Background: an optimization exercise with open tools, aiming at small area and a short achievable clock period. Do not read the settings as production practice.
Where RTL was checked, it was by simulation tests only, not by an equivalence proof against the original.
The series may have gaps, and a smaller design here may also do less where the tests do not look.
Only the layout flow was run in runs 2 to 8; the RTL was not checked for function there.

==> flow/design.v <==
`timescale 1ns / 1ps
module thresholding(
    input wire clk, reset, enable,
    input wire signed [11 : 0] sig,
    output reg signed [11 : 0] y,
    output reg done,
    output reg [11 : 0] id
    );
parameter N = 2048, W = 13, threshold = 84, MEAN = 958;
localparam IDLE = 1'b0,
           WAIT = 2'b1,
           WORKING = 1'b1;
reg signed [11 : 0] d [0 : W - 1];  
reg signed [11 : 0] th;
reg signed [16 : 0] sum;
reg signed [11 : 0] curr_avg;
wire signed [11 : 0] din_curr_avg;
wire signed [16 : 0] din_sum;
reg state;
wire signed [11 : 0] mean;
wire signed [11 : 0] sig_diff;
assign din_curr_avg = din_sum/W;
assign mean = MEAN;
assign sig_diff = sig - mean;
assign din_sum = (sum + sig_diff - d[W - 1]);
integer i, j;
always @ (posedge clk)
begin
    if(reset) begin
        for(i = 0; i < W; i = i + 1) begin
            d[i] <= 12'b0;
        end
        sum <= 17'b0;
        curr_avg <= 12'b0;
        th <= threshold;
        state <= IDLE;
        done <= 1'b0;
        id <= 12'b0;
    end
    else begin
        case(state)
        IDLE: begin
            if(enable == 1'b1) begin
                state <= WORKING;
                id <= 12'b111111111111;
            end
            done <= 1'b0;
        end
        WORKING: begin
            sum <= din_sum;
            curr_avg <= din_curr_avg;
            for(j = 1; j < W; j = j + 1) begin
                d[j] <= d[j - 1];
            end
            d[0] <= sig_diff;
            if(sig_diff >= th + curr_avg) begin
                y <= sig_diff;
            end
            else begin
                y <= 12'b0;
            end
            done <= 1'b1;
            id = id + 1;
            if(id == 2047)
                state <= IDLE;
        end
        endcase
    end
end
endmodule
==> flow/run.sh <==
#!/bin/bash
# synth_recipe.tcl (not shown) runs the flow's synth.tcl, then flattens the netlist and writes it again
# the make line also repeats each setting of config.mk as NAME=value (left out here)
make -C /OpenROAD-flow-scripts/flow DESIGN_CONFIG=/design/flow/config.mk WORK_HOME=/design/flow/orfs CLKGATE_MAP_FILE= SYNTH_SCRIPT=/design/flow/synth_recipe.tcl finish
==> flow/config.mk <==
export PLATFORM = sky130hd
export DESIGN_NAME = thresholding
export DESIGN_NICKNAME = thresholding
export VERILOG_FILES = /design/flow/design.v
export SDC_FILE = /design/flow/constraint.sdc
export NUM_CORES = 4
export LEC_CHECK = 0
export CAP_MARGIN = 20
export CORE_MARGIN = 2
export CORE_UTILIZATION = 40
export SLEW_MARGIN = 20
==> flow/constraint.sdc <==
create_clock -name core_clock -period 14.0 [get_ports {clk}]
set_input_delay 2.8000 -clock core_clock [delete_from_list [all_inputs] [get_ports {clk}]]
set_output_delay 2.8000 -clock core_clock [all_outputs]
set_load 0.01 [all_outputs]
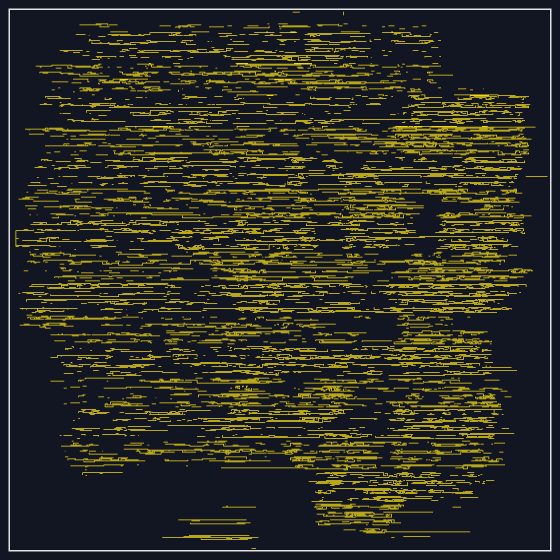
Run 1: met1 routing
The longest straight run is 48.3 um. The layer holds 48% of the routed length. The layer carries 16800 um of wire.

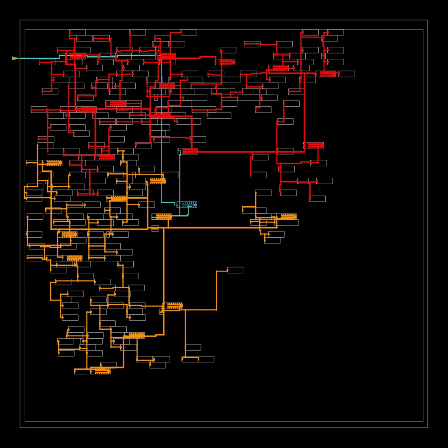
Run 1: clock tree after CTS
CTS Buf Count: 23
CTS sink count: 211
H-tree levels: 1

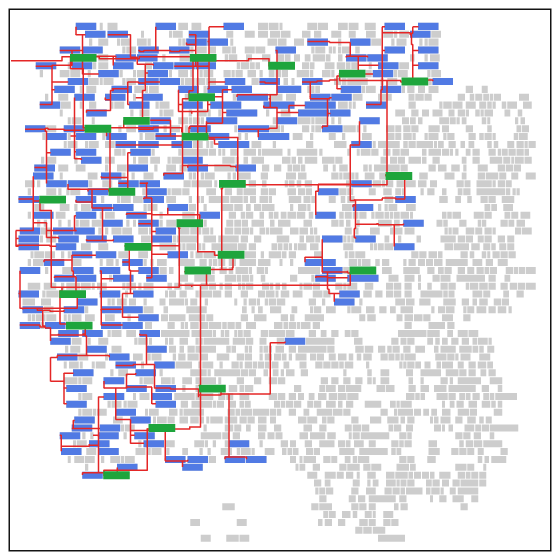
Run 1: clock distribution
Green marks clock drivers, count 23. Blue marks flip-flops, count 211. Red marks clock wires, length 2610 um.
There are 24 routed clock nets.

==> results.txt, run 1 <==
* Antenna-violating nets left at 0
* Crit Path Category: in2reg
* Synth Area in Compound Gates at 19.5%
* Worst Min Path Start: d[0][1]$_SDFFE_PP0P_
* Setup tns final at 0 ns
* Gp weighted congestion at 0.890
* Synth async-reset ratio at 0%
* Worst Hold Class: reg2reg
* Post-Synth Simple-Gate Area at between 10% and 20%
* Routed WL at 35.2 mm
* Non-Filler Instances at between 2000 and 2500
* Post-synthesis sequential area ratio at 32.6%
* Syn-to-layout area delta at 30.9%
* CP startpoint kind: input port
* Clock slew at reported path FFs at approximately 0.060 ns
* CP Depth at 56
* Vias in the first global route at 11300
* Inverters, non-clock at 75
* Layout cells sized above 1 at 25.1%
* Fin crit share at about 95%
* Clock Tree Buf Depth at 3
* Worst path slowest cell: clkdlybuf4s50_1
* Synth Area per Inst at between 8 and 9 um2
* Reg-to-reg endpoint: curr_avg[10]$_SDFFE_PP0P_
* Initial Utilization at 40.8%
* # fillers at 3087
* Worst Hold End: d[0][1]$_SDFFE_PP0P_
* Net Count, Synth at ~1600
* Largest family of logic cells by synthesized area: compound AO/OA/AOI/OAI gates
* DP Worst Slack at -0.583 ns
* Setup Skew at 0.00957 ns
* Max-slew headroom at 18.9%
* Status: finished clean
* Vias at 12000
* NonClk Buf Share at 15.2%
* Worst Path Arrival at 13.79 ns
* Worst skew pair latency at 0.51 ns
* Final setup vio count at 0
* Top Ports at 40
* CTS root buf: clkbuf_16
* RR Startpoint: sum[1]$_SDFFE_PP0P_
* Sequential cell count at roughly 210
* Main synth FF type: dfxtp_1
* Crit path time final at about 13 ns
* Multi-input gate share of total cell area at 51.1%
* Fin. max-slew vios at 0
* CP endpoint kind: flip-flop
* XOR/XNOR Fraction of Synth Area at 4.98%
* N_diodes at 0
* Initial antenna violation count at 1
* Delay-heaviest family, CP: compound AO/OA/AOI/OAI gates
* Post-synthesis mux area share at 14.0%
* Worst Path Required at approximately 14 ns
* Pin count of the biggest net entering global routing at approximately 150
* Clock network area share at 4.00%
* Hold slack final at 0.482 ns
* CP peak stage delay at 0.55 ns
* Comb_multi_in at 1161
* Row count at 66
* Signal buffers at 332
* Via density per instance at 5.32
* Sequential share of cell area at 24.9%
* Most frequent CP cell: buf_4
* Reg2reg path depth at 53
* Synth Instances at about 1500
* Commonest cells after routing, fill and taps aside: buf_4 (286), nor2_1 (249), dfxtp_1 (198), mux2i_1 (179), inv_1 (75)
* Global Route Usage Sum at 19.3%
* Largest class: multi-input gates
* Remaining DRCs at 0
* Commonest non-fill, non-tap cell in the layout: buf_4
* First-pass GRT wire length at roughly 57 mm
* Hpwl dp at about 26 mm
* Max Fclk at 74.9 MHz
* R2R Setup Slk at 3.16 ns
* Post-CTS Hold Buffers at 0
* Final core utilization at 53.3%
* # Max-Cap Violations at 0
* Worst-Margin Slew at approximately 1.2 ns
* Clock buffer cells at 35
* Final setup margin at about 0.65 ns
* Final #Nets at 1874
* EDFF count, synth at 12
* Pre-antenna DRT Iters at 5
* FF+latch count, synth at 211
* Hold Path Depth at 2
* CTS tree: done
* Distinct cells, synth at ~110
* Post-Syn Area at 13300 um2
* Initial DRC Count at 686
* Avg WL per Cell at ~16 um
* Core outline area at 32700 um2
==> run 1: worst max path at each step <==
stage	slack, ns	from	to
final	0.65	sig[8]	curr_avg[10]$_SDFFE_PP0P_
after global routing	-0.01	sig[9]	curr_avg[6]$_SDFFE_PP0P_
after CTS	0.01	sig[1]	curr_avg[10]$_SDFFE_PP0P_
after detailed placement	-0.58	sig[1]	curr_avg[10]$_SDFFE_PP0P_
after global placement	-0.41	sig[1]	curr_avg[8]$_SDFFE_PP0P_
after floorplan	0.16	sig[1]	curr_avg[10]$_SDFFE_PP0P_
==> run 1: synthesized netlist by cell type (8+ instances only) <==
master,count,area (um2)
clkbuf_1,46,173
xor2_1,31,272
o21ai_1,8,40.0
dfxtp_1,199,3980
a21o_1,12,90.1
xnor2_1,41,359
nand2_1,60,225
mux2i_1,180,1800
ha_1,39,488
o21ai_0,44,220
buf_2,15,75.1
nor2_1,256,961
and3_1,12,75.1
or3_1,9,56.3
a211oi_1,41,308
nor2b_1,11,68.8
and2_1,19,119
nand2b_1,8,50.1
fa_1,16,320
nand3_1,45,225
edfxtp_1,12,360
a21oi_1,49,245
o211ai_1,17,128
inv_1,75,282
o21a_1,9,67.6
buf_1,20,75.1
nor3_1,32,160
nand4_1,13,81.3
a31oi_1,17,106
nor4_1,12,75.1
==> run 1: metal layers <==
layer	vias up	track usage (%)	wire [um]
met3	39	1.75	1040
met1	5725	26.9	16800
met2	176	33.1	16900
li1	6077	-	-
met5	-	0	0
met4	0	3.45	504
==> run 1: what timing repair did <==
item                                    CTS  global route
setup buffers                             2            11
endpoints found under the setup margin    5            12
gates resized for setup                   8           114
cloned                                    0             0
pin swaps                                 2            34
hold endpoints to repair                  0             0
==> run 1: registers in the layout, indices dropped and copies added (netlist names) <==
register / count
d: 156
done: 1
id: 12
state: 1
sum: 17
y: 12
curr_avg: 12
==> run 1: per-stage QoR <==
| stage | cell area [um2] |
|---|---|
| detailed placement | 16000 |
| global route | 17400 |
| floorplan | 13300 |
| global placement | 16000 |
| finish | 17400 |
| CTS | 16800 |
==> inputs of run 2 (changes only) <==
==> flow/design.v (replaced) <==
module thresholding(
    input wire clk, reset, enable,
    input wire signed [11 : 0] sig,
    output wire signed [11 : 0] y,
    output reg done,
    output reg [11 : 0] id
    );
localparam W = 13;
reg signed [11 : 0] d [0 : W - 1];    
reg signed [16 : 0] s;                
reg first;                            
reg ysel;                             
wire idle = (id == 12'd2047);
wire working = ~idle;
wire signed [11 : 0] x = sig - 12'sd958;
wire wrapx = (sig < -12'sd1090);
wire late = ~id[11] & (id[10 : 4] != 7'd0 || id[3 : 0] >= 4'd11);
wire valid = ~first | late;
wire signed [11 : 0] d12 = valid ? d[W - 1] : 12'sd0;
wire f0 = ~s[16];
wire fw = (s >= 17'sd25532);
wire signed [16 : 0] c = -17'sd13545 + (f0 ? 17'sd12 : 17'sd0)
                         + (fw ? 17'sd53248 : 17'sd0) + (wrapx ? 17'sd53248 : 17'sd0);
wire signed [16 : 0] sig17 = sig;
wire signed [16 : 0] diff = (sig17 <<< 3) + (sig17 <<< 2) + sig17 + ~s + c;
wire cond = ~diff[16];
assign y = ysel ? d[0] : 12'sd0;
integer j;
always @(posedge clk) begin
    if (reset) begin
        d[0] <= 12'sd0;
        s <= 17'sd0;
        first <= 1'b1;
        done <= 1'b0;
        id <= 12'd2047;
    end else begin
        done <= working;
        if (working) begin
            id <= id + 12'd1;
            s <= s + x - d12;
            for (j = 1; j < W; j = j + 1)
                d[j] <= d[j - 1];
            d[0] <= x;
            if (late)
                first <= 1'b0;
        end else begin
            id <= {enable, 11'h7ff};
        end
    end
    ysel <= cond;
end
endmodule
==> run 2 against run 1 <==
Against the previous run: synthesized cell count fell by 57%; area after synthesis fell by 33%; core utilization fell by 6.6 points.
==> results.txt, run 2 <==
* Fin crit share at 47.5% (-48 points)
* Antenna-violating nets left at 0 (unchanged)
* Hold slack final at 0.420 ns (-0.0617 ns)
* Final Hold Viols at 0
* DP Worst Slack at 6.91 ns (+7.50 ns)
* Initial DRC Count at 336 (-51%)
* Worst Min Path Start: d[4][6]$_DFFE_PP_
* Die area at roughly 24000 um2
* Post-Syn Area at 8930 um2 (-33%)
* Routed WL at 15.8 mm (-55%)
* Syn-to-layout area delta at 14.6%
* Largest regs: d (156), s (17), id (12)
* Max-slew headroom at 40.7% (+22 points)
* H-tree levels at 4 (+3)
* Max Fclk at 150 MHz (+100%)
* # port buffers at 39
* Cell Chain, Critical Path: clkdlybuf4s50_1 > ha_1 > a31oi_1 > nor2b_1 > a21oi_1 > xnor2_1 > fa_1 > inv_1 > ha_1 > a21o_1 > a21o_1 > a21oi_1 > o21ai_1 > xor2_1 > a22o_1
* Worst Hold End: d[5][6]$_DFFE_PP_
* Final setup margin at 7.35 ns (+6.70 ns)
* Worst Path Arrival at 6.97 ns (-6.82 ns)
* # fillers at 1966 (-36%)
* CTS tree: done
* Avg WL per Cell at 15.8 um (+1.4%)
* Commonest cells after routing, fill and taps aside: edfxtp_1 (144), inv_1 (84), ha_1 (64), dfxtp_1 (44), fa_1 (43)
* Most common cell in the netlist: edfxtp_1
* Pin count of the biggest net entering global routing at 95 (-38%)
* Distinct cells, synth at 54 (-50%)
* Initial Utilization at 40.8% (about the same)
* Commonest non-fill, non-tap cell in the layout: edfxtp_1
* Core outline area at 21900 um2 (-33%)
* Fin. max-slew vios at 0 (unchanged)
* Crit-path max FO at 7
* CTS Buf Count at 17 (-26%)
* FF+latch count, synth at 188 (-11%)
* Hpwl dp at 10.7 mm (-59%)
* Post-CTS Hold Buffers at 0 (unchanged)
* First-pass GRT wire length at 26.8 mm (-53%)
* Final #Nets at 826 (-56%)
* Synth async-reset ratio at 0% (unchanged)
* Post-synthesis sequential area ratio at 58.3% (+26 points)
* Crit path launch: sig[1]
* Reg2reg path depth at 15 (-72%)
* Die width at 153 um
* CTS sink count at 188 (-11%)
* Buffer and inverter count on the worst path at 2
* Remaining DRCs at 0 (unchanged)
* Synth top area share at 48.4% (+19 points)
* CP endpoint kind: flip-flop
* Die H at between 150 and 200 um
* Largest Register: d
* N_diodes at 0 (unchanged)
* Via density per instance at 4.88 (-8.3%)
* Worst-Margin Slew at 0.883 ns (-0.329 ns)
* Post-CTS sizing at 0 (-8)
* Area contributors post-synth: edfxtp_1 (48%), dfxtp_1 (9.9%), fa_1 (9.6%)
* Status: finished clean
* Worst Hold Class: reg2reg
* # Max-Cap Violations at 0 (unchanged)
* Setup Skew at 0.00574 ns (-0.00383 ns)
* Row count at 54 (-18%)
* Vias at 4862 (-60%)
* Final setup vio count at 0 (unchanged)
* Delay-heaviest family, CP: compound AO/OA/AOI/OAI gates
* Clock Tree Buf Depth at 2 (-1)
* RR Startpoint: id[0]$_SDFF_PN1_
* Ys Warns at 2
* CP peak stage delay at 0.72 ns (+0.17 ns)
* Reg-to-reg endpoint: s[16]$_SDFFE_PP0N_
* Global Route Usage Sum at 14.4% (-5.0 points)
* R2R Setup Slk at 9.76 ns (+6.60 ns)
* CP startpoint kind: input port
* Synth Area per Inst at 13.6 um2 (+57%)
* EDFF count, synth at 144 (+132)
* Setup tns final at 0 ns (unchanged)
* CP Depth at 15 (-73%)
* Initial antenna violation count at 1 (unchanged)
* Vias in the first global route at 5218 (-54%)
* Synth Instances at 655 (-57%)
* Top Ports at 40 (unchanged)
* Hold Path Depth at 0 (-2)
* Final core utilization at 46.7% (-6.6 points)
* Clock slew at reported path FFs at 0.07 ns (about the same)
* Number of flip-flops under the largest register name at 156 (unchanged)
* Ranking of synthesized cells by instance count: edfxtp_1 (144), inv_1 (84), ha_1 (64)
* Worst Path Required at 14.32 ns (-0.12 ns)
* Total grt overflow at 0
* Setup bufs post-CTS at 0 (-2)
* Crit path time final at 6.65 ns (-6.70 ns)
* CTS root buf: clkbuf_16
* Post-synth top area cell: edfxtp_1
* Net Count, Synth at 777 (-52%)
* Gp weighted congestion at 0.818 (-8.1%)
* Worst path slowest cell: xnor2_1
* Pre-antenna DRT Iters at 4 (-1)
* Main synth FF type: edfxtp_1
* Worst skew pair latency at 0.43 ns (-0.08 ns)
* RSZ-0062 raised after global routing: no
* Crit Path Category: in2reg
* Layout cells sized above 1 at 7.11% (-18 points)
## run 2: changes by cell type after synthesis, sizes merged, moves of 34 or more
cell	change
o21ai	-44
a211oi	-36
nor2	-229
nand3	-41
dfxtp	-155
clkbuf	-39
edfxtp	+132
mux2i	-178
buf	-34
## run 2: worst max path at each step
stage | to
after floorplan | d[10][0]$_DFFE_PP_
after global placement | ysel$_DFF_P_
after detailed placement | s[16]$_SDFFE_PP0N_
after CTS | s[16]$_SDFFE_PP0N_
after global routing | s[16]$_SDFFE_PP0N_
final | s[16]$_SDFFE_PP0N_
## run 2: area by class of cell
cell class | instances | area (um2) | share of cell area [%]
Clock inverter | 13 | 163 | 1.59
Clock buffer | 19 | 433 | 4.23
Tap cell | 280 | 350 | 3.43
Inverter | 84 | 315 | 3.08
Timing Repair Buffer | 43 | 424 | 4.15
Multi-Input combinational cell | 370 | 3340 | 32.6
Sequential cell | 188 | 5200 | 50.9
## run 2: kinds of logic after synthesis
group	after synthesis	share of synthesized area, %
flip-flops	188	58.3
AND/OR/NAND/NOR	135	7.71
adder cells (fa/ha/maj)	107	18.6
buffers and inverters	97	4.47
AO/OA/AOI/OAI	90	7.15
XOR/XNOR	36	3.53
multiplexers	2	0.224
## run 2: metrics by stage
step / cells / area [um2]
3_5_place_dp: 965 / 9630
5_1_grt: 997 / 10200
6_report: 997 / 10200
2_1_floorplan: 655 / 8930
4_1_cts: 997 / 10200
3_3_place_gp: 965 / 9630
## run 2: worst reg2reg max path, cell delays in order, from the launching register on
cell	delay [ns]
dfxtp_1	0.34
ha_1	0.26
o21ai_0	0.20
and3_1	0.21
o21ai_1	0.28
and2_1	0.32
fa_1	0.49
inv_1	0.08
fa_1	0.47
a211o_1	0.34
a21oi_2	0.20
o21ai_1	0.16
a21oi_2	0.27
o21ai_1	0.12
xor2_1	0.17
a22o_1	0.23
## run 2: metal layers
| metal | up-vias | track usage, % | share of wire, % |
|---|---|---|---|
| met5 | - | 0 | 0 |
| met4 | 0 | 4.24 | 1.3 |
| met3 | 18 | 3.29 | 3.2 |
| met2 | 74 | 23.7 | 49 |
| met1 | 2409 | 19.0 | 46 |
| li1 | 2361 | - | - |
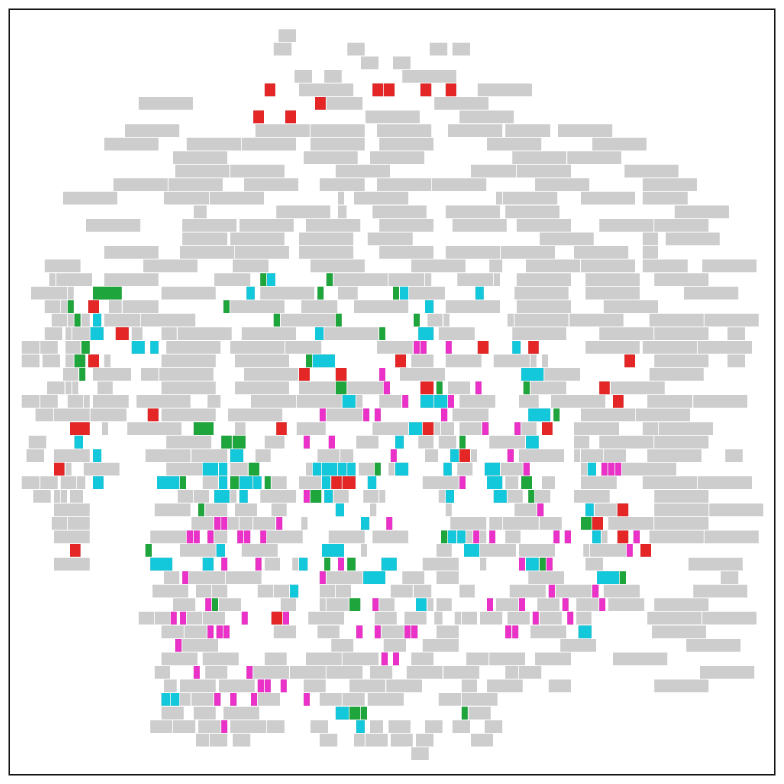
Run 2: selected gate families
Red marks and/or cells, cells 35. Green marks nor cells, cells 45. Cyan marks aoi and oai cells, cells 71. Magenta marks inv cells, cells 84.

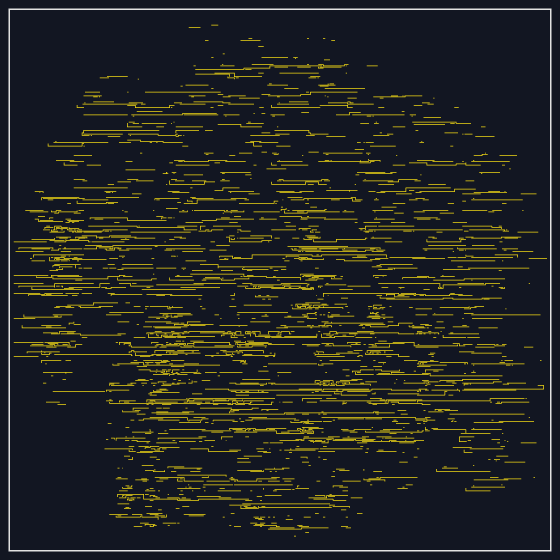
Run 2: met1 routing
The layer carries 7300 um of wire. The wires run mostly horizontal. 773 nets have wire on it.

==> inputs of run 3 (changes only) <==
--- a/flow/config.mk
+++ b/flow/config.mk
@@ -7,2 +7,3 @@
 export LEC_CHECK = 0
+export ABC_CLOCK_PERIOD_IN_PS = 4000
 export CAP_MARGIN = 20
==> run 3 against run 2 <==
Against the previous run: still clean on timing, DRC and antenna; core utilization did not move; critical path depth did not move; sequential share of layout area did not move; design area did not move; setup slack did not move; clock-buffer cell count did not move; non-clock buffer count did not move; via count did not move; sequential cell count did not move; area after synthesis did not move; largest cell class unchanged.
==> results.txt, run 3 <==
* Net Count, Synth at 777 (unchanged)
* CP peak stage delay at 0.72 ns (about the same)
* Initial antenna violation count at 1 (unchanged)
* Buffer and inverter count on the worst path at 2 (unchanged)
* Largest regs: d (156), s (17), id (12)
* Worst-Margin Slew at 0.883 ns (unchanged)
* Final Hold Viols at 0 (unchanged)
* Worst Hold Class: reg2reg
* Layout cells sized above 1 at 7.11% (unchanged)
* Post-CTS Hold Buffers at 0 (unchanged)
* DP Worst Slack at 6.91 ns (unchanged)
* Setup bufs post-CTS at 0 (unchanged)
* # port buffers at 39 (unchanged)
* First-pass GRT wire length at 26.8 mm (unchanged)
* Antenna-violating nets left at 0 (unchanged)
* RSZ-0062 raised after global routing: no
* Worst Hold End: d[5][6]$_DFFE_PP_
* Number of flip-flops under the largest register name at 156 (unchanged)
* Synth Area in Compound Gates at 7.15% (unchanged)
* Crit Path Category: in2reg
* Top Ports at 40 (unchanged)
* Gp weighted congestion at 0.818 (unchanged)
* Final core utilization at 46.7% (unchanged)
* Ys Warns at 2 (unchanged)
* # Max-Cap Violations at 0 (unchanged)
* Total grt overflow at 0 (unchanged)
* Initial DRC Count at 336 (unchanged)
* Setup tns final at 0 ns (unchanged)
* Reg2reg path depth at 15 (unchanged)
* Dpl cell area at 9630 um2 (unchanged)
* Largest family of logic cells by synthesized area: adder cells
* CP startpoint kind: input port
* Worst path slowest cell: xnor2_1
* Global Route Usage Sum at 14.4% (unchanged)
* Area contributors post-synth: edfxtp_1 (48%), dfxtp_1 (9.9%), fa_1 (9.6%)
* Post-Syn Area at 8930 um2 (unchanged)
* Die area at 23500 um2 (unchanged)
* Via density per instance at 4.88 (unchanged)
* FF+latch count, synth at 188 (unchanged)
* XOR/XNOR Fraction of Synth Area at 3.53% (unchanged)
* Reg-to-reg endpoint: s[16]$_SDFFE_PP0N_
* Post-synthesis mux area share at 0.224% (unchanged)
* Remaining DRCs at 0 (unchanged)
* Clock Tree Buf Depth at 2 (unchanged)
* Worst Path Arrival at 6.97 ns (about the same)
* Status: finished clean
* EDFF count, synth at 144 (unchanged)
* Initial Utilization at 40.8% (unchanged)
* Commonest cells after routing, fill and taps aside: edfxtp_1 (144), inv_1 (84), ha_1 (64), dfxtp_1 (44), fa_1 (43)
* Max-slew headroom at 40.7% (unchanged)
* Max Fclk at 150 MHz (unchanged)
* Largest Register: d
* RR Startpoint: id[0]$_SDFF_PN1_
* Hold slack final at 0.420 ns (unchanged)
* Final setup vio count at 0 (unchanged)
* Syn-to-layout area delta at 14.6% (unchanged)
* Post-synthesis adder-cell area fraction at 18.6% (unchanged)
* Synth top area share at 48.4% (unchanged)
* Hpwl dp at 10.7 mm (unchanged)
* Post-synth top area cell: edfxtp_1
* Distinct cells, synth at 54 (unchanged)
* Fin. max-slew vios at 0 (unchanged)
* Worst Path Required at 14.32 ns (about the same)
* R2R Setup Slk at 9.76 ns (about the same)
* Ranking of synthesized cells by instance count: edfxtp_1 (144), inv_1 (84), ha_1 (64)
* CP endpoint kind: flip-flop
* Post-CTS sizing at 0 (unchanged)
* Vias in the first global route at 5218 (unchanged)
* Synth Instances at 655 (unchanged)
* Hold Path Depth at 0 (unchanged)
* Clock slew at reported path FFs at 0.07 ns (about the same)
* Pre-antenna DRT Iters at 4 (unchanged)
* Fin area at 10200 um2 (unchanged)
* Commonest non-fill, non-tap cell in the layout: edfxtp_1
* Crit-path max FO at 7 (unchanged)
* Most common cell in the netlist: edfxtp_1
* CP Depth at 15 (unchanged)
* Worst skew pair latency at 0.43 ns (about the same)
* Cell Chain, Critical Path: clkdlybuf4s50_1 > ha_1 > a31oi_1 > nor2b_1 > a21oi_1 > xnor2_1 > fa_1 > inv_1 > ha_1 > a21o_1 > a21o_1 > a21oi_1 > o21ai_1 > xor2_1 > a22o_1
* Delay-heaviest family, CP: compound AO/OA/AOI/OAI gates
* CTS tree: done
* N_diodes at 0 (unchanged)
* Main synth FF type: edfxtp_1
* CTS Buf Count at 17 (unchanged)
* Avg WL per Cell at 15.8 um (unchanged)
* Final setup margin at 7.35 ns (unchanged)
* Fin crit share at 47.5% (unchanged)
* Vias at 4862 (unchanged)
* Post-synthesis sequential area ratio at 58.3% (unchanged)
* Setup Skew at 0.00574 ns (unchanged)
* Pin count of the biggest net entering global routing at 95 (unchanged)
* Final #Nets at 826 (unchanged)
* Post-Synth Simple-Gate Area at 7.71% (unchanged)
* Crit path time final at 6.65 ns (unchanged)
* Worst Min Path Start: d[4][6]$_DFFE_PP_
* Routed WL at 15.8 mm (unchanged)
* Synth async-reset ratio at 0% (unchanged)
* Synth Area per Inst at 13.6 um2 (unchanged)
* Core outline area at 21900 um2 (unchanged)
[run 3: cell counts in the layout (fill, tap and decap cells not counted)]
No cell type changed its count.
[run 3: cell type report]
cell class	count	area, um2
fillers	1966	11700
flip-flops and latches	188	5200
multi-input cells	370	3340
clock buffers	19	433
repair buffers	43	424
well taps	280	350
inverters	84	315
clock inverters	13	163
[run 3: metrics by stage]
| stage | instances |
|---|---|
| 2_1_floorplan | 655 |
| 4_1_cts | 997 |
| 3_5_place_dp | 965 |
| 3_3_place_gp | 965 |
| 6_report | 997 |
| 5_1_grt | 997 |
[run 3: how the worst max path moves through the flow]
stage                start                 end  slack [ns]
finish              sig[1]  s[16]$_SDFFE_PP0N_        7.35
global route        sig[1]  s[16]$_SDFFE_PP0N_        6.90
CTS                 sig[1]  s[16]$_SDFFE_PP0N_        7.36
detailed placement  sig[1]  s[16]$_SDFFE_PP0N_        6.91
global placement    sig[6]        ysel$_DFF_P_        7.05
floorplan            reset  d[10][0]$_DFFE_PP_        6.13
[run 3: metal layers]
layer / GRT usage, % / vias to the layer above / wire length [um]
li1: - / 2361 / -
met1: 19.0 / 2409 / 7300
met2: 23.7 / 74 / 7750
met3: 3.29 / 18 / 509
met4: 4.24 / 0 / 212
met5: 0 / - / 0
[run 3: kinds of logic (layout without fill, tap and decap cells)]
family	after synthesis	in the layout
XOR/XNOR	36	36
multiplexers	2	2
buffers and inverters	97	159
flip-flops	188	188
AO/OA/AOI/OAI	90	90
AND/OR/NAND/NOR	135	135
adder cells (fa/ha/maj)	107	107
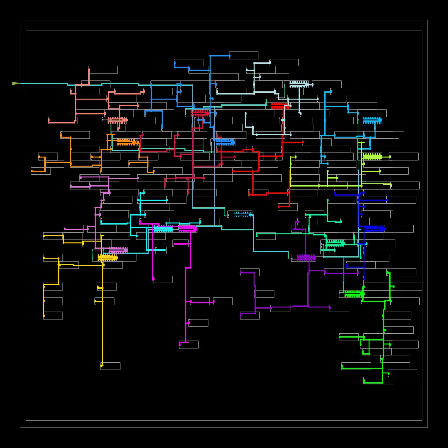
Run 3: clock tree after CTS
CTS root buf: clkbuf_16
H-tree levels: 4
CTS sink count: 188

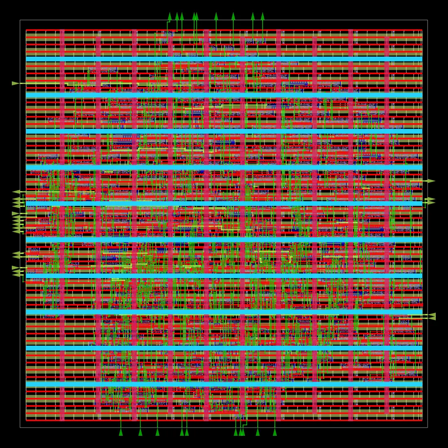
Run 3: final layout
row count: 54
Non-Filler Instances: 997
die width: 153 um
Die H: 153 um

==> inputs of run 4 (changes only) <==
--- a/flow/config.mk
+++ b/flow/config.mk
@@ -7,3 +7,3 @@
 export LEC_CHECK = 0
-export ABC_CLOCK_PERIOD_IN_PS = 4000
+export ABC_CLOCK_PERIOD_IN_PS = 2000
 export CAP_MARGIN = 20
==> run 4 against run 3 <==
Against the previous run: sequential cell count unchanged; via count unchanged; core utilization unchanged; critical path depth unchanged; clock skew unchanged; register-to-register slack about the same; area after synthesis unchanged; setup slack unchanged; highest routed layer unchanged.
==> results.txt, run 4 <==
* Status: finished clean
* Final setup margin at 7.35 ns (unchanged)
* Layout cells sized above 1 at 7.11% (unchanged)
* RSZ-0062 raised after global routing: no
* Setup tns final at 0 ns (unchanged)
* Global Route Usage Sum at 14.4% (unchanged)
* Synth async-reset ratio at 0% (unchanged)
* CTS sink count at 188 (unchanged)
* Crit path time final at 6.65 ns (unchanged)
* R2R Setup Slk at 9.76 ns (about the same)
* Hpwl dp at 10.7 mm (unchanged)
* Core outline area at 21900 um2 (unchanged)
* Setup bufs post-CTS at 0 (unchanged)
* # port buffers at 39 (unchanged)
* Clock slew at reported path FFs at 0.07 ns (about the same)
* FF+latch count, synth at 188 (unchanged)
* Max Fclk at 150 MHz (unchanged)
* Net Count, Synth at 777 (unchanged)
* H-tree levels at 4 (unchanged)
* Post-synth top area cell: edfxtp_1
* Antenna-violating nets left at 0 (unchanged)
* Non-Filler Instances at 997 (unchanged)
* N_diodes at 0 (unchanged)
* First-pass GRT wire length at 26.8 mm (unchanged)
* Largest regs: d (156), s (17), id (12)
* Multi-input logic area at 3340 um2 (unchanged)
* EDFF count, synth at 144 (unchanged)
* Remaining DRCs at 0 (unchanged)
* Number of flip-flops under the largest register name at 156 (unchanged)
* Worst Path Required at 14.32 ns (about the same)
* Syn-to-layout area delta at 14.6% (unchanged)
* Crit Path Category: in2reg
* Crit-path max FO at 7 (unchanged)
* CTS root buf: clkbuf_16
* Setup Skew at 0.00574 ns (unchanged)
* Vias in the first global route at 5218 (unchanged)
* Final Hold Viols at 0 (unchanged)
* Worst Path Arrival at 6.97 ns (about the same)
* Synth Instances at 655 (unchanged)
* Area contributors post-synth: edfxtp_1 (48%), dfxtp_1 (9.9%), fa_1 (9.6%)
* Via density per instance at 4.88 (unchanged)
* Routed WL at 15.8 mm (unchanged)
* Main synth FF type: edfxtp_1
* Clock Tree Buf Depth at 2 (unchanged)
* Most common cell in the netlist: edfxtp_1
* Row count at 54 (unchanged)
* DP Worst Slack at 6.91 ns (unchanged)
* Commonest non-fill, non-tap cell in the layout: edfxtp_1
* Avg WL per Cell at 15.8 um (unchanged)
* Die width at 153 um (unchanged)
* Max-slew headroom at 40.7% (unchanged)
* Worst Hold Class: reg2reg
* Ranking of synthesized cells by instance count: edfxtp_1 (144), inv_1 (84), ha_1 (64)
* Vias at 4862 (unchanged)
* Distinct cells, synth at 54 (unchanged)
* CTS tree: done
* Fin area at 10200 um2 (unchanged)
* # fillers at 1966 (unchanged)
* Worst-Margin Slew at 0.883 ns (unchanged)
* Post-Syn Area at 8930 um2 (unchanged)
* Die H at 153 um (unchanged)
* Initial antenna violation count at 1 (unchanged)
* Post-CTS Hold Buffers at 0 (unchanged)
* CP endpoint kind: flip-flop
-- run 4: kinds of logic (layout without fill, tap and decap cells) --
group | count (synthesis) | in the layout | synth area share (%)
flops | 188 | 188 | 58.3
fa+ha+maj | 107 | 107 | 18.6
compound gates | 90 | 90 | 7.15
buf+inv | 97 | 159 | 4.47
simple gates | 135 | 135 | 7.71
xor+xnor | 36 | 36 | 3.53
mux | 2 | 2 | 0.224
-- run 4: worst paths after layout --
check / from / endpoint / cells after the start
worst max register to register: id[0]$_SDFF_PN1_ / s[16]$_SDFFE_PP0N_ / 15
worst max-delay path: sig[1] / s[16]$_SDFFE_PP0N_ / 15
worst min-delay path: d[4][6]$_DFFE_PP_ / d[5][6]$_DFFE_PP_ / 0
worst min register to register: d[4][6]$_DFFE_PP_ / d[5][6]$_DFFE_PP_ / 0
-- run 4: cell type report --
type,instances,area share (%)
clock buffers,19,4.23
clock inverters,13,1.59
inverters,84,3.08
multi-input cells,370,32.6
flip-flops and latches,188,50.9
well taps,280,3.43
repair buffers,43,4.15
-- run 4: critical path, cell delays in order --
cell,delay (ns)
clkdlybuf4s50_1,0.69
ha_1,0.28
a31oi_1,0.14
nor2b_1,0.21
a21oi_1,0.14
xnor2_1,0.72
fa_1,0.55
inv_1,0.07
ha_1,0.29
a21o_1,0.21
a21o_1,0.18
a21oi_1,0.17
o21ai_1,0.11
xor2_1,0.17
a22o_1,0.23
-- run 4: routing by layer --
| layer | up-vias | track usage (%) |
|---|---|---|
| met2 | 74 | 23.7 |
| li1 | 2361 | - |
| met5 | - | 0 |
| met1 | 2409 | 19.0 |
| met3 | 18 | 3.29 |
| met4 | 0 | 4.24 |
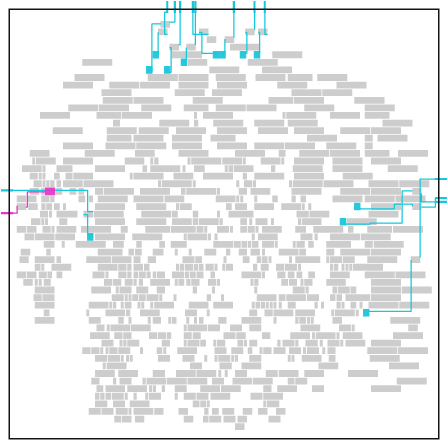
Run 4: port wiring
Magenta marks enable, direction input, end cells 1, buffers 1, wire 17.3 um. Cyan marks y, direction output, end cells 12, buffers 12, wire 349 um.

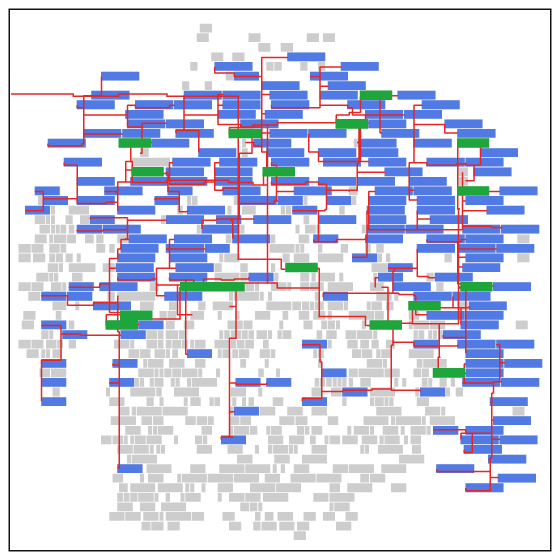
Run 4: clock distribution
Red marks clock wires, length 2170 um. Green marks clock drivers, count 17. Blue marks flip-flops, count 188.
There are 18 routed clock nets.

==> inputs of run 5 (changes only) <==
==> flow/design.v (replaced) <==
module thresholding(
    input wire clk, reset, enable,
    input wire signed [11 : 0] sig,
    output wire signed [11 : 0] y,
    output reg done,
    output reg [11 : 0] id
    );
localparam W = 13;
reg signed [11 : 0] d [0 : W - 1];    
reg signed [15 : 0] s;                
reg first;                            
reg ysel;                             
wire idle = (id == 12'd2047);
wire working = ~idle;
wire signed [11 : 0] x = sig - 12'sd958;
wire wrapx = (sig < -12'sd1090);
wire u = sig[11] & ~wrapx;
wire signed [16 : 0] su = {{5{u}}, sig};
wire late = ~id[11] & (id[10 : 4] != 7'd0 || id[3 : 0] >= 4'd12);
wire valid = ~first | late;
wire signed [15 : 0] d12 = valid ? d[W - 1] : 12'sd0;
wire signed [15 : 0] p = s - d12 - 16'sd958;
wire signed [15 : 0] s_next = p + su[15 : 0];
wire f0 = ~s[15];
wire fw = (s >= 16'sd25532);
wire signed [16 : 0] c = -17'sd13545 + (f0 ? 17'sd12 : 17'sd0) + (fw ? 17'sd53248 : 17'sd0);
wire signed [16 : 0] v = {~s[15], ~s} + c;
wire signed [16 : 0] diff = (su <<< 3) + (su <<< 2) + su + v;
wire cond = ~diff[16];
assign y = ysel ? d[0] : 12'sd0;
integer j;
always @(posedge clk) begin
    if (working) begin
        for (j = 1; j < W; j = j + 1)
            d[j] <= d[j - 1];
        d[0] <= x;
    end
    if (reset) begin
        s <= 16'sd0;
        first <= 1'b1;
        done <= 1'b0;
        id <= 12'd2047;
    end else begin
        done <= working;
        if (working) begin
            id <= id + 12'd1;
            s <= s_next;
            if (late)
                first <= 1'b0;
        end else begin
            id <= {enable, 11'h7ff};
        end
    end
    ysel <= cond;
end
endmodule
--- a/flow/config.mk
+++ b/flow/config.mk
@@ -7,3 +7,2 @@
 export LEC_CHECK = 0
-export ABC_CLOCK_PERIOD_IN_PS = 2000
 export CAP_MARGIN = 20
==> run 5 against run 4 <==
Against the previous run: first-iteration DRC count decreased by 29%; via count is 4.8% lower; die area decreased by 1.8%; core utilization shrank 0.28 points; sequential share of layout area increased by 1.8 points; critical endpoint is now ysel$_DFF_P_.
==> results.txt, run 5 <==
* First-pass GRT wire length at 25.3 mm (-5.6%)
* Total grt overflow at 0
* Vias at 4629 (-4.8%)
* Distinct cells, synth at 52 (-3.7%)
* Post-synth top area cell: edfxtp_1
* CTS root buf: clkbuf_16
* CP peak stage delay at 0.76 ns (+0.04 ns)
* Final Hold Viols at 0 (unchanged)
* Worst skew pair latency at 0.44 ns
* Pin count of the biggest net entering global routing at 100
* Worst-Margin Slew at 0.884 ns (+0.00108 ns)
* Max Fclk at 142 MHz (-5.3%)
* Die H at 152 um (-0.89%)
* Net Count, Synth at 729 (-6.2%)
* Die area at 23100 um2
* Worst Path Arrival at 7.36 ns (+0.39 ns)
* Hpwl dp at 10.6 mm (-0.92%)
* Core outline area at 21700 um2 (-0.93%)
* # fillers at 1898 (-3.5%)
* Main synth FF type: edfxtp_1
* CTS Buf Count at 17
* Routed WL at 15.1 mm (-4.1%)
* Crit path time final at 7.03 ns (+0.375 ns)
* Crit Path Category: in2reg
* DP Worst Slack at 6.52 ns (-0.397 ns)
* Setup Skew at 0.0223 ns (+0.0166 ns)
* Worst Path Required at 14.33 ns (about the same)
* EDFF count, synth at 156 (+8.3%)
* Post-Syn Area at 8760 um2 (-1.8%)
* Storage cell area at roughly 5300 um2
* Cell Chain, Critical Path: clkdlybuf4s50_1 > ha_1 > nand4_2 > o211ai_4 > inv_1 > fa_1 > inv_1 > fa_1 > inv_1 > fa_1 > inv_1 > ha_1 > a21o_1 > a21o_1 > a21oi_1 > o21ai_0 > a211oi_1
* Via density per instance at 4.89 (+0.23%)
* Syn-to-layout area delta at 14.9%
* Final setup vio count at 0
* Most common cell in the netlist: edfxtp_1
* Gp weighted congestion at approximately 0.84
* Commonest cells after routing, fill and taps aside: edfxtp_1 (156), ha_1 (72), inv_1 (68), fa_1 (41), nand2_1 (40)
* CP endpoint kind: flip-flop
* Row count at 54 (unchanged)
* Multi-input logic area at 3170 um2 (-5.1%)
* Clock Tree Buf Depth at 2 (unchanged)
* Final setup margin at 6.97 ns (-0.375 ns)
* Antenna-violating nets left at 0 (unchanged)
* Ys Warns at 2
* Largest Register: d
* Avg WL per Cell at 16.0 um (+0.98%)
* Post-CTS Hold Buffers at 0 (unchanged)
* Remaining DRCs at 0 (unchanged)
* Layout cells sized above 1 at 6.45% (-0.67 points)
* Initial antenna violation count at 0 (-1)
* CTS sink count at 187 (-0.53%)
* Max-slew headroom at 40.8% (+0.16 points)
* Area contributors post-synth: edfxtp_1 (53%), ha_1 (10%), fa_1 (9.4%)
* Delay-heaviest family, CP: adder cells
* Setup bufs post-CTS at 0 (unchanged)
* Buffer and inverter count on the worst path at 5 (+3)
* Largest regs: d (156), s (16), id (12)
* Initial DRC Count at 240
* Die width at 152 um (-0.89%)
* Synth top area share at 53.4%
* # port buffers at 39 (unchanged)
* Commonest non-fill, non-tap cell in the layout: edfxtp_1
* Clock slew at reported path FFs at 0.08 ns (about the same)
* CTS tree: done
* Most frequent CP cell: inv_1
* Fin. max-slew vios at 0
* Top Ports at 40
* Fin crit share at 50.2%
* Synth Instances at 601 (-8.2%)
* Global Route Usage Sum at 13.9% (-0.46 points)
* Ranking of synthesized cells by instance count: edfxtp_1 (156), ha_1 (72), inv_1 (68)
* N_diodes at 0 (unchanged)
* Final #Nets at ~780
* Setup tns final at 0 ns (unchanged)
* Post-CTS sizing at 0
* Status: finished clean
* RSZ-0062 raised after global routing: no
* Pre-antenna DRT Iters at 4
* Crit-path max FO at 7 (unchanged)
* H-tree levels at 4 (unchanged)
* FF+latch count, synth at 187 (-0.53%)
* Vias in the first global route at 4907 (-6.0%)
* Synth async-reset ratio at 0% (unchanged)
* Number of flip-flops under the largest register name at 156 (unchanged)
* Post-synthesis sequential area ratio at about three fifths
* Worst path slowest cell: clkdlybuf4s50_1
* Worst Hold Class: reg2reg
* Synth Area per Inst at 14.6 um2
* CP startpoint kind: input port
* # Max-Cap Violations at 0
* Initial Utilization at 40.4%
[run 5: cell types whose count changed after synthesis, sizes merged, moves of 5 or more]
cell    delta
xnor2      -5
and2       -6
inv       -15
nor2      -13
a211oi     -6
dfxtp     -13
nor2b      -6
a21o       +5
a21oi     -11
ha         +8
edfxtp    +12
[run 5: layout make-up]
class	count	share of cell area (%)
Sequential cell	187	52.7
Timing Repair Buffer	41	4.06
Clock inverter	15	1.49
Tap cell	280	3.48
Inverter	69	2.62
Multi-Input combinational cell	338	31.5
Clock buffer	17	4.22
[run 5: worst paths after layout]
check / from / to / slack (ns) / cells after the start
max: sig[3] / ysel$_DFF_P_ / 6.97 / 17
min: d[10][6]$_DFFE_PN_ / d[11][6]$_DFFE_PN_ / 0.42 / 0
max reg2reg: id[8]$_SDFF_PP1_ / s[9]$_SDFFE_PP0N_ / 9.38 / 16
min reg2reg: d[10][6]$_DFFE_PN_ / d[11][6]$_DFFE_PN_ / 0.42 / 0
[run 5: logic make-up (layout without fill, tap and decap cells)]
| logic type | after synthesis | in the layout | share of synthesized area, % |
|---|---|---|---|
| and+or+nand+nor | 109 | 109 | 6.40 |
| adders and majority gates | 113 | 113 | 19.6 |
| buffers and inverters | 76 | 142 | 3.34 |
| muxes | 1 | 1 | 0.114 |
| DFF | 187 | 187 | 60.5 |
| AOI/OAI and AO/OA | 81 | 81 | 6.58 |
| xor gates and xnor gates | 34 | 34 | 3.40 |
[run 5: per-layer routing]
layer / vias to the layer above / part of all wire [%] / track usage [%]
met5: - / 0 / 0
met4: 0 / 1.4 / 4.90
met3: 12 / 4.1 / 3.31
met2: 78 / 46 / 21.5
met1: 2296 / 48 / 19.4
li1: 2243 / - / -
[run 5: metrics by stage]
step / hold WS (ns) / instances / utilization, % / cell area (um2)
detailed placement: 0.405 / 915 / 43.8 / 9490
CTS: 0.418 / 947 / 46.4 / 10100
global route: 0.423 / 947 / 46.4 / 10100
finish: 0.417 / 947 / 46.4 / 10100
global placement: 0.401 / 915 / 43.8 / 9490
floorplan: 0.400 / 601 / - / 8760
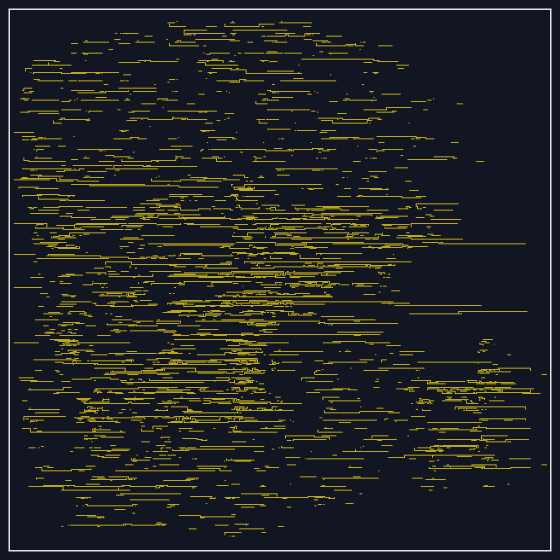
Run 5: met1 routing
The wires run mostly horizontal. 727 nets have wire on it. The layer carries 7290 um of wire. The layer holds 48% of the routed length. The longest straight run is 53.4 um.

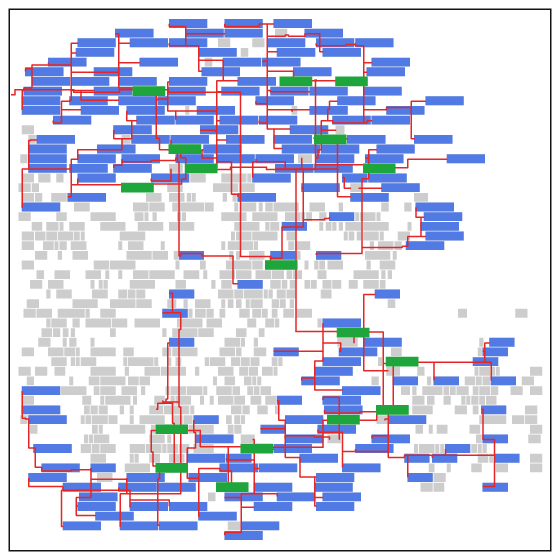
Run 5: clock distribution
Blue marks flip-flops, count 187. Red marks clock wires, length 2210 um. Green marks clock drivers, count 17.
Position of the flops: spread over the die. There are 18 routed clock nets.

==> inputs of run 6 (changes only) <==
--- a/flow/config.mk
+++ b/flow/config.mk
@@ -10,2 +10,3 @@
 export CORE_UTILIZATION = 40
+export CTS_BUF_LIST = sky130_fd_sc_hd__clkbuf_8
 export SLEW_MARGIN = 20
==> run 6 against run 5 <==
Against the previous run: still clean; first-iteration DRC count up 23%; critical endpoint unchanged; largest cell class unchanged.
==> results.txt, run 6 <==
* Status: finished clean
* CTS tree: done
* Net Count, Synth at 729 (unchanged)
* Remaining DRCs at 0 (unchanged)
* Pre-antenna DRT Iters at 4 (unchanged)
* H-tree levels at 4 (unchanged)
* Core outline area at 21700 um2 (unchanged)
* Routed WL at 15.2 mm (+0.37%)
* Syn-to-layout area delta at 12.7%
* N_diodes at 0 (unchanged)
* First-pass GRT wire length at 25.3 mm (-0.27%)
* Post-CTS Hold Buffers at 0 (unchanged)
* Synth async-reset ratio at 0% (unchanged)
* Total grt overflow at 0 (unchanged)
* Initial DRC Count at 295 (+23%)
* Buffer and inverter count on the worst path at 5 (unchanged)
* Crit path launch: sig[3]
* Gp weighted congestion at 0.839 (unchanged)
* Delay-heaviest family, CP: adder cells
* Crit-path max FO at 7 (unchanged)
* CTS sink count at 187 (unchanged)
* RR Startpoint: id[8]$_SDFF_PP1_
* Area contributors post-synth: edfxtp_1 (53%), ha_1 (10%), fa_1 (9.4%)
* Main synth FF type: edfxtp_1
* Worst Hold End: d[12][9]$_DFFE_PN_
* Final setup vio count at 0 (unchanged)
* Die width at 152 um (unchanged)
* Max Fclk at 144 MHz (+0.83%)
* Post-CTS sizing at 0 (unchanged)
* Post-synthesis sequential area ratio at 60.5% (unchanged)
* CP startpoint kind: input port
* Largest regs: d (156), s (16), id (12)
* R2R Setup Slk at 9.40 ns (+0.02 ns)
* Antenna-violating nets left at 0 (unchanged)
* CP peak stage delay at 0.76 ns (about the same)
* Layout cells sized above 1 at 6.45% (unchanged)
* Setup bufs post-CTS at 0 (unchanged)
* Final setup margin at 7.03 ns (+0.0579 ns)
* Ys Warns at 2 (unchanged)
* Storage cell area at 5310 um2 (unchanged)
* Clock slew at reported path FFs at 0.11 ns (+0.03 ns)
* Worst skew pair latency at 0.46 ns (+0.02 ns)
* Commonest non-fill, non-tap cell in the layout: edfxtp_1
* Worst Min Path Start: d[11][9]$_DFFE_PN_
* Most common cell in the netlist: edfxtp_1
* Synth Instances at 601 (unchanged)
* Fin. max-slew vios at 0 (unchanged)
* Crit path time final at 6.97 ns (-0.0579 ns)
* Post-synth top area cell: edfxtp_1
* Setup tns final at 0 ns (unchanged)
* Most frequent CP cell: inv_1
* Initial antenna violation count at 0 (unchanged)
* Synth top area share at 53.4% (unchanged)
* Distinct cells, synth at 52 (unchanged)
* Worst Hold Class: reg2reg
* Multi-input logic area at 3170 um2 (unchanged)
* Commonest cells after routing, fill and taps aside: edfxtp_1 (156), ha_1 (72), inv_1 (68), fa_1 (41), nand2_1 (40)
* Hold Path Depth at 0 (unchanged)
* # port buffers at 39 (unchanged)
* Die area at 23100 um2 (unchanged)
* EDFF count, synth at 156 (unchanged)
* Fin area at 9880 um2 (-1.9%)
* Vias in the first global route at 4885 (-0.45%)
* Setup Skew at 0.0273 ns (+0.00501 ns)
* Synth Area per Inst at 14.6 um2 (unchanged)
* CP endpoint kind: flip-flop
* Final #Nets at 782 (unchanged)
* Worst-Margin Slew at 0.896 ns (+0.0113 ns)
* Initial Utilization at 40.4% (unchanged)
* DP Worst Slack at 6.52 ns (unchanged)
* Reg-to-reg endpoint: s[9]$_SDFFE_PP0N_
* Worst Path Arrival at 7.34 ns (-0.02 ns)
* # Max-Cap Violations at 0 (unchanged)
* Via density per instance at 4.93 (+0.78%)
* RSZ-0062 raised after global routing: no
* Cell Chain, Critical Path: clkdlybuf4s50_1 > ha_1 > nand4_2 > o211ai_4 > inv_1 > fa_1 > inv_1 > fa_1 > inv_1 > fa_1 > inv_1 > ha_1 > a21o_1 > a21o_1 > a21oi_1 > o21ai_0 > a211oi_1
* # fillers at 1925 (+1.4%)
* Clock Tree Buf Depth at 2 (unchanged)
* Crit Path Category: in2reg
* Reg2reg path depth at 16 (unchanged)
* Hold slack final at 0.413 ns (-0.00452 ns)
* Fin crit share at 49.8% (-0.41 points)
* Top Ports at 40 (unchanged)
* FF+latch count, synth at 187 (unchanged)
* Max-slew headroom at 40.1% (-0.76 points)
* Ranking of synthesized cells by instance count: edfxtp_1 (156), ha_1 (72), inv_1 (68)
* Row count at 54 (unchanged)
* Pin count of the biggest net entering global routing at 100 (unchanged)
* Largest Register: d
* Avg WL per Cell at 16.0 um (+0.37%)
* Final Hold Viols at 0 (unchanged)
* Worst Path Required at 14.37 ns (+0.04 ns)
* Worst path slowest cell: clkdlybuf4s50_1
* Global Route Usage Sum at 13.8% (-0.057 points)
* Dpl cell area at 9490 um2 (unchanged)
* Final core utilization at 45.6% (-0.88 points)
* Post-Syn Area at 8760 um2 (unchanged)
* Number of flip-flops under the largest register name at 156 (unchanged)
* Vias at 4665 (+0.78%)
* Hpwl dp at 10.6 mm (unchanged)
* Die H at 152 um (unchanged)
-- run 6: area by class of cell --
type	instances	area share, %
inverter	69	2.67
sequential	187	53.7
multi-input combinational	338	32.1
timing repair buffer	41	4.14
clock inverter	15	1.52
tap	280	3.55
clock buffer	17	2.37
-- run 6: metrics by stage --
| stage | instances |
|---|---|
| floorplan | 601 |
| global placement | 915 |
| detailed placement | 915 |
| CTS | 947 |
| global route | 947 |
| finish | 947 |
-- run 6: cells by family after synthesis --
kind of cell             after synthesis  share of synthesized area, %
multiplexers                           1                         0.114
AND/OR/NAND/NOR                      109                          6.40
AO/OA/AOI/OAI                         81                          6.58
buffers and inverters                 76                          3.34
flip-flops                           187                          60.5
XOR/XNOR                              34                          3.40
adder cells (fa/ha/maj)              113                          19.6
-- run 6: how the worst max path moves through the flow --
stage	to	slack, ns	cells past startpoint
4_1_cts	ysel$_DFF_P_	7.03	17
2_1_floorplan	ysel$_DFF_P_	7.67	18
3_5_place_dp	ysel$_DFF_P_	6.52	17
5_1_grt	ysel$_DFF_P_	6.74	17
3_3_place_gp	ysel$_DFF_P_	6.76	18
6_report	ysel$_DFF_P_	7.03	17
-- run 6: per-layer routing --
metal / up-vias / share of wire (%) / track usage (%)
li1: 2239 / - / -
met5: - / 0 / 0
met3: 19 / 3.8 / 3.34
met2: 94 / 46 / 21.5
met4: 0 / 1.7 / 4.32
met1: 2313 / 49 / 19.4
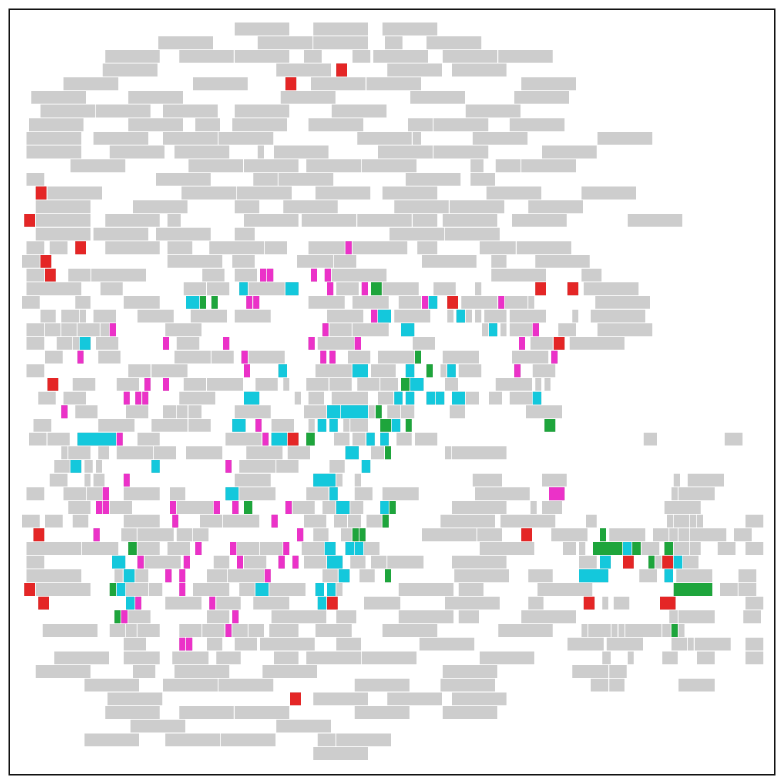
Run 6: selected gate families
Cyan marks aoi and oai cells, cells 58. Green marks nor cells, cells 28. Red marks and/or cells, cells 23. Magenta marks inv cells, cells 69.

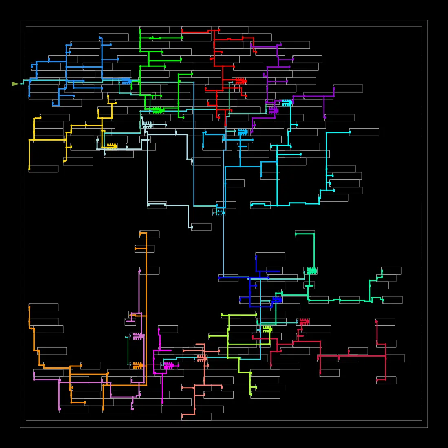
Run 6: clock tree after CTS
CTS root buf: clkbuf_8
CTS Buf Count: 17
sequential cell count: 187

==> inputs of run 7 (changes only) <==
==> flow/flow/run.sh (new file) <==
#!/bin/bash
set -euo pipefail
bash standard.sh "BUFFER_PORTS_ARGS=-buffer_cell sky130_fd_sc_hd__buf_2" finish > standard.log 2>&1
==> flow/standard.sh (new file) <==
#!/bin/bash
# synth_recipe.tcl (not shown) runs the flow's synth.tcl, then flattens the netlist and writes it again
# the make line also repeats each setting of config.mk as NAME=value (left out here)
make -C /OpenROAD-flow-scripts/flow DESIGN_CONFIG=/design/flow/config.mk WORK_HOME=/design/flow/orfs CLKGATE_MAP_FILE= SYNTH_SCRIPT=/design/flow/synth_recipe.tcl "${@:-finish}"
--- a/flow/config.mk
+++ b/flow/config.mk
@@ -10,3 +10,2 @@
 export CORE_UTILIZATION = 40
-export CTS_BUF_LIST = sky130_fd_sc_hd__clkbuf_8
 export SLEW_MARGIN = 20
removed: flow/run.sh
==> run 7 against run 6 <==
Against the previous run: still clean on timing, DRC and antenna; routed wire length grew 0.90%; setup slack gained 0.55 ns; synthesized cell count is the same; core utilization grew 0.19 points; sequential share of layout area shrank 0.22 points; register-to-register slack lost 0.12 ns; critical endpoint unchanged.
==> results.txt, run 7 <==
* Commonest non-fill, non-tap cell in the layout: edfxtp_1
* Synth async-reset ratio at 0% (unchanged)
* Most frequent CP cell: inv_1
* Crit Path Category: in2reg
* Final setup margin at 7.58 ns (+0.550 ns)
* Fin area at 9920 um2 (+0.42%)
* Global Route Usage Sum at 13.8% (-0.021 points)
* CTS root buf: clkbuf_16
* Ranking of synthesized cells by instance count: edfxtp_1 (156), ha_1 (72), inv_1 (68)
* Post-synthesis adder-cell area fraction at 19.6% (unchanged)
* Gp weighted congestion at 0.865 (+3.0%)
* Avg WL per Cell at 16.2 um (+0.90%)
* Final core utilization at 45.8% (+0.19 points)
* Non-Filler Instances at 947 (unchanged)
* Commonest cells after routing, fill and taps aside: edfxtp_1 (156), ha_1 (72), inv_1 (68), fa_1 (41), nand2_1 (40)
* Reg2reg path depth at 16 (unchanged)
* Final #Nets at 782 (unchanged)
* Max Fclk at 156 MHz (+8.6%)
* Net Count, Synth at 729 (unchanged)
* Reg-to-reg endpoint: s[9]$_SDFFE_PP0N_
* Top Ports at 40 (unchanged)
* Worst path slowest cell: fa_1
* Post-Synth Simple-Gate Area at 6.40% (unchanged)
* Pin count of the biggest net entering global routing at 87 (-13%)
* Final Hold Viols at 0 (unchanged)
* H-tree levels at 4 (unchanged)
* Routed WL at 15.3 mm (+0.90%)
* GR Util met3 at 3.42% (+0.086 points)
* Largest family of logic cells by synthesized area: adder cells
* Hpwl dp at 10.7 mm (+0.98%)
* Syn-to-layout area delta at 13.2%
* Clock slew at reported path FFs at 0.08 ns (-0.03 ns)
* Main synth FF type: edfxtp_1
* Worst Path Arrival at 6.71 ns (-0.63 ns)
* Remaining DRCs at 0 (unchanged)
* Largest regs: d (156), s (16), id (12)
* EDFF count, synth at 156 (unchanged)
* Setup Skew at 0.0155 ns (-0.0118 ns)
* Clock Tree Buf Depth at 2 (unchanged)
* Pre-antenna DRT Iters at 7 (+3)
* Delay-heaviest family, CP: adder cells
* CTS sink count at 187 (unchanged)
* Synth Area per Inst at 14.6 um2 (unchanged)
* Crit-path max FO at 7 (unchanged)
* Fin crit share at 45.8% (-3.9 points)
* Cells after DPL at 915 (unchanged)
* Fin. max-slew vios at 0 (unchanged)
* Worst Hold Class: reg2reg
* Synth top area share at 53.4% (unchanged)
* Worst-Margin Slew at 1.03 ns (+0.130 ns)
* Status: finished clean
* # port buffers at 39 (unchanged)
* Post-synth top area cell: edfxtp_1
* Die width at 152 um (unchanged)
* Post-synthesis mux area share at 0.114% (unchanged)
* RR Startpoint: id[8]$_SDFF_PP1_
* Largest Register: d
* Hold slack final at 0.413 ns (-0.000367 ns)
* CP endpoint kind: flip-flop
* RSZ-0062 raised after global routing: no
* Dpl cell area at 9300 um2 (-2.1%)
* Vias at 4648 (-0.36%)
* Total grt overflow at 0 (unchanged)
* CTS tree: done
* CP Depth at 18 (+1)
* Synth Area in Compound Gates at 6.58% (unchanged)
* Crit path to: ysel$_DFF_P_
* Most common cell in the netlist: edfxtp_1
* DP Worst Slack at 7.14 ns (+0.628 ns)
* Number of flip-flops under the largest register name at 156 (unchanged)
* Area contributors post-synth: edfxtp_1 (53%), ha_1 (10%), fa_1 (9.4%)
* R2R Setup Slk at 9.28 ns (-0.12 ns)
* Crit path time final at 6.42 ns (-0.550 ns)
* Core outline area at 21700 um2 (unchanged)
* N_diodes at 0 (unchanged)
* Layout cells sized above 1 at 12.4% (+6.0 points)
* Initial Utilization at 40.4% (unchanged)
* XOR/XNOR Fraction of Synth Area at 3.40% (unchanged)
* Vias in the first global route at 4788 (-2.0%)
* CTS Buf Count at 17 (unchanged)
* Distinct cells, synth at 52 (unchanged)
* Ys Warns at 2 (unchanged)
* Die H at 152 um (unchanged)
* Buffer and inverter count on the worst path at 5 (unchanged)
* Post-Syn Area at 8760 um2 (unchanged)
* Final setup vio count at 0 (unchanged)
* Initial DRC Count at 240 (-19%)
* Setup tns final at 0 ns (unchanged)
* Post-synthesis sequential area ratio at 60.5% (unchanged)
* Crit path launch: sig[3]
* FF+latch count, synth at 187 (unchanged)
* First-pass GRT wire length at 25.2 mm (-0.44%)
* Antenna-violating nets left at 0 (unchanged)
* Initial antenna violation count at 0 (unchanged)
* Die area at 23100 um2 (unchanged)
* Post-CTS Hold Buffers at 0 (unchanged)
* Worst skew pair latency at 0.43 ns (-0.03 ns)
* Setup bufs post-CTS at 0 (unchanged)
* Via density per instance at 4.91 (-0.36%)
* CP startpoint kind: input port
* CP peak stage delay at 0.51 ns (-0.25 ns)
* M1 GR Usage at 19.3% (-0.068 points)
* Worst Path Required at 14.29 ns (-0.08 ns)
* # Max-Cap Violations at 0 (unchanged)
* Cell Chain, Critical Path: buf_2 > ha_1 > nand4_2 > o211ai_4 > inv_1 > fa_1 > inv_1 > fa_1 > inv_1 > fa_1 > inv_1 > ha_1 > a21o_1 > a21o_1 > a21oi_1 > a31oi_1 > o21ai_0 > a211oi_1
* Synth Instances at 601 (unchanged)
* Row count at 54 (unchanged)
* Met2 Use GR at 21.6% (+0.13 points)
* Post-CTS sizing at 0 (unchanged)
* Most Crowded Layer GR: met2
* Max-slew headroom at 31.6% (-8.5 points)
[run 7: cell counts after synthesis]
Identical to the previous run, type by type.
[run 7: worst min path at each step]
stage / cells after the start / endpoint / slack (ns) / from
after CTS: 0 / d[4][11]$_DFFE_PN_ / 0.42 / d[3][11]$_DFFE_PN_
after detailed placement: 0 / d[2][5]$_DFFE_PN_ / 0.40 / d[1][5]$_DFFE_PN_
after global placement: 0 / d[4][1]$_DFFE_PN_ / 0.40 / d[3][1]$_DFFE_PN_
final: 0 / d[4][11]$_DFFE_PN_ / 0.41 / d[3][11]$_DFFE_PN_
after floorplan: 0 / d[10][0]$_DFFE_PN_ / 0.40 / d[9][0]$_DFFE_PN_
after global routing: 0 / d[4][11]$_DFFE_PN_ / 0.42 / d[3][11]$_DFFE_PN_
[run 7: worst register-to-register path: cells and delay by family, from the launching register on]
| family | cells | cell delay (ns) |
|---|---|---|
| AO/OA/AOI/OAI | 5 | 1.22 |
| flip-flops | 1 | 0.39 |
| AND/OR/NAND/NOR | 6 | 1.47 |
| adder cells (fa/ha/maj) | 4 | 1.46 |
| buffers and inverters | 1 | 0.04 |
[run 7: logic make-up after synthesis]
group,Yosys count
fa+ha+maj,113
buf+inv,76
mux,1
flops,187
simple gates,109
compound gates,81
xor+xnor,34
[run 7: routing by layer]
layer	vias to the layer above	routed length (um)
li1	2243	-
met1	2309	7520
met2	83	7050
met3	13	580
met4	0	167
met5	-	0
[run 7: cell type report]
type	instances	area, um2
Fill cell	1904	11800
Sequential cell	187	5310
Multi-Input combinational cell	338	3170
Clock buffer	17	425
Tap cell	280	350
Inverter	69	264
Timing Repair Buffer	41	210
Clock inverter	15	199
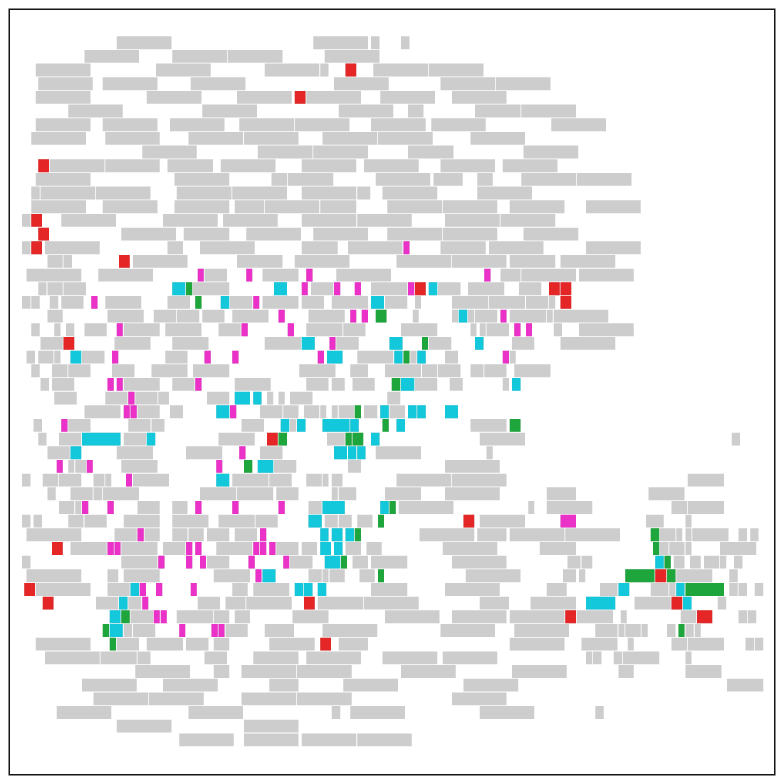
Run 7: selected gate families
Red marks and/or cells, cells 23. Green marks nor cells, cells 28. Magenta marks inv cells, cells 69. Cyan marks aoi and oai cells, cells 58.

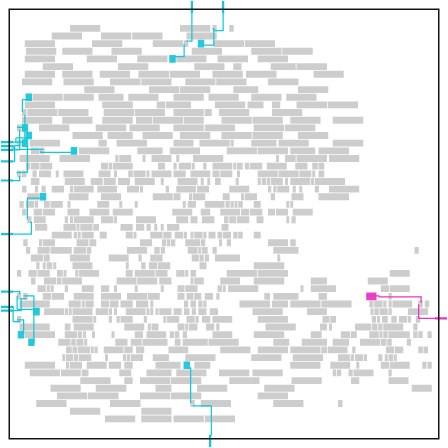
Run 7: port wiring
Magenta marks enable, direction input, end cells 1, buffers 1, wire 32.8 um. Cyan marks y, direction output, end cells 12, buffers 12, wire 255 um.

==> inputs of run 8 (changes only) <==
==> flow/design.v (replaced) <==
module thresholding(
    input wire clk, reset, enable,
    input wire signed [11 : 0] sig,
    output wire signed [11 : 0] y,
    output reg done,
    output reg [11 : 0] id
    );
localparam W = 13;
reg signed [11 : 0] d [0 : W - 1];    
reg [16 : 0] n;                       
reg first;                            
reg ysel;                             
wire idle = (id == 12'd2047);
wire working = ~idle;
wire signed [11 : 0] x = sig - 12'sd958;
wire wrapx = (sig[11] == 1'b1) && (sig[10 : 0] < 11'd958);    
wire [12 : 0] sp = {wrapx, ~sig[11], sig[10 : 0]};
wire f0 = (n <= 17'd90902);           
wire fw = (n <= 17'd65370);           
wire [13 : 0] spf = {wrapx & fw, wrapx ^ fw, ~sig[11], sig[10 : 0]};    
wire [16 : 0] r0 = {3'b000, spf};
wire [16 : 0] r2 = {1'b0, spf, 2'b00};
wire [16 : 0] r3 = {spf, 3'b000};
wire [16 : 0] l1c = {r3[16 : 3], f0, r3[1 : 0]};
wire [16 : 0] s1 = r0 ^ r2 ^ l1c;
wire [17 : 0] c1 = {(r0 & r2) | (r0 & l1c) | (r2 & l1c), 1'b0};
wire [16 : 0] l2b = {c1[16 : 3], f0, f0, f0};
wire [16 : 0] s2 = s1 ^ l2b ^ n;
wire [17 : 0] c2 = {(s1 & l2b) | (s1 & n) | (l2b & n), 1'b0};
wire [16 : 0] dsum = s2 + c2[16 : 0] + {16'd0, f0};
wire cond = ~dsum[16];
wire late = ~id[11] & (id[10 : 4] != 7'd0 || id[3 : 0] >= 4'd12);
wire valid = ~first | late;
wire [11 : 0] d12b = valid ? {~d[W - 1][11], d[W - 1][10 : 0]} : 12'h800;
localparam [16 : 0] KU = 17'd123839;
wire [16 : 0] ea = n ^ {5'd0, d12b} ^ KU;
wire [17 : 0] eb = {(n & {5'd0, d12b}) | (n & KU) | ({5'd0, d12b} & KU), 1'b0};
wire [16 : 0] nsp = {4'b0000, ~sp};
wire [16 : 0] ua = ea ^ eb[16 : 0] ^ nsp;
wire [17 : 0] ub = {(ea & eb[16 : 0]) | (ea & nsp) | (eb[16 : 0] & nsp), 1'b0};
wire [16 : 0] n_next = ua + ub[16 : 0];
assign y = ysel ? d[0] : 12'sd0;
integer j;
always @(posedge clk) begin
    if (working) begin
        for (j = 1; j < W; j = j + 1)
            d[j] <= d[j - 1];
        d[0] <= x;
    end
    if (reset) begin
        n <= 17'd90902;
        first <= 1'b1;
        done <= 1'b0;
        id <= 12'd2047;
    end else begin
        done <= working;
        if (working) begin
            id <= id + 12'd1;
            n <= n_next;
            if (late)
                first <= 1'b0;
        end else begin
            id <= {enable, 11'h7ff};
        end
    end
    ysel <= cond;
end
endmodule
--- a/flow/config.mk
+++ b/flow/config.mk
@@ -10,2 +10,3 @@
 export CORE_UTILIZATION = 40
+export CTS_BUF_LIST = sky130_fd_sc_hd__clkbuf_8
 export SLEW_MARGIN = 20
==> run 8 against run 7 <==
Against the previous run: still clean on timing, DRC and antenna; setup slack better by 0.28 ns; sequential cell count is 1 higher; register-to-register slack better by 0.19 ns; critical path type unchanged.
==> results.txt, run 8 <==
* Vias at 4721 (+1.6%)
* Final setup vio count at 0 (unchanged)
* EDFF count, synth at 156 (unchanged)
* Largest Register: d
* Post-synthesis sequential area ratio at 61.7% (+1.2 points)
* Commonest cells after routing, fill and taps aside: edfxtp_1 (156), inv_1 (65), ha_1 (57), nand2_1 (50)
* Crit-path max FO at 6 (-1)
* Top Ports at 40 (unchanged)
* CP peak stage delay at 0.49 ns (-0.02 ns)
* FF+latch count, synth at 188 (+0.53%)
* Ranking of synthesized cells by instance count: edfxtp_1 (156), inv_1 (65), ha_1 (57)
* Main synth FF type: edfxtp_1
* First-pass GRT wire length at 24.4 mm (-2.9%)
* Via density per instance at 4.97 (+1.2%)
* XOR/XNOR Fraction of Synth Area at 3.15% (-0.25 points)
* Largest regs: d (156), n (17), id (12)
* CP endpoint kind: flip-flop
* Synth Instances at 612 (+1.8%)
* Initial antenna violation count at 0 (unchanged)
* Distinct cells, synth at 52 (unchanged)
* Met1 WL at 7.22 mm (-4.0%)
* Pin count of the biggest net entering global routing at 95 (+9.2%)
* Die width at 151 um (-0.77%)
* M1 GR Usage at 20.9% (+1.6 points)
* Post-synthesis adder-cell area fraction at 17.3% (-2.3 points)
* Status: finished clean
* Worst Path Required at 14.40 ns (+0.11 ns)
* Fin crit share at 43.8% (-2.0 points)
* Post-Syn Area at 8630 um2 (-1.6%)
* Setup tns final at 0 ns (unchanged)
* Worst Hold Class: reg2reg
* Vias in the first global route at 4756 (-0.67%)
* Non-Filler Instances at 950 (+0.32%)
* CTS Buf Count at 17 (unchanged)
* Initial DRC Count at 305 (+27%)
* Hpwl dp at 10.7 mm (-0.24%)
* Most common cell in the netlist: edfxtp_1
* H-tree levels at 4 (unchanged)
* Post-CTS Hold Buffers at 0 (unchanged)
* Cells after DPL at 918 (+0.33%)
* # port buffers at 39 (unchanged)
* N_diodes at 0 (unchanged)
* Fin. max-slew vios at 0 (unchanged)
* Global Route Usage Sum at 14.2% (+0.40 points)
* CTS tree: done
* Final core utilization at 45.5% (-0.27 points)
* Ys Warns at 2 (unchanged)
* # Max-Cap Violations at 0 (unchanged)
* Max-slew headroom at 47.6% (+16 points)
* Initial Utilization at 40.9% (+0.50 points)
* Avg WL per Cell at 15.7 um (-2.7%)
* Post-synthesis mux area share at 0% (-0.11 points)
* CTS sink count at 188 (+0.53%)
* CTS root buf: clkbuf_8
* Worst-Margin Slew at 0.787 ns (-0.239 ns)
* Crit Path Category: in2reg
* Routed WL at 14.9 mm (-2.4%)
* Crit path time final at 6.14 ns (-0.281 ns)
* Post-Synth Simple-Gate Area at 8.02% (+1.6 points)
* Gp weighted congestion at 0.831 (-3.9%)
* Clock slew at reported path FFs at 0.11 ns (+0.03 ns)
* Number of flip-flops under the largest register name at 156 (unchanged)
* Net Count, Synth at 723 (-0.82%)
* Setup bufs post-CTS at 0 (unchanged)
* Remaining DRCs at 0 (unchanged)
* Cell Chain, Critical Path: buf_2 > ha_1 > nand3_1 > o21a_1 > nor2_1 > nor2_1 > ha_1 > inv_1 > ha_1 > inv_1 > fa_1 > inv_1 > fa_1 > ha_1 > a211o_1 > o211ai_1 > a21oi_1 > a211o_1 > xnor2_1
* Core outline area at 21100 um2 (-2.8%)
* Post-synth top area cell: edfxtp_1
* Synth Area in Compound Gates at 6.44% (-0.14 points)
* Max Used Layer: met4
* Worst path slowest cell: fa_1
* Post-CTS sizing at 0 (unchanged)
* Met2 Wirelength at 6.85 mm (-2.8%)
* Synth async-reset ratio at 0% (unchanged)
* Most frequent CP cell: ha_1
* CP startpoint kind: input port
* Met2 Use GR at 21.3% (-0.37 points)
* Layout cells sized above 1 at 11.7% (-0.74 points)
* Total grt overflow at 0 (unchanged)
* Synth top area share at 54.3% (+0.85 points)
* Syn-to-layout area delta at 11.2%
* Largest family of logic cells by synthesized area: adder cells
* GR Util met3 at 3.49% (+0.071 points)
* RSZ-0062 raised after global routing: no
* Final #Nets at 773 (-1.2%)
* Die H at 151 um (-0.77%)
* Synth Area per Inst at 14.1 um2 (-3.3%)
* Commonest non-fill, non-tap cell in the layout: edfxtp_1
* Max Fclk at 163 MHz (+4.6%)
* Pre-antenna DRT Iters at 4 (-3)
* Setup Skew at 0.00988 ns (-0.00561 ns)
* Metal3 WL at 745 um (+28%)
* Row count at 53 (-1.9%)
-- run 8: cell count changes in the layout (fill, tap and decap cells not counted), sizes merged, moves of 4 or more --
cell,delta
a21o,-7
a31oi,-4
ha,-15
nand2,+10
nand3,+7
nor3,+4
o21a,+5
o21ai,+7
-- run 8: worst paths after layout --
path	start	endpoint	slack, ns	cells past startpoint
worst min register to register	d[3][4]$_DFFE_PN_	d[4][4]$_DFFE_PN_	0.43	0
worst max-delay path	sig[1]	ysel$_DFF_P_	7.86	19
worst min-delay path	d[3][4]$_DFFE_PN_	d[4][4]$_DFFE_PN_	0.43	0
worst max register to register	id[9]$_SDFF_PP1_	n[11]$_SDFFE_PP0N_	9.47	18
-- run 8: through the flow --
stage | hold slack (ns) | instance area (um2) | worst slack, ns
final | 0.427 | 9590 | 7.86
after global placement | 0.400 | 9150 | 7.53
after CTS | 0.428 | 9590 | 7.87
after detailed placement | 0.405 | 9150 | 7.38
after global routing | 0.435 | 9590 | 7.60
after floorplan | 0.400 | 8630 | 7.93
-- run 8: logic make-up after synthesis --
group	Yosys count
flip-flops	188
AND/OR/NAND/NOR	138
adder cells (fa/ha/maj)	96
AO/OA/AOI/OAI	83
buffers and inverters	76
XOR/XNOR	31
-- run 8: area by class of cell --
class | count | area (um2) | share of cell area, %
Inverter | 66 | 253 | 2.64
Sequential cell | 188 | 5330 | 55.5
Timing Repair Buffer | 41 | 214 | 2.23
Multi-Input combinational cell | 348 | 3010 | 31.4
Tap cell | 275 | 344 | 3.59
Clock buffer | 17 | 234 | 2.44
Clock inverter | 15 | 209 | 2.18
-- run 8: worst max-delay path, delay by kind of cell --
family | cells | cell delay [ns]
AND/OR/NAND/NOR | 3 | 0.29
AO/OA/AOI/OAI | 5 | 0.89
adder cells (fa/ha/maj) | 6 | 1.99
buffers and inverters | 4 | 0.40
XOR/XNOR | 1 | 0.17
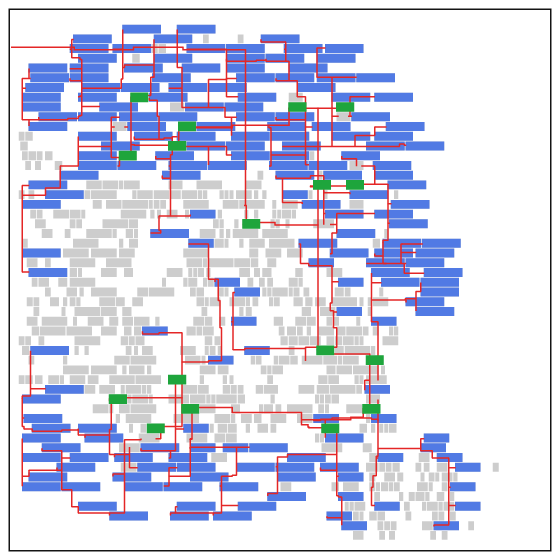
Run 8: clock distribution
Red marks clock wires, length 2000 um. Blue marks flip-flops, count 188. Green marks clock drivers, count 17.
There are 18 routed clock nets.

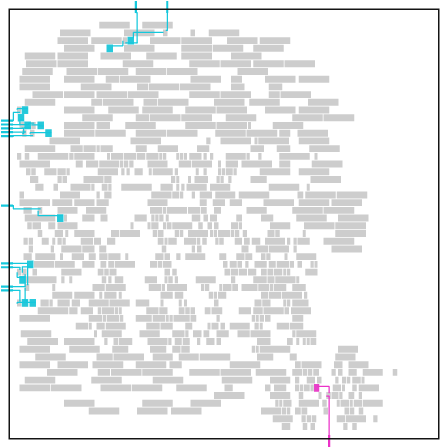
Run 8: port wiring
Magenta marks enable, direction input, end cells 1, buffers 1, wire 21.9 um. Cyan marks y, direction output, end cells 12, buffers 12, wire 174 um.

==> inputs of run 9 (changes only) <==
==> flow/design.v (replaced) <==
module thresholding(
    input wire clk, reset, enable,
    input wire signed [11 : 0] sig,
    output wire signed [11 : 0] y,
    output reg done,
    output reg [11 : 0] id
    );
localparam W = 13;
reg signed [11 : 0] d [0 : W - 1];    
reg signed [16 : 0] t;                
reg first;                            
reg ysel;                             
wire idle = (id == 12'd2047);
wire working = ~idle;
wire signed [11 : 0] x = sig - 12'sd958;
wire wrapx = (sig < -12'sd1090);
wire late = ~id[11] & (id[10 : 4] != 7'd0 || id[3 : 0] >= 4'd11);
wire valid = ~first | late;
wire signed [11 : 0] d12 = valid ? d[W - 1] : 12'sd0;
wire signed [16 : 0] s = t + d[0];
wire signed [19 : 0] s20 = s;
wire signed [19 : 0] k = (s >= 17'sd25532) ? s20 - 20'sd39714 :
                         (s >= 17'sd0)     ? s20 + 20'sd13534 :
                                             s20 + 20'sd13546;
wire signed [19 : 0] kw = wrapx ? k - 20'sd53248 : k;
wire signed [19 : 0] sig20 = sig;
wire signed [19 : 0] diff = (sig20 <<< 3) + (sig20 <<< 2) + sig20 - kw;
wire cond = ~diff[19];
assign y = ysel ? d[0] : 12'sd0;
integer j;
always @(posedge clk) begin
    if (reset) begin
        d[0] <= 12'sd0;
        t <= 17'sd0;
        first <= 1'b1;
        done <= 1'b0;
        id <= 12'd2047;
    end else begin
        done <= working;
        if (working) begin
            id <= id + 12'd1;
            t <= t + d[0] - d12;
            for (j = 1; j < W; j = j + 1)
                d[j] <= d[j - 1];
            d[0] <= x;
            if (late)
                first <= 1'b0;
        end else begin
            id <= {enable, 11'h7ff};
        end
    end
    ysel <= cond;
end
endmodule
==> flow/run.sh (new file) <==
#!/bin/bash
# synth_recipe.tcl (not shown) runs the flow's synth.tcl, then flattens the netlist and writes it again
# the make line also repeats each setting of config.mk as NAME=value (left out here)
make -C /OpenROAD-flow-scripts/flow DESIGN_CONFIG=/design/flow/config.mk WORK_HOME=/design/flow/orfs CLKGATE_MAP_FILE= SYNTH_SCRIPT=/design/flow/synth_recipe.tcl finish
--- a/flow/config.mk
+++ b/flow/config.mk
@@ -10,3 +10,2 @@
 export CORE_UTILIZATION = 40
-export CTS_BUF_LIST = sky130_fd_sc_hd__clkbuf_8
 export SLEW_MARGIN = 20
removed: flow/flow/run.sh
removed: flow/standard.sh
==> run 9 against run 8 <==
Against the previous run: setup slack worse by 1.6 ns; critical path depth rose by 18; design area up 14%; via count is 22% higher; highest routed layer unchanged; maximum frequency shrank 21%; register-to-register slack lost 3.2 ns; core utilization is 1.1 points higher; first-iteration DRC count shrank 8.9%; clock-buffer cell count is 1 higher; clock skew fell by 0.00090 ns; hold slack worse by 0.011 ns.
==> results.txt, run 9 <==
* Initial DRC Count at 278 (-8.9%)
* Final #Nets at 930 (+20%)
* Net Count, Synth at 881 (+22%)
* # Max-Cap Violations at 0 (unchanged)
* Synth top area share at 45.0% (-9.3 points)
* Pin count of the biggest net entering global routing at 85 (-11%)
* Worst Path Arrival at slightly above 8 ns
* CP endpoint kind: flip-flop
* # fillers at 2204
* Crit-path max FO at 5 (-1)
* Global Route Usage Sum at 14.8% (+0.57 points)
* Max-slew headroom at 33.2% (-14 points)
* Hold Path Depth at 0 (unchanged)
* Post-synth top area cell: edfxtp_1
* Largest Register: d
* Remaining DRCs at 0 (unchanged)
* Die H at 159 um (+5.3%)
* Crit path launch: d[0][0]$_SDFFE_PP0N_
* Synth async-reset ratio at 0% (unchanged)
* Die width at 159 um (+5.3%)
* Post-CTS Hold Buffers at 0 (unchanged)
* First-pass GRT wire length at 29.6 mm (+21%)
* Main synth FF type: edfxtp_1
* Setup bufs post-CTS at 0 (unchanged)
* Initial Utilization at 40.8% (-0.14 points)
* CP peak stage delay at 0.52 ns (+0.03 ns)
* Number of flip-flops under the largest register name at 156 (unchanged)
* Reg2reg path depth at 37 (+19)
* Initial antenna violation count at 0 (unchanged)
* Routed WL at 17.9 mm (+20%)
* Ys Warns at 2 (unchanged)
* Clock slew at reported path FFs at 0.07 ns (-0.04 ns)
* Post-Syn Area at 9600 um2 (+11%)
* Top Ports at 40 (unchanged)
* Row count at 56 (+5.7%)
* CTS tree: done
* RSZ-0062 raised after global routing: no
* Antenna-violating nets left at 0
* Commonest non-fill, non-tap cell in the layout: edfxtp_1
* EDFF count, synth at 144 (-7.7%)
* Final setup vio count at 0 (unchanged)
* Total grt overflow at 0 (unchanged)
* Worst Path Required at 14.32 ns (-0.08 ns)
* Largest regs: d (156), t (17), id (12)
* CTS Buf Count at 17 (unchanged)
* Post-synthesis sequential area ratio at 54.2% (-7.5 points)
* CP startpoint kind: flip-flop
* Vias at 5775 (+22%)
* Area contributors post-synth: edfxtp_1 (45%), dfxtp_1 (9.2%), ha_1 (9.0%)
* Max Fclk at 129 MHz (-21%)
* Pre-antenna DRT Iters at 5 (+1)
* Storage cell area at 5200 um2 (-2.3%)
* Fin crit share at 55.4% (+12 points)
* N_diodes at 0 (unchanged)
* Crit path time final at 7.76 ns (+1.62 ns)
* Multi-input logic area at 4200 um2 (+39%)
* RR Startpoint: d[0][0]$_SDFFE_PP0N_
* Setup tns final at 0 ns (unchanged)
* CTS sink count at 188 (unchanged)
* Syn-to-layout area delta at 14.3%
* Avg WL per Cell at 15.5 um (-1.2%)
* Final Hold Viols at 0
* R2R Setup Slk at 6.24 ns (-3.23 ns)
* Status: finished clean
* Hold slack final at 0.416 ns (-0.0108 ns)
* Die area at 25300 um2
* H-tree levels at 4 (unchanged)
* Hpwl dp at 12.6 mm (+18%)
* Worst path slowest cell: fa_1
* Worst skew pair latency at 0.43 ns
* Most common cell in the netlist: edfxtp_1
* Setup Skew at 0.00899 ns (-0.000896 ns)
* Worst-Margin Slew at 1.00 ns (+0.215 ns)
* Synth Instances at 773 (+26%)
* Layout cells sized above 1 at 9.58% (-2.1 points)
* Distinct cells, synth at 80 (+54%)
* Worst Hold Class: reg2reg
* FF+latch count, synth at 188 (unchanged)
* Commonest cells after routing, fill and taps aside: edfxtp_1 (144), nand2_1 (80), ha_1 (69), a21oi_1 (46), dfxtp_1 (44)
* # port buffers at 39 (unchanged)
* Vias in the first global route at 5609 (+18%)
* Clock Tree Buf Depth at 2
* Synth Area per Inst at 12.4 um2 (-12%)
* Crit Path Category: reg2reg
* Ranking of synthesized cells by instance count: edfxtp_1 (144), nand2_1 (80), ha_1 (69)
* Most frequent CP cell: a21oi_1
* Post-CTS sizing at 0 (unchanged)
* Worst Min Path Start: d[7][11]$_DFFE_PP_
* Gp weighted congestion at 0.807 (-2.8%)
* Fin. max-slew vios at 0 (unchanged)
* Via density per instance at 5.00 (+0.70%)
* Core outline area at 23500 um2 (+12%)
-- run 9: cell count changes in the layout (fill, tap and decap cells not counted), sizes merged, moves of 12 or more --
cell,before,now
ha,57,69
dfxtp,32,44
nand2,50,81
edfxtp,156,144
buf,41,6
xnor2,22,42
inv,79,50
a21oi,19,52
nor2,16,44
a211oi,3,16
fa,39,24
clkdlybuf4s50,0,39
-- run 9: final cells by class --
class | count | area share [%]
timing repair buffer | 45 | 3.97
inverter | 41 | 1.40
clock inverter | 14 | 1.31
multi-input combinational | 529 | 38.2
tap | 319 | 3.64
clock buffer | 18 | 4.00
sequential | 188 | 47.4
-- run 9: cells by family (layout without fill, tap and decap cells) --
family / count (synthesis) / in the layout / share of synthesized area [%]
compound gates: 161 / 161 / 12.3
xor+xnor: 60 / 60 / 6.32
fa+ha+maj: 93 / 93 / 14.0
buf+inv: 56 / 118 / 2.20
flops: 188 / 188 / 54.2
mux: 2 / 2 / 0.222
simple gates: 213 / 213 / 10.8
-- run 9: per-stage QoR --
step / util [%] / instances / worst slack, ns / cell area (um2)
after global routing: 46.6 / 1154 / 5.57 / 11000
after global placement: 44.1 / 1122 / 6.35 / 10400
after CTS: 46.6 / 1154 / 6.19 / 11000
final: 46.6 / 1154 / 6.24 / 11000
after floorplan: - / 773 / 6.27 / 9600
after detailed placement: 44.1 / 1122 / 6.21 / 10400
-- run 9: path summary, 6_finish.rpt --
kind,end
min reg2reg,d[8][11]$_DFFE_PP_
min,d[8][11]$_DFFE_PP_
max,ysel$_DFF_P_
max reg2reg,ysel$_DFF_P_
-- run 9: critical path: cells and delay by family, from the launching register on --
family,cells,cell delay (ns)
buffers and inverters,3,0.23
DFF,1,0.36
xor gates and xnor gates,5,0.95
AOI/OAI and AO/OA,18,3.14
adders and majority gates,7,2.39
and+or+nand+nor,4,0.58
-- run 9: routing by layer --
layer  global-route usage (%)  routed length [um]  vias up
li1                         -                   -     2921
met1                     22.3                9290     2756
met2                     21.9                7980       92
met3                     3.06                 587        6
met4                     3.47                  87        0
met5                        0                   0        -
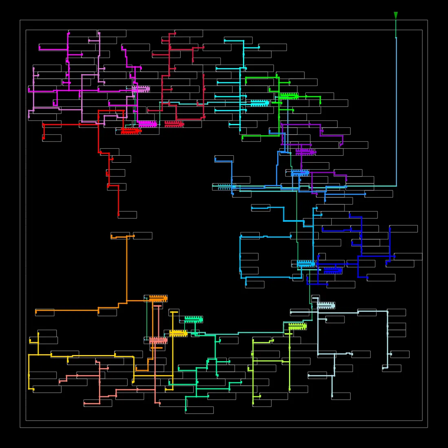
Run 9: clock tree after CTS
CTS root buf: clkbuf_16
sequential cell count: 188

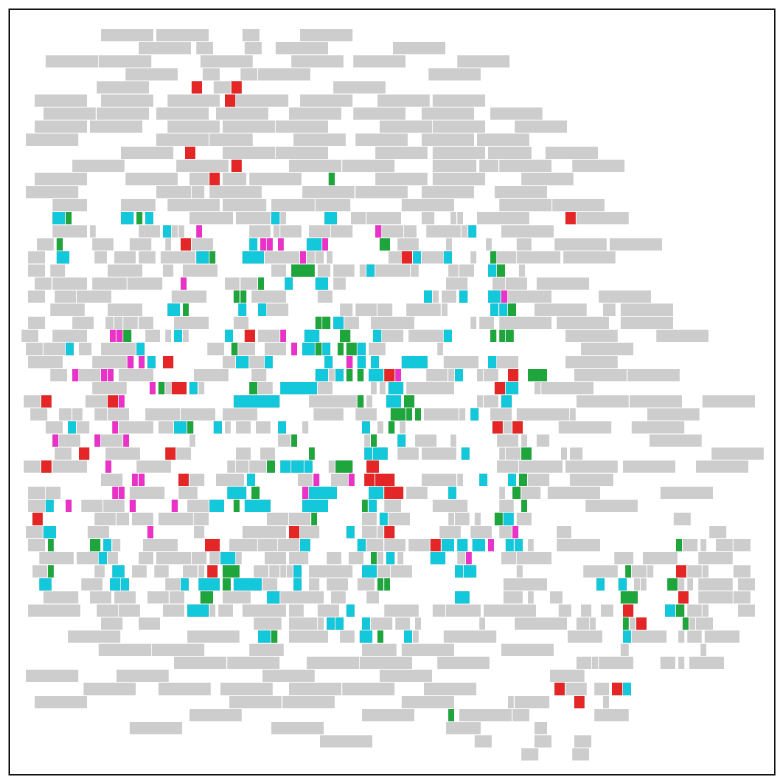
Run 9: selected gate families
Green marks nor cells, cells 70. Red marks and/or cells, cells 40. Magenta marks inv cells, cells 41, where middle left. Cyan marks aoi and oai cells, cells 124.

## Run 10: files that changed since run 9, shown whole
removed: flow/run.sh
==> flow/design.v <==
module thresholding(
    input wire clk, reset, enable,
    input wire signed [11 : 0] sig,
    output wire signed [11 : 0] y,
    output reg done,
    output reg [11 : 0] id
    );
localparam W = 13;
function lt_const11(input [10 : 0] a, input [10 : 0] k);
    integer i;
    reg r;
    begin
        r = 1'b0;
        for (i = 0; i < 11; i = i + 1)
            r = k[i] ? (~a[i] | r) : (~a[i] & r);
        lt_const11 = r;
    end
endfunction
function le_const17(input [16 : 0] a, input [16 : 0] k);
    integer i;
    reg r;
    begin
        r = 1'b1;
        for (i = 0; i < 17; i = i + 1)
            r = k[i] ? (~a[i] | r) : (~a[i] & r);
        le_const17 = r;
    end
endfunction
function [11 : 0] add_const12(input [11 : 0] a, input [11 : 0] k);
    integer i, j, m;
    reg c, t;
    begin
        for (i = 0; i < 12; i = i + 1) begin
            c = 1'b0;
            for (j = 0; j < i; j = j + 1) begin
                if (k[j]) begin
                    t = 1'b1;
                    for (m = i - 1; m > j; m = m - 1)
                        if (!k[m]) t = t & a[m];
                    t = t & a[j];
                    c = c | t;
                end
            end
            add_const12[i] = a[i] ^ k[i] ^ c;
        end
    end
endfunction
reg signed [11 : 0] d [0 : W - 1];    
reg [16 : 0] n;                       
reg first;                            
reg ysel;                             
wire idle = ~id[11] & (&id[10 : 0]);
wire working = ~idle;
reg [11 : 0] id_inc;
reg id_c;
integer k;
always @* begin
    id_c = 1'b1;
    for (k = 0; k < 12; k = k + 1) begin
        id_inc[k] = id[k] ^ id_c;
        id_c = id_c & id[k];
    end
end
wire [11 : 0] x = add_const12(sig, 12'd3138);                
wire wrapx = sig[11] & lt_const11(sig[10 : 0], 11'd958);      
wire [12 : 0] sp = {wrapx, ~sig[11], sig[10 : 0]};
wire f0 = le_const17(n, 17'd90902);           
wire fw = le_const17(n, 17'd65370);           
function cmp_ge(input [13 : 0] spf, input [16 : 0] nn, input f);
    reg [16 : 0] r0, r2, r3, l1c, s1, l2b, s2, cg, cp;
    reg [17 : 0] c1, c2;
    reg [15 : 0] tg, tp;
    integer lv, b;
    begin
        r0 = {3'b000, spf};
        r2 = {1'b0, spf, 2'b00};
        r3 = {spf, 3'b000};
        l1c = {r3[16 : 3], f, r3[1 : 0]};
        s1 = r0 ^ r2 ^ l1c;
        c1 = {(r0 & r2) | (r0 & l1c) | (r2 & l1c), 1'b0};
        l2b = {c1[16 : 3], f, f, f};
        s2 = s1 ^ l2b ^ nn;
        c2 = {(s1 & l2b) | (s1 & nn) | (l2b & nn), 1'b0};
        cg = s2 & c2[16 : 0];
        cp = s2 ^ c2[16 : 0];
        tg = cg[15 : 0];
        tp = cp[15 : 0];
        tg[0] = cg[0] | (cp[0] & f);
        for (lv = 1; lv < 5; lv = lv + 1)
            for (b = 0; b < (16 >> lv); b = b + 1) begin
                tg[b] = tg[2 * b + 1] | (tp[2 * b + 1] & tg[2 * b]);
                tp[b] = tp[2 * b + 1] & tp[2 * b];
            end
        cmp_ge = ~(cp[16] ^ tg[0]);
    end
endfunction
wire cond0 = cmp_ge({1'b0, fw, ~sig[11], sig[10 : 0]}, n, f0);
wire cond1 = cmp_ge({fw, ~fw, ~sig[11], sig[10 : 0]}, n, f0);
wire cond = wrapx ? cond1 : cond0;
wire late = ~id[11] & ((|id[10 : 4]) | (id[3] & id[2]));
wire valid = ~first | late;
wire [11 : 0] d12b = valid ? {~d[W - 1][11], d[W - 1][10 : 0]} : 12'h800;
localparam [16 : 0] KU = 17'd123839;
wire [16 : 0] ea = n ^ {5'd0, d12b} ^ KU;
wire [17 : 0] eb = {(n & {5'd0, d12b}) | (n & KU) | ({5'd0, d12b} & KU), 1'b0};
wire [16 : 0] nsp = {4'b0000, ~sp};
wire [16 : 0] ua = ea ^ eb[16 : 0] ^ nsp;
wire [17 : 0] ub = {(ea & eb[16 : 0]) | (ea & nsp) | (eb[16 : 0] & nsp), 1'b0};
wire [16 : 0] n_next = ua + ub[16 : 0];
assign y = ysel ? d[0] : 12'sd0;
integer j;
always @(posedge clk) begin
    if (working) begin
        for (j = 1; j < W; j = j + 1)
            d[j] <= d[j - 1];
        d[0] <= x;
    end
    if (reset) begin
        n <= 17'd90902;
        first <= 1'b1;
        done <= 1'b0;
        id <= 12'd2047;
    end else begin
        done <= working;
        if (working) begin
            id <= id_inc;
            n <= n_next;
            if (late)
                first <= 1'b0;
        end else begin
            id <= {enable, 11'h7ff};
        end
    end
    ysel <= cond;
end
endmodule
==> flow/flow/run.sh <==
#!/bin/bash
set -euo pipefail
bash standard.sh "BUFFER_PORTS_ARGS=-buffer_cell sky130_fd_sc_hd__buf_2" finish > standard.log 2>&1
==> flow/standard.sh <==
#!/bin/bash
# synth_recipe.tcl (not shown) runs the flow's synth.tcl, then flattens the netlist and writes it again
# the make line also repeats each setting of config.mk as NAME=value (left out here)
make -C /OpenROAD-flow-scripts/flow DESIGN_CONFIG=/design/flow/config.mk WORK_HOME=/design/flow/orfs CLKGATE_MAP_FILE= SYNTH_SCRIPT=/design/flow/synth_recipe.tcl "${@:-finish}"
==> flow/config.mk <==
export PLATFORM = sky130hd
export DESIGN_NAME = thresholding
export DESIGN_NICKNAME = thresholding
export VERILOG_FILES = /design/flow/design.v
export SDC_FILE = /design/flow/constraint.sdc
export NUM_CORES = 4
export LEC_CHECK = 0
export CAP_MARGIN = 20
export CORE_MARGIN = 2
export CORE_UTILIZATION = 40
export CTS_BUF_LIST = sky130_fd_sc_hd__clkbuf_8
export SLEW_MARGIN = 20
==> run 10 against run 9 <==
Against the previous run: still clean on timing, DRC and antenna; first-iteration DRC count is 9.7% lower; global-route usage is 0.53 points lower; clock-buffer cell count is 1 lower; register-to-register slack better by 3.3 ns; critical endpoint is now n[15]$_SDFFE_PP0N_; largest cell class unchanged.
==> results.txt, run 10 <==
* Die H at 153 um (-3.7%)
* Worst Path Required at 14.36 ns (+0.04 ns)
* Synth Area per Inst at 14.2 um2 (+14%)
* Final #Nets at 807 (-13%)
* Clock Tree Buf Depth at 2 (unchanged)
* Largest family of logic cells by synthesized area: adder cells
* Hpwl dp at 11.3 mm (-10%)
* Setup Skew at 0.0293 ns (+0.0203 ns)
* Vias in the first global route at 4941 (-12%)
* Final Hold Viols at 0 (unchanged)
* Avg WL per Cell at 16.4 um (+5.6%)
* Post-synthesis adder-cell area fraction at 19.7% (+5.7 points)
* Distinct cells, synth at 46 (-43%)
* CP peak stage delay at 0.56 ns (+0.04 ns)
* Die width at 153 um (-3.7%)
* Largest Register: d
* Met2 Use GR at 22.2% (+0.28 points)
* Post-Syn Area at 8890 um2 (-7.4%)
* XOR/XNOR Fraction of Synth Area at 2.17% (-4.2 points)
* Setup bufs post-CTS at 0 (unchanged)
* Remaining DRCs at 0 (unchanged)
* Initial antenna violation count at 0 (unchanged)
* Ranking of synthesized cells by instance count: edfxtp_1 (156), inv_1 (80), ha_1 (71)
* CTS Buf Count at 17 (unchanged)
* Syn-to-layout area delta at 10.9%
* Buffer and inverter count on the worst path at 3 (unchanged)
* Status: finished clean
* RR Startpoint: id[5]$_SDFF_PP1_
* Ys Warns at 2 (unchanged)
* Crit Path Category: in2reg
* CTS sink count at 188 (unchanged)
* Post-synthesis mux area share at 0.788% (+0.57 points)
* Number of flip-flops under the largest register name at 156 (unchanged)
* Crit-path max FO at 5 (unchanged)
* Pin count of the biggest net entering global routing at 90 (+5.9%)
* Global Route Usage Sum at 14.3% (-0.53 points)
* Delay-heaviest family, CP: compound AO/OA/AOI/OAI gates
* Fin. max-slew vios at 0 (unchanged)
* EDFF count, synth at 156 (+8.3%)
* Most common cell in the netlist: edfxtp_1
* Worst Hold Class: reg2reg
* Top Ports at 40 (unchanged)
* Synth Instances at 626 (-19%)
* Vias at 4791 (-17%)
* Initial Utilization at 40.7% (about the same)
* CP endpoint kind: flip-flop
* Post-synthesis sequential area ratio at 59.9% (+5.7 points)
* Post-Synth Simple-Gate Area at 7.11% (-3.6 points)
* Largest regs: d (156), n (17), id (12)
* N_diodes at 0 (unchanged)
* Reg-to-reg endpoint: n[15]$_SDFFE_PP0N_
* Crit path to: n[15]$_SDFFE_PP0N_
* Worst skew pair latency at 0.47 ns (+0.04 ns)
* Setup tns final at 0 ns (unchanged)
* Net Count, Synth at 755 (-14%)
* Area contributors post-synth: edfxtp_1 (53%), ha_1 (10%), fa_1 (9.7%)
* Max-slew headroom at 29.2% (-4.0 points)
* H-tree levels at 4 (unchanged)
* Synth Area in Compound Gates at 6.59% (-5.7 points)
* Row count at 54 (-3.6%)
* Worst-Margin Slew at 1.06 ns (+0.0598 ns)
* Main synth FF type: edfxtp_1
* # port buffers at 39 (unchanged)
* Total grt overflow at 0 (unchanged)
* Clock slew at reported path FFs at 0.12 ns (+0.05 ns)
* Via density per instance at 4.93 (-1.4%)
* Post-CTS sizing at 0 (unchanged)
* First-pass GRT wire length at 25.9 mm (-13%)
* Initial DRC Count at 251 (-9.7%)
* Final setup vio count at 0 (unchanged)
==> run 10: worst min path at each step <==
| stage | start | endpoint | slack [ns] | cells after the start |
|---|---|---|---|---|
| final | d[10][9]$_DFFE_PN_ | d[11][9]$_DFFE_PN_ | 0.42 | 0 |
| after global routing | d[5][4]$_DFFE_PN_ | d[6][4]$_DFFE_PN_ | 0.42 | 0 |
| after CTS | id[0]$_SDFF_PP1_ | id[0]$_SDFF_PP1_ | 0.42 | 1 |
| after detailed placement | id[0]$_SDFF_PP1_ | id[0]$_SDFF_PP1_ | 0.39 | 1 |
| after global placement | id[0]$_SDFF_PP1_ | id[0]$_SDFF_PP1_ | 0.39 | 1 |
| after floorplan | d[9][0]$_DFFE_PN_ | d[10][0]$_DFFE_PN_ | 0.40 | 0 |
==> run 10: per-stage QoR <==
stage	instances	hold WS (ns)	setup WS (ns)	area [um2]	utilization, %
2_1_floorplan	626	0.400	8.37	8890	-
3_3_place_gp	939	0.389	8.06	9430	43.2
3_5_place_dp	939	0.394	8.01	9430	43.2
4_1_cts	971	0.420	8.53	9860	45.2
5_1_grt	971	0.423	8.31	9860	45.2
6_report	971	0.417	8.46	9860	45.2
==> run 10: per-layer routing <==
metal	vias to the layer above	part of all wire (%)	wire [um]
li1	2314	-	-
met1	2392	48	7720
met2	74	46	7400
met3	11	4.3	678
met4	0	0.89	142
met5	-	0	0
==> run 10: cells by family after synthesis <==
family          after synthesis
flops                       188
simple gates                120
buf+inv                      90
compound gates               85
mux                           7
fa+ha+maj                   114
xor+xnor                     22
==> run 10: area by class of cell <==
cell class | count | area [um2]
Clock inverter | 15 | 193
Fill cell | 1973 | 12000
Inverter | 81 | 309
Clock buffer | 17 | 234
Multi-Input combinational cell | 348 | 3230
Timing Repair Buffer | 42 | 218
Sequential cell | 188 | 5330
Tap cell | 280 | 350
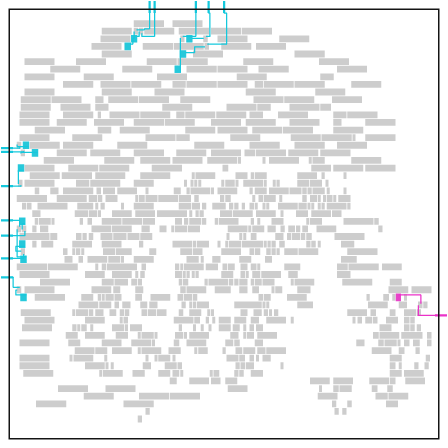
Run 10: port wiring
Cyan marks y, direction output, end cells 12, buffers 12, wire 185 um. Magenta marks enable, direction input, end cells 1, buffers 1, wire 21.1 um.

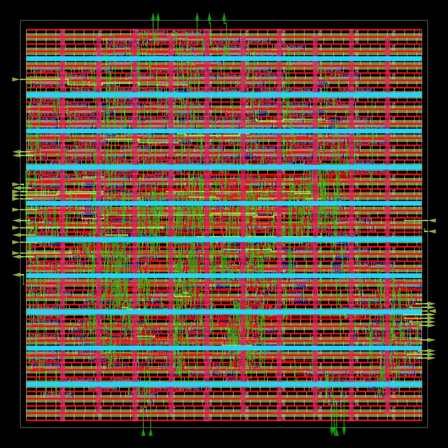
Run 10: final layout
Routed WL: 15.9 mm
die area: 23400 um2

==> inputs of run 11 (changes only) <==
==> flow/flow/run.sh (replaced) <==
#!/bin/bash
set -euo pipefail
bash standard.sh "BUFFER_PORTS_ARGS=-buffer_cell sky130_fd_sc_hd__buf_2" SETUP_SLACK_MARGIN=9.6 finish > standard.log 2>&1
==> run 11 against run 10 <==
Against the previous run: design area increased by 7.2%; register-to-register slack improved by 0.35 ns; routed wire length increased by 5.3%; core utilization increased by 3.3 points; global-route usage increased by 0.48 points; area after synthesis unchanged; via count increased by 3.6%; largest cell class unchanged.
==> results.txt, run 11 <==
* Status: finished clean
* N_diodes at 0 (unchanged)
* Most Crowded Layer GR: met2
* Crit Path Category: in2reg
* CP startpoint kind: input port
* FF+latch count, synth at 188
* Worst Hold End: id[0]$_SDFF_PP1_
* Post-CTS Hold Buffers at 0
* Worst Path Arrival at 5.48 ns
* GR Util met3 at 3.80%
* Post-synth top area cell: edfxtp_1
* Main synth FF type: edfxtp_1
* Area contributors post-synth: edfxtp_1 (53%), ha_1 (10%), fa_1 (9.7%)
* Pin count of the biggest net entering global routing at 84 (-6.7%)
* Post-Syn Area at 8890 um2 (unchanged)
* Row count at 54 (unchanged)
* Hold Path Depth at 1 (+1)
* Hpwl dp at 11.6 mm (+2.4%)
* Clock Tree Buf Depth at 2 (unchanged)
* Worst-Margin Slew at 1.02 ns (-0.0401 ns)
* Initial antenna violation count at 0 (unchanged)
* Vias in the first global route at 5001 (+1.2%)
* First-pass GRT wire length at 26.8 mm (+3.3%)
* Final setup vio count at 0 (unchanged)
* Synth top area share at 52.7%
* Fin crit share at 36.7%
* H-tree levels at 4 (unchanged)
* Distinct cells, synth at 46 (unchanged)
* Synth Area per Inst at 14.2 um2 (unchanged)
* Syn-to-layout area delta at 18.8%
* Max Fclk at 195 MHz
* Die H at 153 um (unchanged)
* CTS Buf Count at 17 (unchanged)
* Die width at 153 um (unchanged)
* Synth async-reset ratio at 0%
* Net Count, Synth at 755 (unchanged)
* Die area at 23400 um2 (unchanged)
* Vias at 4964 (+3.6%)
* Multi-input logic area at 3570 um2 (+11%)
* Ranking of synthesized cells by instance count: edfxtp_1 (156), inv_1 (80), ha_1 (71)
* Antenna-violating nets left at 0
* Setup Skew at 0.0160 ns (-0.0132 ns)
* Reg2reg path depth at 20
* Ys Warns at 2 (unchanged)
* RR Startpoint: id[5]$_SDFF_PP1_
* Remaining DRCs at 0 (unchanged)
* Layout cells sized above 1 at 23.9%
* # Max-Cap Violations at 0
* Total grt overflow at 0 (unchanged)
* CP endpoint kind: flip-flop
* Met2 Use GR at 22.8% (+0.57 points)
* Setup tns final at 0 ns (unchanged)
* Storage cell area at 5330 um2 (unchanged)
* RSZ-0062 raised after global routing: yes
* Most common cell in the netlist: edfxtp_1
* Largest Register: d
* # port buffers at 39 (unchanged)
* Worst Path Required at 14.34 ns (-0.02 ns)
* Final #Nets at 842 (+4.3%)
* # fillers at 1875 (-5.0%)
* Crit path time final at 5.13 ns
* Initial Utilization at 40.7% (unchanged)
* Avg WL per Cell at 16.7 um (+1.7%)
* Clock slew at reported path FFs at 0.11 ns (about the same)
* Global Route Usage Sum at 14.7% (+0.48 points)
* Synth Instances at 626 (unchanged)
* CTS sink count at 188 (unchanged)
* Routed WL at 16.8 mm (+5.3%)
* Commonest non-fill, non-tap cell in the layout: edfxtp_1
* CTS tree: done
* Fin. max-slew vios at 0 (unchanged)
* Final setup margin at 8.87 ns (+0.406 ns)
* Final Hold Viols at 0 (unchanged)
* Top Ports at 40 (unchanged)
* Initial DRC Count at 281 (+12%)
* Worst Min Path Start: id[0]$_SDFF_PP1_
* Via density per instance at 4.94 (+0.11%)
* M1 GR Usage at 20.3%
* Largest regs: d (156), n (17), id (12)
* Gp weighted congestion at 0.831
* Core outline area at 21800 um2
* R2R Setup Slk at 9.88 ns
* Pre-antenna DRT Iters at 4
* Reg-to-reg endpoint: n[15]$_SDFFE_PP0N_
* Number of flip-flops under the largest register name at 156 (unchanged)
* EDFF count, synth at 156 (unchanged)
* Worst skew pair latency at 0.46 ns (about the same)
* DP Worst Slack at 8.25 ns (+0.238 ns)
* Worst Hold Class: reg2reg
* Post-synthesis sequential area ratio at 59.9% (unchanged)
* Crit-path max FO at 6 (+1)
* Max-slew headroom at 31.9% (+2.7 points)
* Commonest cells after routing, fill and taps aside: edfxtp_1 (156), inv_1 (70), ha_1 (58), fa_1 (41), buf_4 (35)
==> run 11: cell types whose count changed in the layout (fill, tap and decap cells not counted), sizes merged <==
cell and delta:
clkbuf +3, clkinv -2, inv -4, buf +32, clkinvlp +5
==> run 11: logic make-up after synthesis <==
family / synth area share [%]
fa+ha+maj: 19.7
flops: 59.9
xor+xnor: 2.17
buf+inv: 3.80
mux: 0.788
simple gates: 7.11
compound gates: 6.59
==> run 11: per-stage QoR <==
stage | util [%] | std cells | hold WS [ns] | cell area [um2]
finish | 48.4 | 1005 | 0.410 | 10600
global route | 48.4 | 1005 | 0.432 | 10600
CTS | 47.2 | 990 | 0.415 | 10300
detailed placement | 43.9 | 939 | 0.388 | 9580
global placement | 43.9 | 939 | 0.386 | 9580
floorplan | - | 626 | 0.400 | 9040
==> run 11: area by class of cell <==
type	instances	share of cell area, %
clock inverters	14	1.61
repair buffers	77	5.38
well taps	280	3.32
flip-flops and latches	188	50.4
inverters	81	3.30
multi-input cells	348	33.8
clock buffers	17	2.21
==> run 11: worst max-delay path by stage <==
stage / slack (ns) / cells after the start / endpoint / start
floorplan: 8.71 / 11 / ysel$_DFF_P_ / sig[2]
global placement: 8.34 / 14 / n[15]$_SDFFE_PP0N_ / sig[1]
detailed placement: 8.25 / 14 / n[15]$_SDFFE_PP0N_ / sig[1]
CTS: 8.91 / 12 / ysel$_DFF_P_ / sig[3]
global route: 8.82 / 12 / ysel$_DFF_P_ / sig[10]
finish: 8.87 / 12 / ysel$_DFF_P_ / sig[2]
==> run 11: metal layers <==
metal	wire (um)	part of all wire [%]
met5	0	0
met4	362	2.2
met3	712	4.2
met2	8020	48
met1	7700	46
==> run 11: critical path, cell delays in order <==
cell and delay, ns:
buf_8 0.13, fa_1 0.53, fa_1 0.43, ha_1 0.31, a211o_1 0.28, a21oi_2 0.19, nand2_1 0.09, a41oi_2 0.18
o211ai_1 0.11, a31oi_1 0.20, xnor2_1 0.15, mux2i_1 0.09
==> run 11: timing repair <==
| item | 4_1_cts | 5_1_grt |
|---|---|---|
| setup buffers | 20 | 15 |
| resized for setup | 39 | 28 |
| setup endpoints to repair | 12 | 14 |
| pin swaps | 19 | 21 |
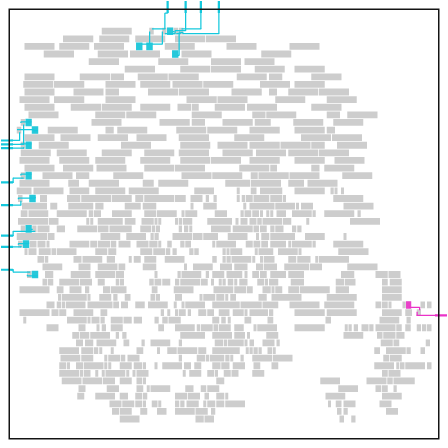
Run 11: port wiring
Magenta marks enable, direction input, end cells 1, buffers 1, wire 13.0 um. Cyan marks y, direction output, end cells 12, buffers 12, wire 178 um.

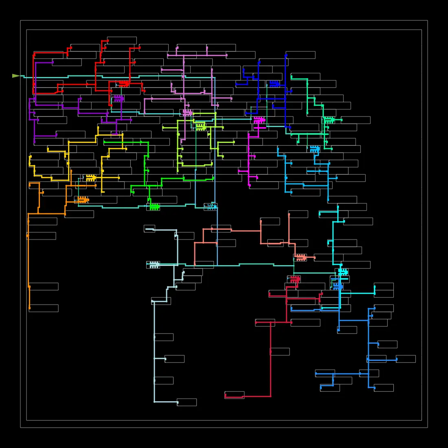
Run 11: clock tree after CTS
CTS root buf: clkbuf_8

==> inputs of run 12 (changes only) <==
==> flow/flow/run.sh (replaced) <==
#!/bin/bash
set -euo pipefail
bash standard.sh "BUFFER_PORTS_ARGS=-buffer_cell sky130_fd_sc_hd__buf_2" SETUP_SLACK_MARGIN=9.0 finish > standard.log 2>&1
==> run 12 against run 11 <==
Against the previous run: global-route usage is 0.45 points lower; clock-buffer cell count stayed put; design area decreased by 1.9%; area after synthesis unchanged; sequential cell count unchanged; cell count is 1.5% lower; sequential share of layout area up 0.97 points; maximum frequency grew 1.4%; critical path type unchanged; critical endpoint unchanged; largest cell class unchanged; highest routed layer unchanged.
==> results.txt, run 12 <==
* Vias in the first global route at 4922 (-1.6%)
* CTS Buf Count at 17 (unchanged)
* Max-slew headroom at 36.1% (+4.2 points)
* Commonest cells after routing, fill and taps aside: edfxtp_1 (156), inv_1 (72), ha_1 (60), fa_1 (39), dfxtp_1 (32)
* Antenna-violating nets left at 0 (unchanged)
* Most common cell in the netlist: edfxtp_1
* Die H at 153 um (unchanged)
* Layout cells sized above 1 at 20.8% (-3.0 points)
* Post-Syn Area at 8890 um2 (unchanged)
* Global Route Usage Sum at 14.3% (-0.45 points)
* Syn-to-layout area delta at 16.6%
* Crit-path max FO at 6 (unchanged)
* Worst-Margin Slew at 0.958 ns (-0.0635 ns)
* Fin area at 10400 um2 (-1.9%)
* First-pass GRT wire length at 26.1 mm (-2.5%)
* Pre-antenna DRT Iters at 4 (unchanged)
* Area contributors post-synth: edfxtp_1 (53%), ha_1 (10%), fa_1 (9.7%)
* FF+latch count, synth at 188 (unchanged)
* Clock Tree Buf Depth at 2 (unchanged)
* Max Fclk at 198 MHz (+1.4%)
* R2R Setup Slk at 9.99 ns (+0.11 ns)
* Worst skew pair latency at 0.46 ns (about the same)
* Worst Path Arrival at 5.41 ns (-0.07 ns)
* Die area at 23400 um2 (unchanged)
* # Max-Cap Violations at 0 (unchanged)
* Final #Nets at 826 (-1.9%)
* RR Startpoint: id[5]$_SDFF_PP1_
* N_diodes at 0 (unchanged)
* Main synth FF type: edfxtp_1
* Remaining DRCs at 0 (unchanged)
* Final setup vio count at 0 (unchanged)
* Top Ports at 40 (unchanged)
* Clock slew at reported path FFs at 0.10 ns (about the same)
* Avg WL per Cell at 16.2 um (-3.1%)
* Dpl cell area at 9540 um2 (-0.44%)
* # port buffers at 39 (unchanged)
* Setup tns final at 0 ns (unchanged)
* Hpwl dp at 11.3 mm (-2.4%)
* Number of flip-flops under the largest register name at 156 (unchanged)
* Vias at 4803 (-3.2%)
* Fin crit share at 36.1% (-0.52 points)
* CP startpoint kind: input port
* # fillers at 1883 (+0.43%)
* Ys Warns at 2 (unchanged)
* Routed WL at 16.0 mm (-4.5%)
* Synth Instances at 626 (unchanged)
* Crit Path Category: in2reg
* Worst Path Required at 14.35 ns (about the same)
* Via density per instance at 4.85 (-1.8%)
* Status: finished clean
* Cells after DPL at 939 (unchanged)
* Synth top area share at 52.7% (unchanged)
* Row count at 54 (unchanged)
* EDFF count, synth at 156 (unchanged)
* Synth Area per Inst at 14.2 um2 (unchanged)
* Post-synth top area cell: edfxtp_1
* Largest Register: d
* DP Worst Slack at 8.31 ns (+0.0579 ns)
* Initial Utilization at 40.7% (unchanged)
* H-tree levels at 4 (unchanged)
* CTS tree: done
* Distinct cells, synth at 46 (unchanged)
* Initial DRC Count at 271 (-3.6%)
* Setup Skew at 0.0217 ns (+0.00567 ns)
* Largest regs: d (156), n (17), id (12)
* Commonest non-fill, non-tap cell in the layout: edfxtp_1
* Final core utilization at 47.5% (-0.92 points)
* Final setup margin at 8.94 ns (+0.0733 ns)
* Crit path launch: sig[2]
* Crit path time final at 5.06 ns (-0.0733 ns)
* Post-synthesis sequential area ratio at 59.9% (unchanged)
* CTS sink count at 188 (unchanged)
* Final Hold Viols at 0 (unchanged)
* CTS root buf: clkbuf_8
* Initial antenna violation count at 0 (unchanged)
* Non-Filler Instances at 990 (-1.5%)
* Ranking of synthesized cells by instance count: edfxtp_1 (156), inv_1 (80), ha_1 (71)
* Gp weighted congestion at 0.886 (+6.6%)
* CP endpoint kind: flip-flop
* Core outline area at 21800 um2 (unchanged)
* Worst Min Path Start: d[9][6]$_DFFE_PN_
* Pin count of the biggest net entering global routing at 82 (-2.4%)
* Fin. max-slew vios at 0 (unchanged)
* Hold slack final at 0.420 ns (+0.00985 ns)
* Net Count, Synth at 755 (unchanged)
* RSZ-0062 raised after global routing: yes
* Synth async-reset ratio at 0% (unchanged)
* Die width at 153 um (unchanged)
* Worst Hold Class: reg2reg
* Total grt overflow at 0 (unchanged)
-- run 12: worst paths after layout --
check / to / cells past startpoint
worst max-delay path: ysel$_DFF_P_ / 12
worst min-delay path: d[10][6]$_DFFE_PN_ / 0
worst max register to register: n[15]$_SDFFE_PP0N_ / 20
worst min register to register: d[10][6]$_DFFE_PN_ / 0
-- run 12: logic make-up after synthesis --
group / share of synthesized area [%]
AO/OA/AOI/OAI: 6.59
multiplexers: 0.788
flip-flops: 59.9
AND/OR/NAND/NOR: 7.11
buffers and inverters: 3.80
XOR/XNOR: 2.17
adder cells (fa/ha/maj): 19.7
-- run 12: final cells by class --
type                       instances  area (um2)  area share [%]
clock buffer                      17         234            2.26
clock inverter                    15         193            1.86
inverter                          81         339            3.27
multi-input combinational        348        3500            33.7
sequential                       188        5330            51.4
tap                              280         350            3.38
timing repair buffer              61         428            4.13
-- run 12: layer usage --
| metal | wire length (um) | up-vias | share of wire, % | GRT usage [%] |
|---|---|---|---|---|
| met5 | 0 | - | 0 | 0 |
| met4 | 33 | 0 | 0.21 | 2.82 |
| met3 | 569 | 2 | 3.5 | 3.18 |
| met2 | 7410 | 75 | 46 | 21.7 |
| met1 | 8020 | 2375 | 50 | 21.3 |
| li1 | - | 2351 | - | - |
-- run 12: worst max-delay path, stage by stage --
cell and delay [ns]:
buf_12 0.12, fa_1 0.49, fa_1 0.55, ha_4 0.22, a211o_1 0.26, a21oi_2 0.20
nand2_1 0.08, a41oi_2 0.18, o211ai_1 0.11, a31oi_1 0.18, xnor2_1 0.14, mux2i_1 0.08
-- run 12: what timing repair did --
item                                    CTS  global route
hold buffers                              0             0
endpoints found under the setup margin    5             6
setup buffers                             7            12
pin swaps                                25            26
gates resized for setup                  29            28
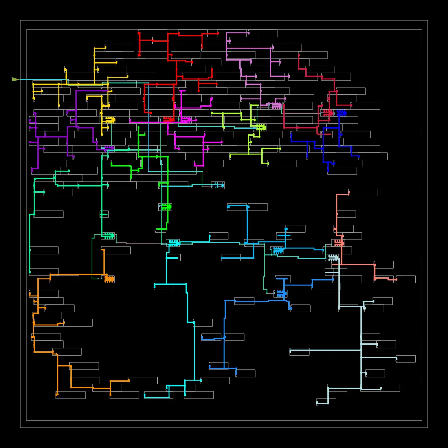
Run 12: clock tree after CTS

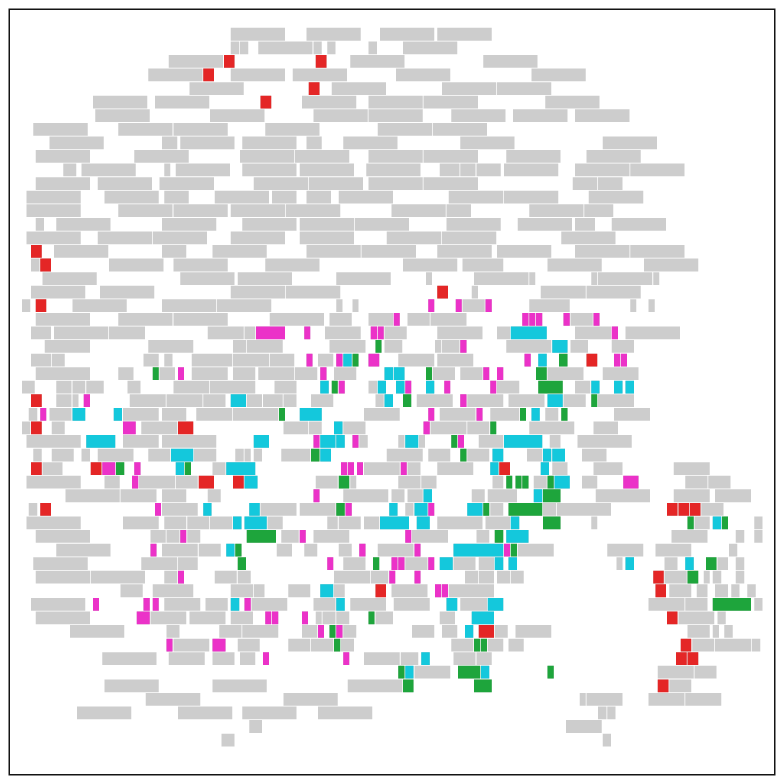
Run 12: selected gate families
Magenta marks inv cells, cells 81. Green marks nor cells, cells 50. Red marks and/or cells, cells 31, where spread over the die. Cyan marks aoi and oai cells, cells 69.

what the ideal ports hide:
No port has a modelled driver above. Below, the same layouts with a new extraction and two added sets of constraints. Step 1 (the two cells are an assumption about what drives the block):
set clk [get_ports {clk}]
set_driving_cell -lib_cell sky130_fd_sc_hd__clkbuf_16 $clk
set_driving_cell -lib_cell sky130_fd_sc_hd__buf_2 [delete_from_list [all_inputs] $clk]
Step 2, shift: input delay + t, output delay - t, t = (earliest + latest rising clock arrival at the registers) / 2. This alone moves slack from input paths to output paths. Three values: ideal ports, drivers, drivers and shift; two values: the first two.
run	t, ns	setup WS [ns]	worst data-port slew with drivers (ns)	cell pins on the clock port's net
run 1	0.550	0.649 / 0.665 / 0.116	0.12	1
run 2	0.467	7.350 / 7.364 / 6.898	0.05	1
run 3	0.467	7.350 / 7.364 / 6.898	0.05	1
run 4	0.467	7.350 / 7.364 / 6.898	0.05	1
run 5	0.467	6.975 / 6.976 / 6.510	0.05	1
run 6	0.486	7.033 / 7.035 / 6.549	0.05	1
run 7	0.472	7.583 / 7.598 / 7.126	0.05	1
run 8	0.498	7.864 / 7.859 / 7.360	0.05	1
run 9	0.465	6.241 / 6.241 / 6.241	0.04	1
run 10	0.497	8.461 / 8.444 / 7.947	0.05	1
run 11	0.488	8.866 / 8.820 / 8.332	0.12	1
run 12	0.487	8.940 / 8.895 / 8.407	0.11	1
After both steps every run listed still meets setup and hold. The setup slack of run 11, which loses most, moves by -0.046 ns with the drivers and by -0.534 ns with both steps.
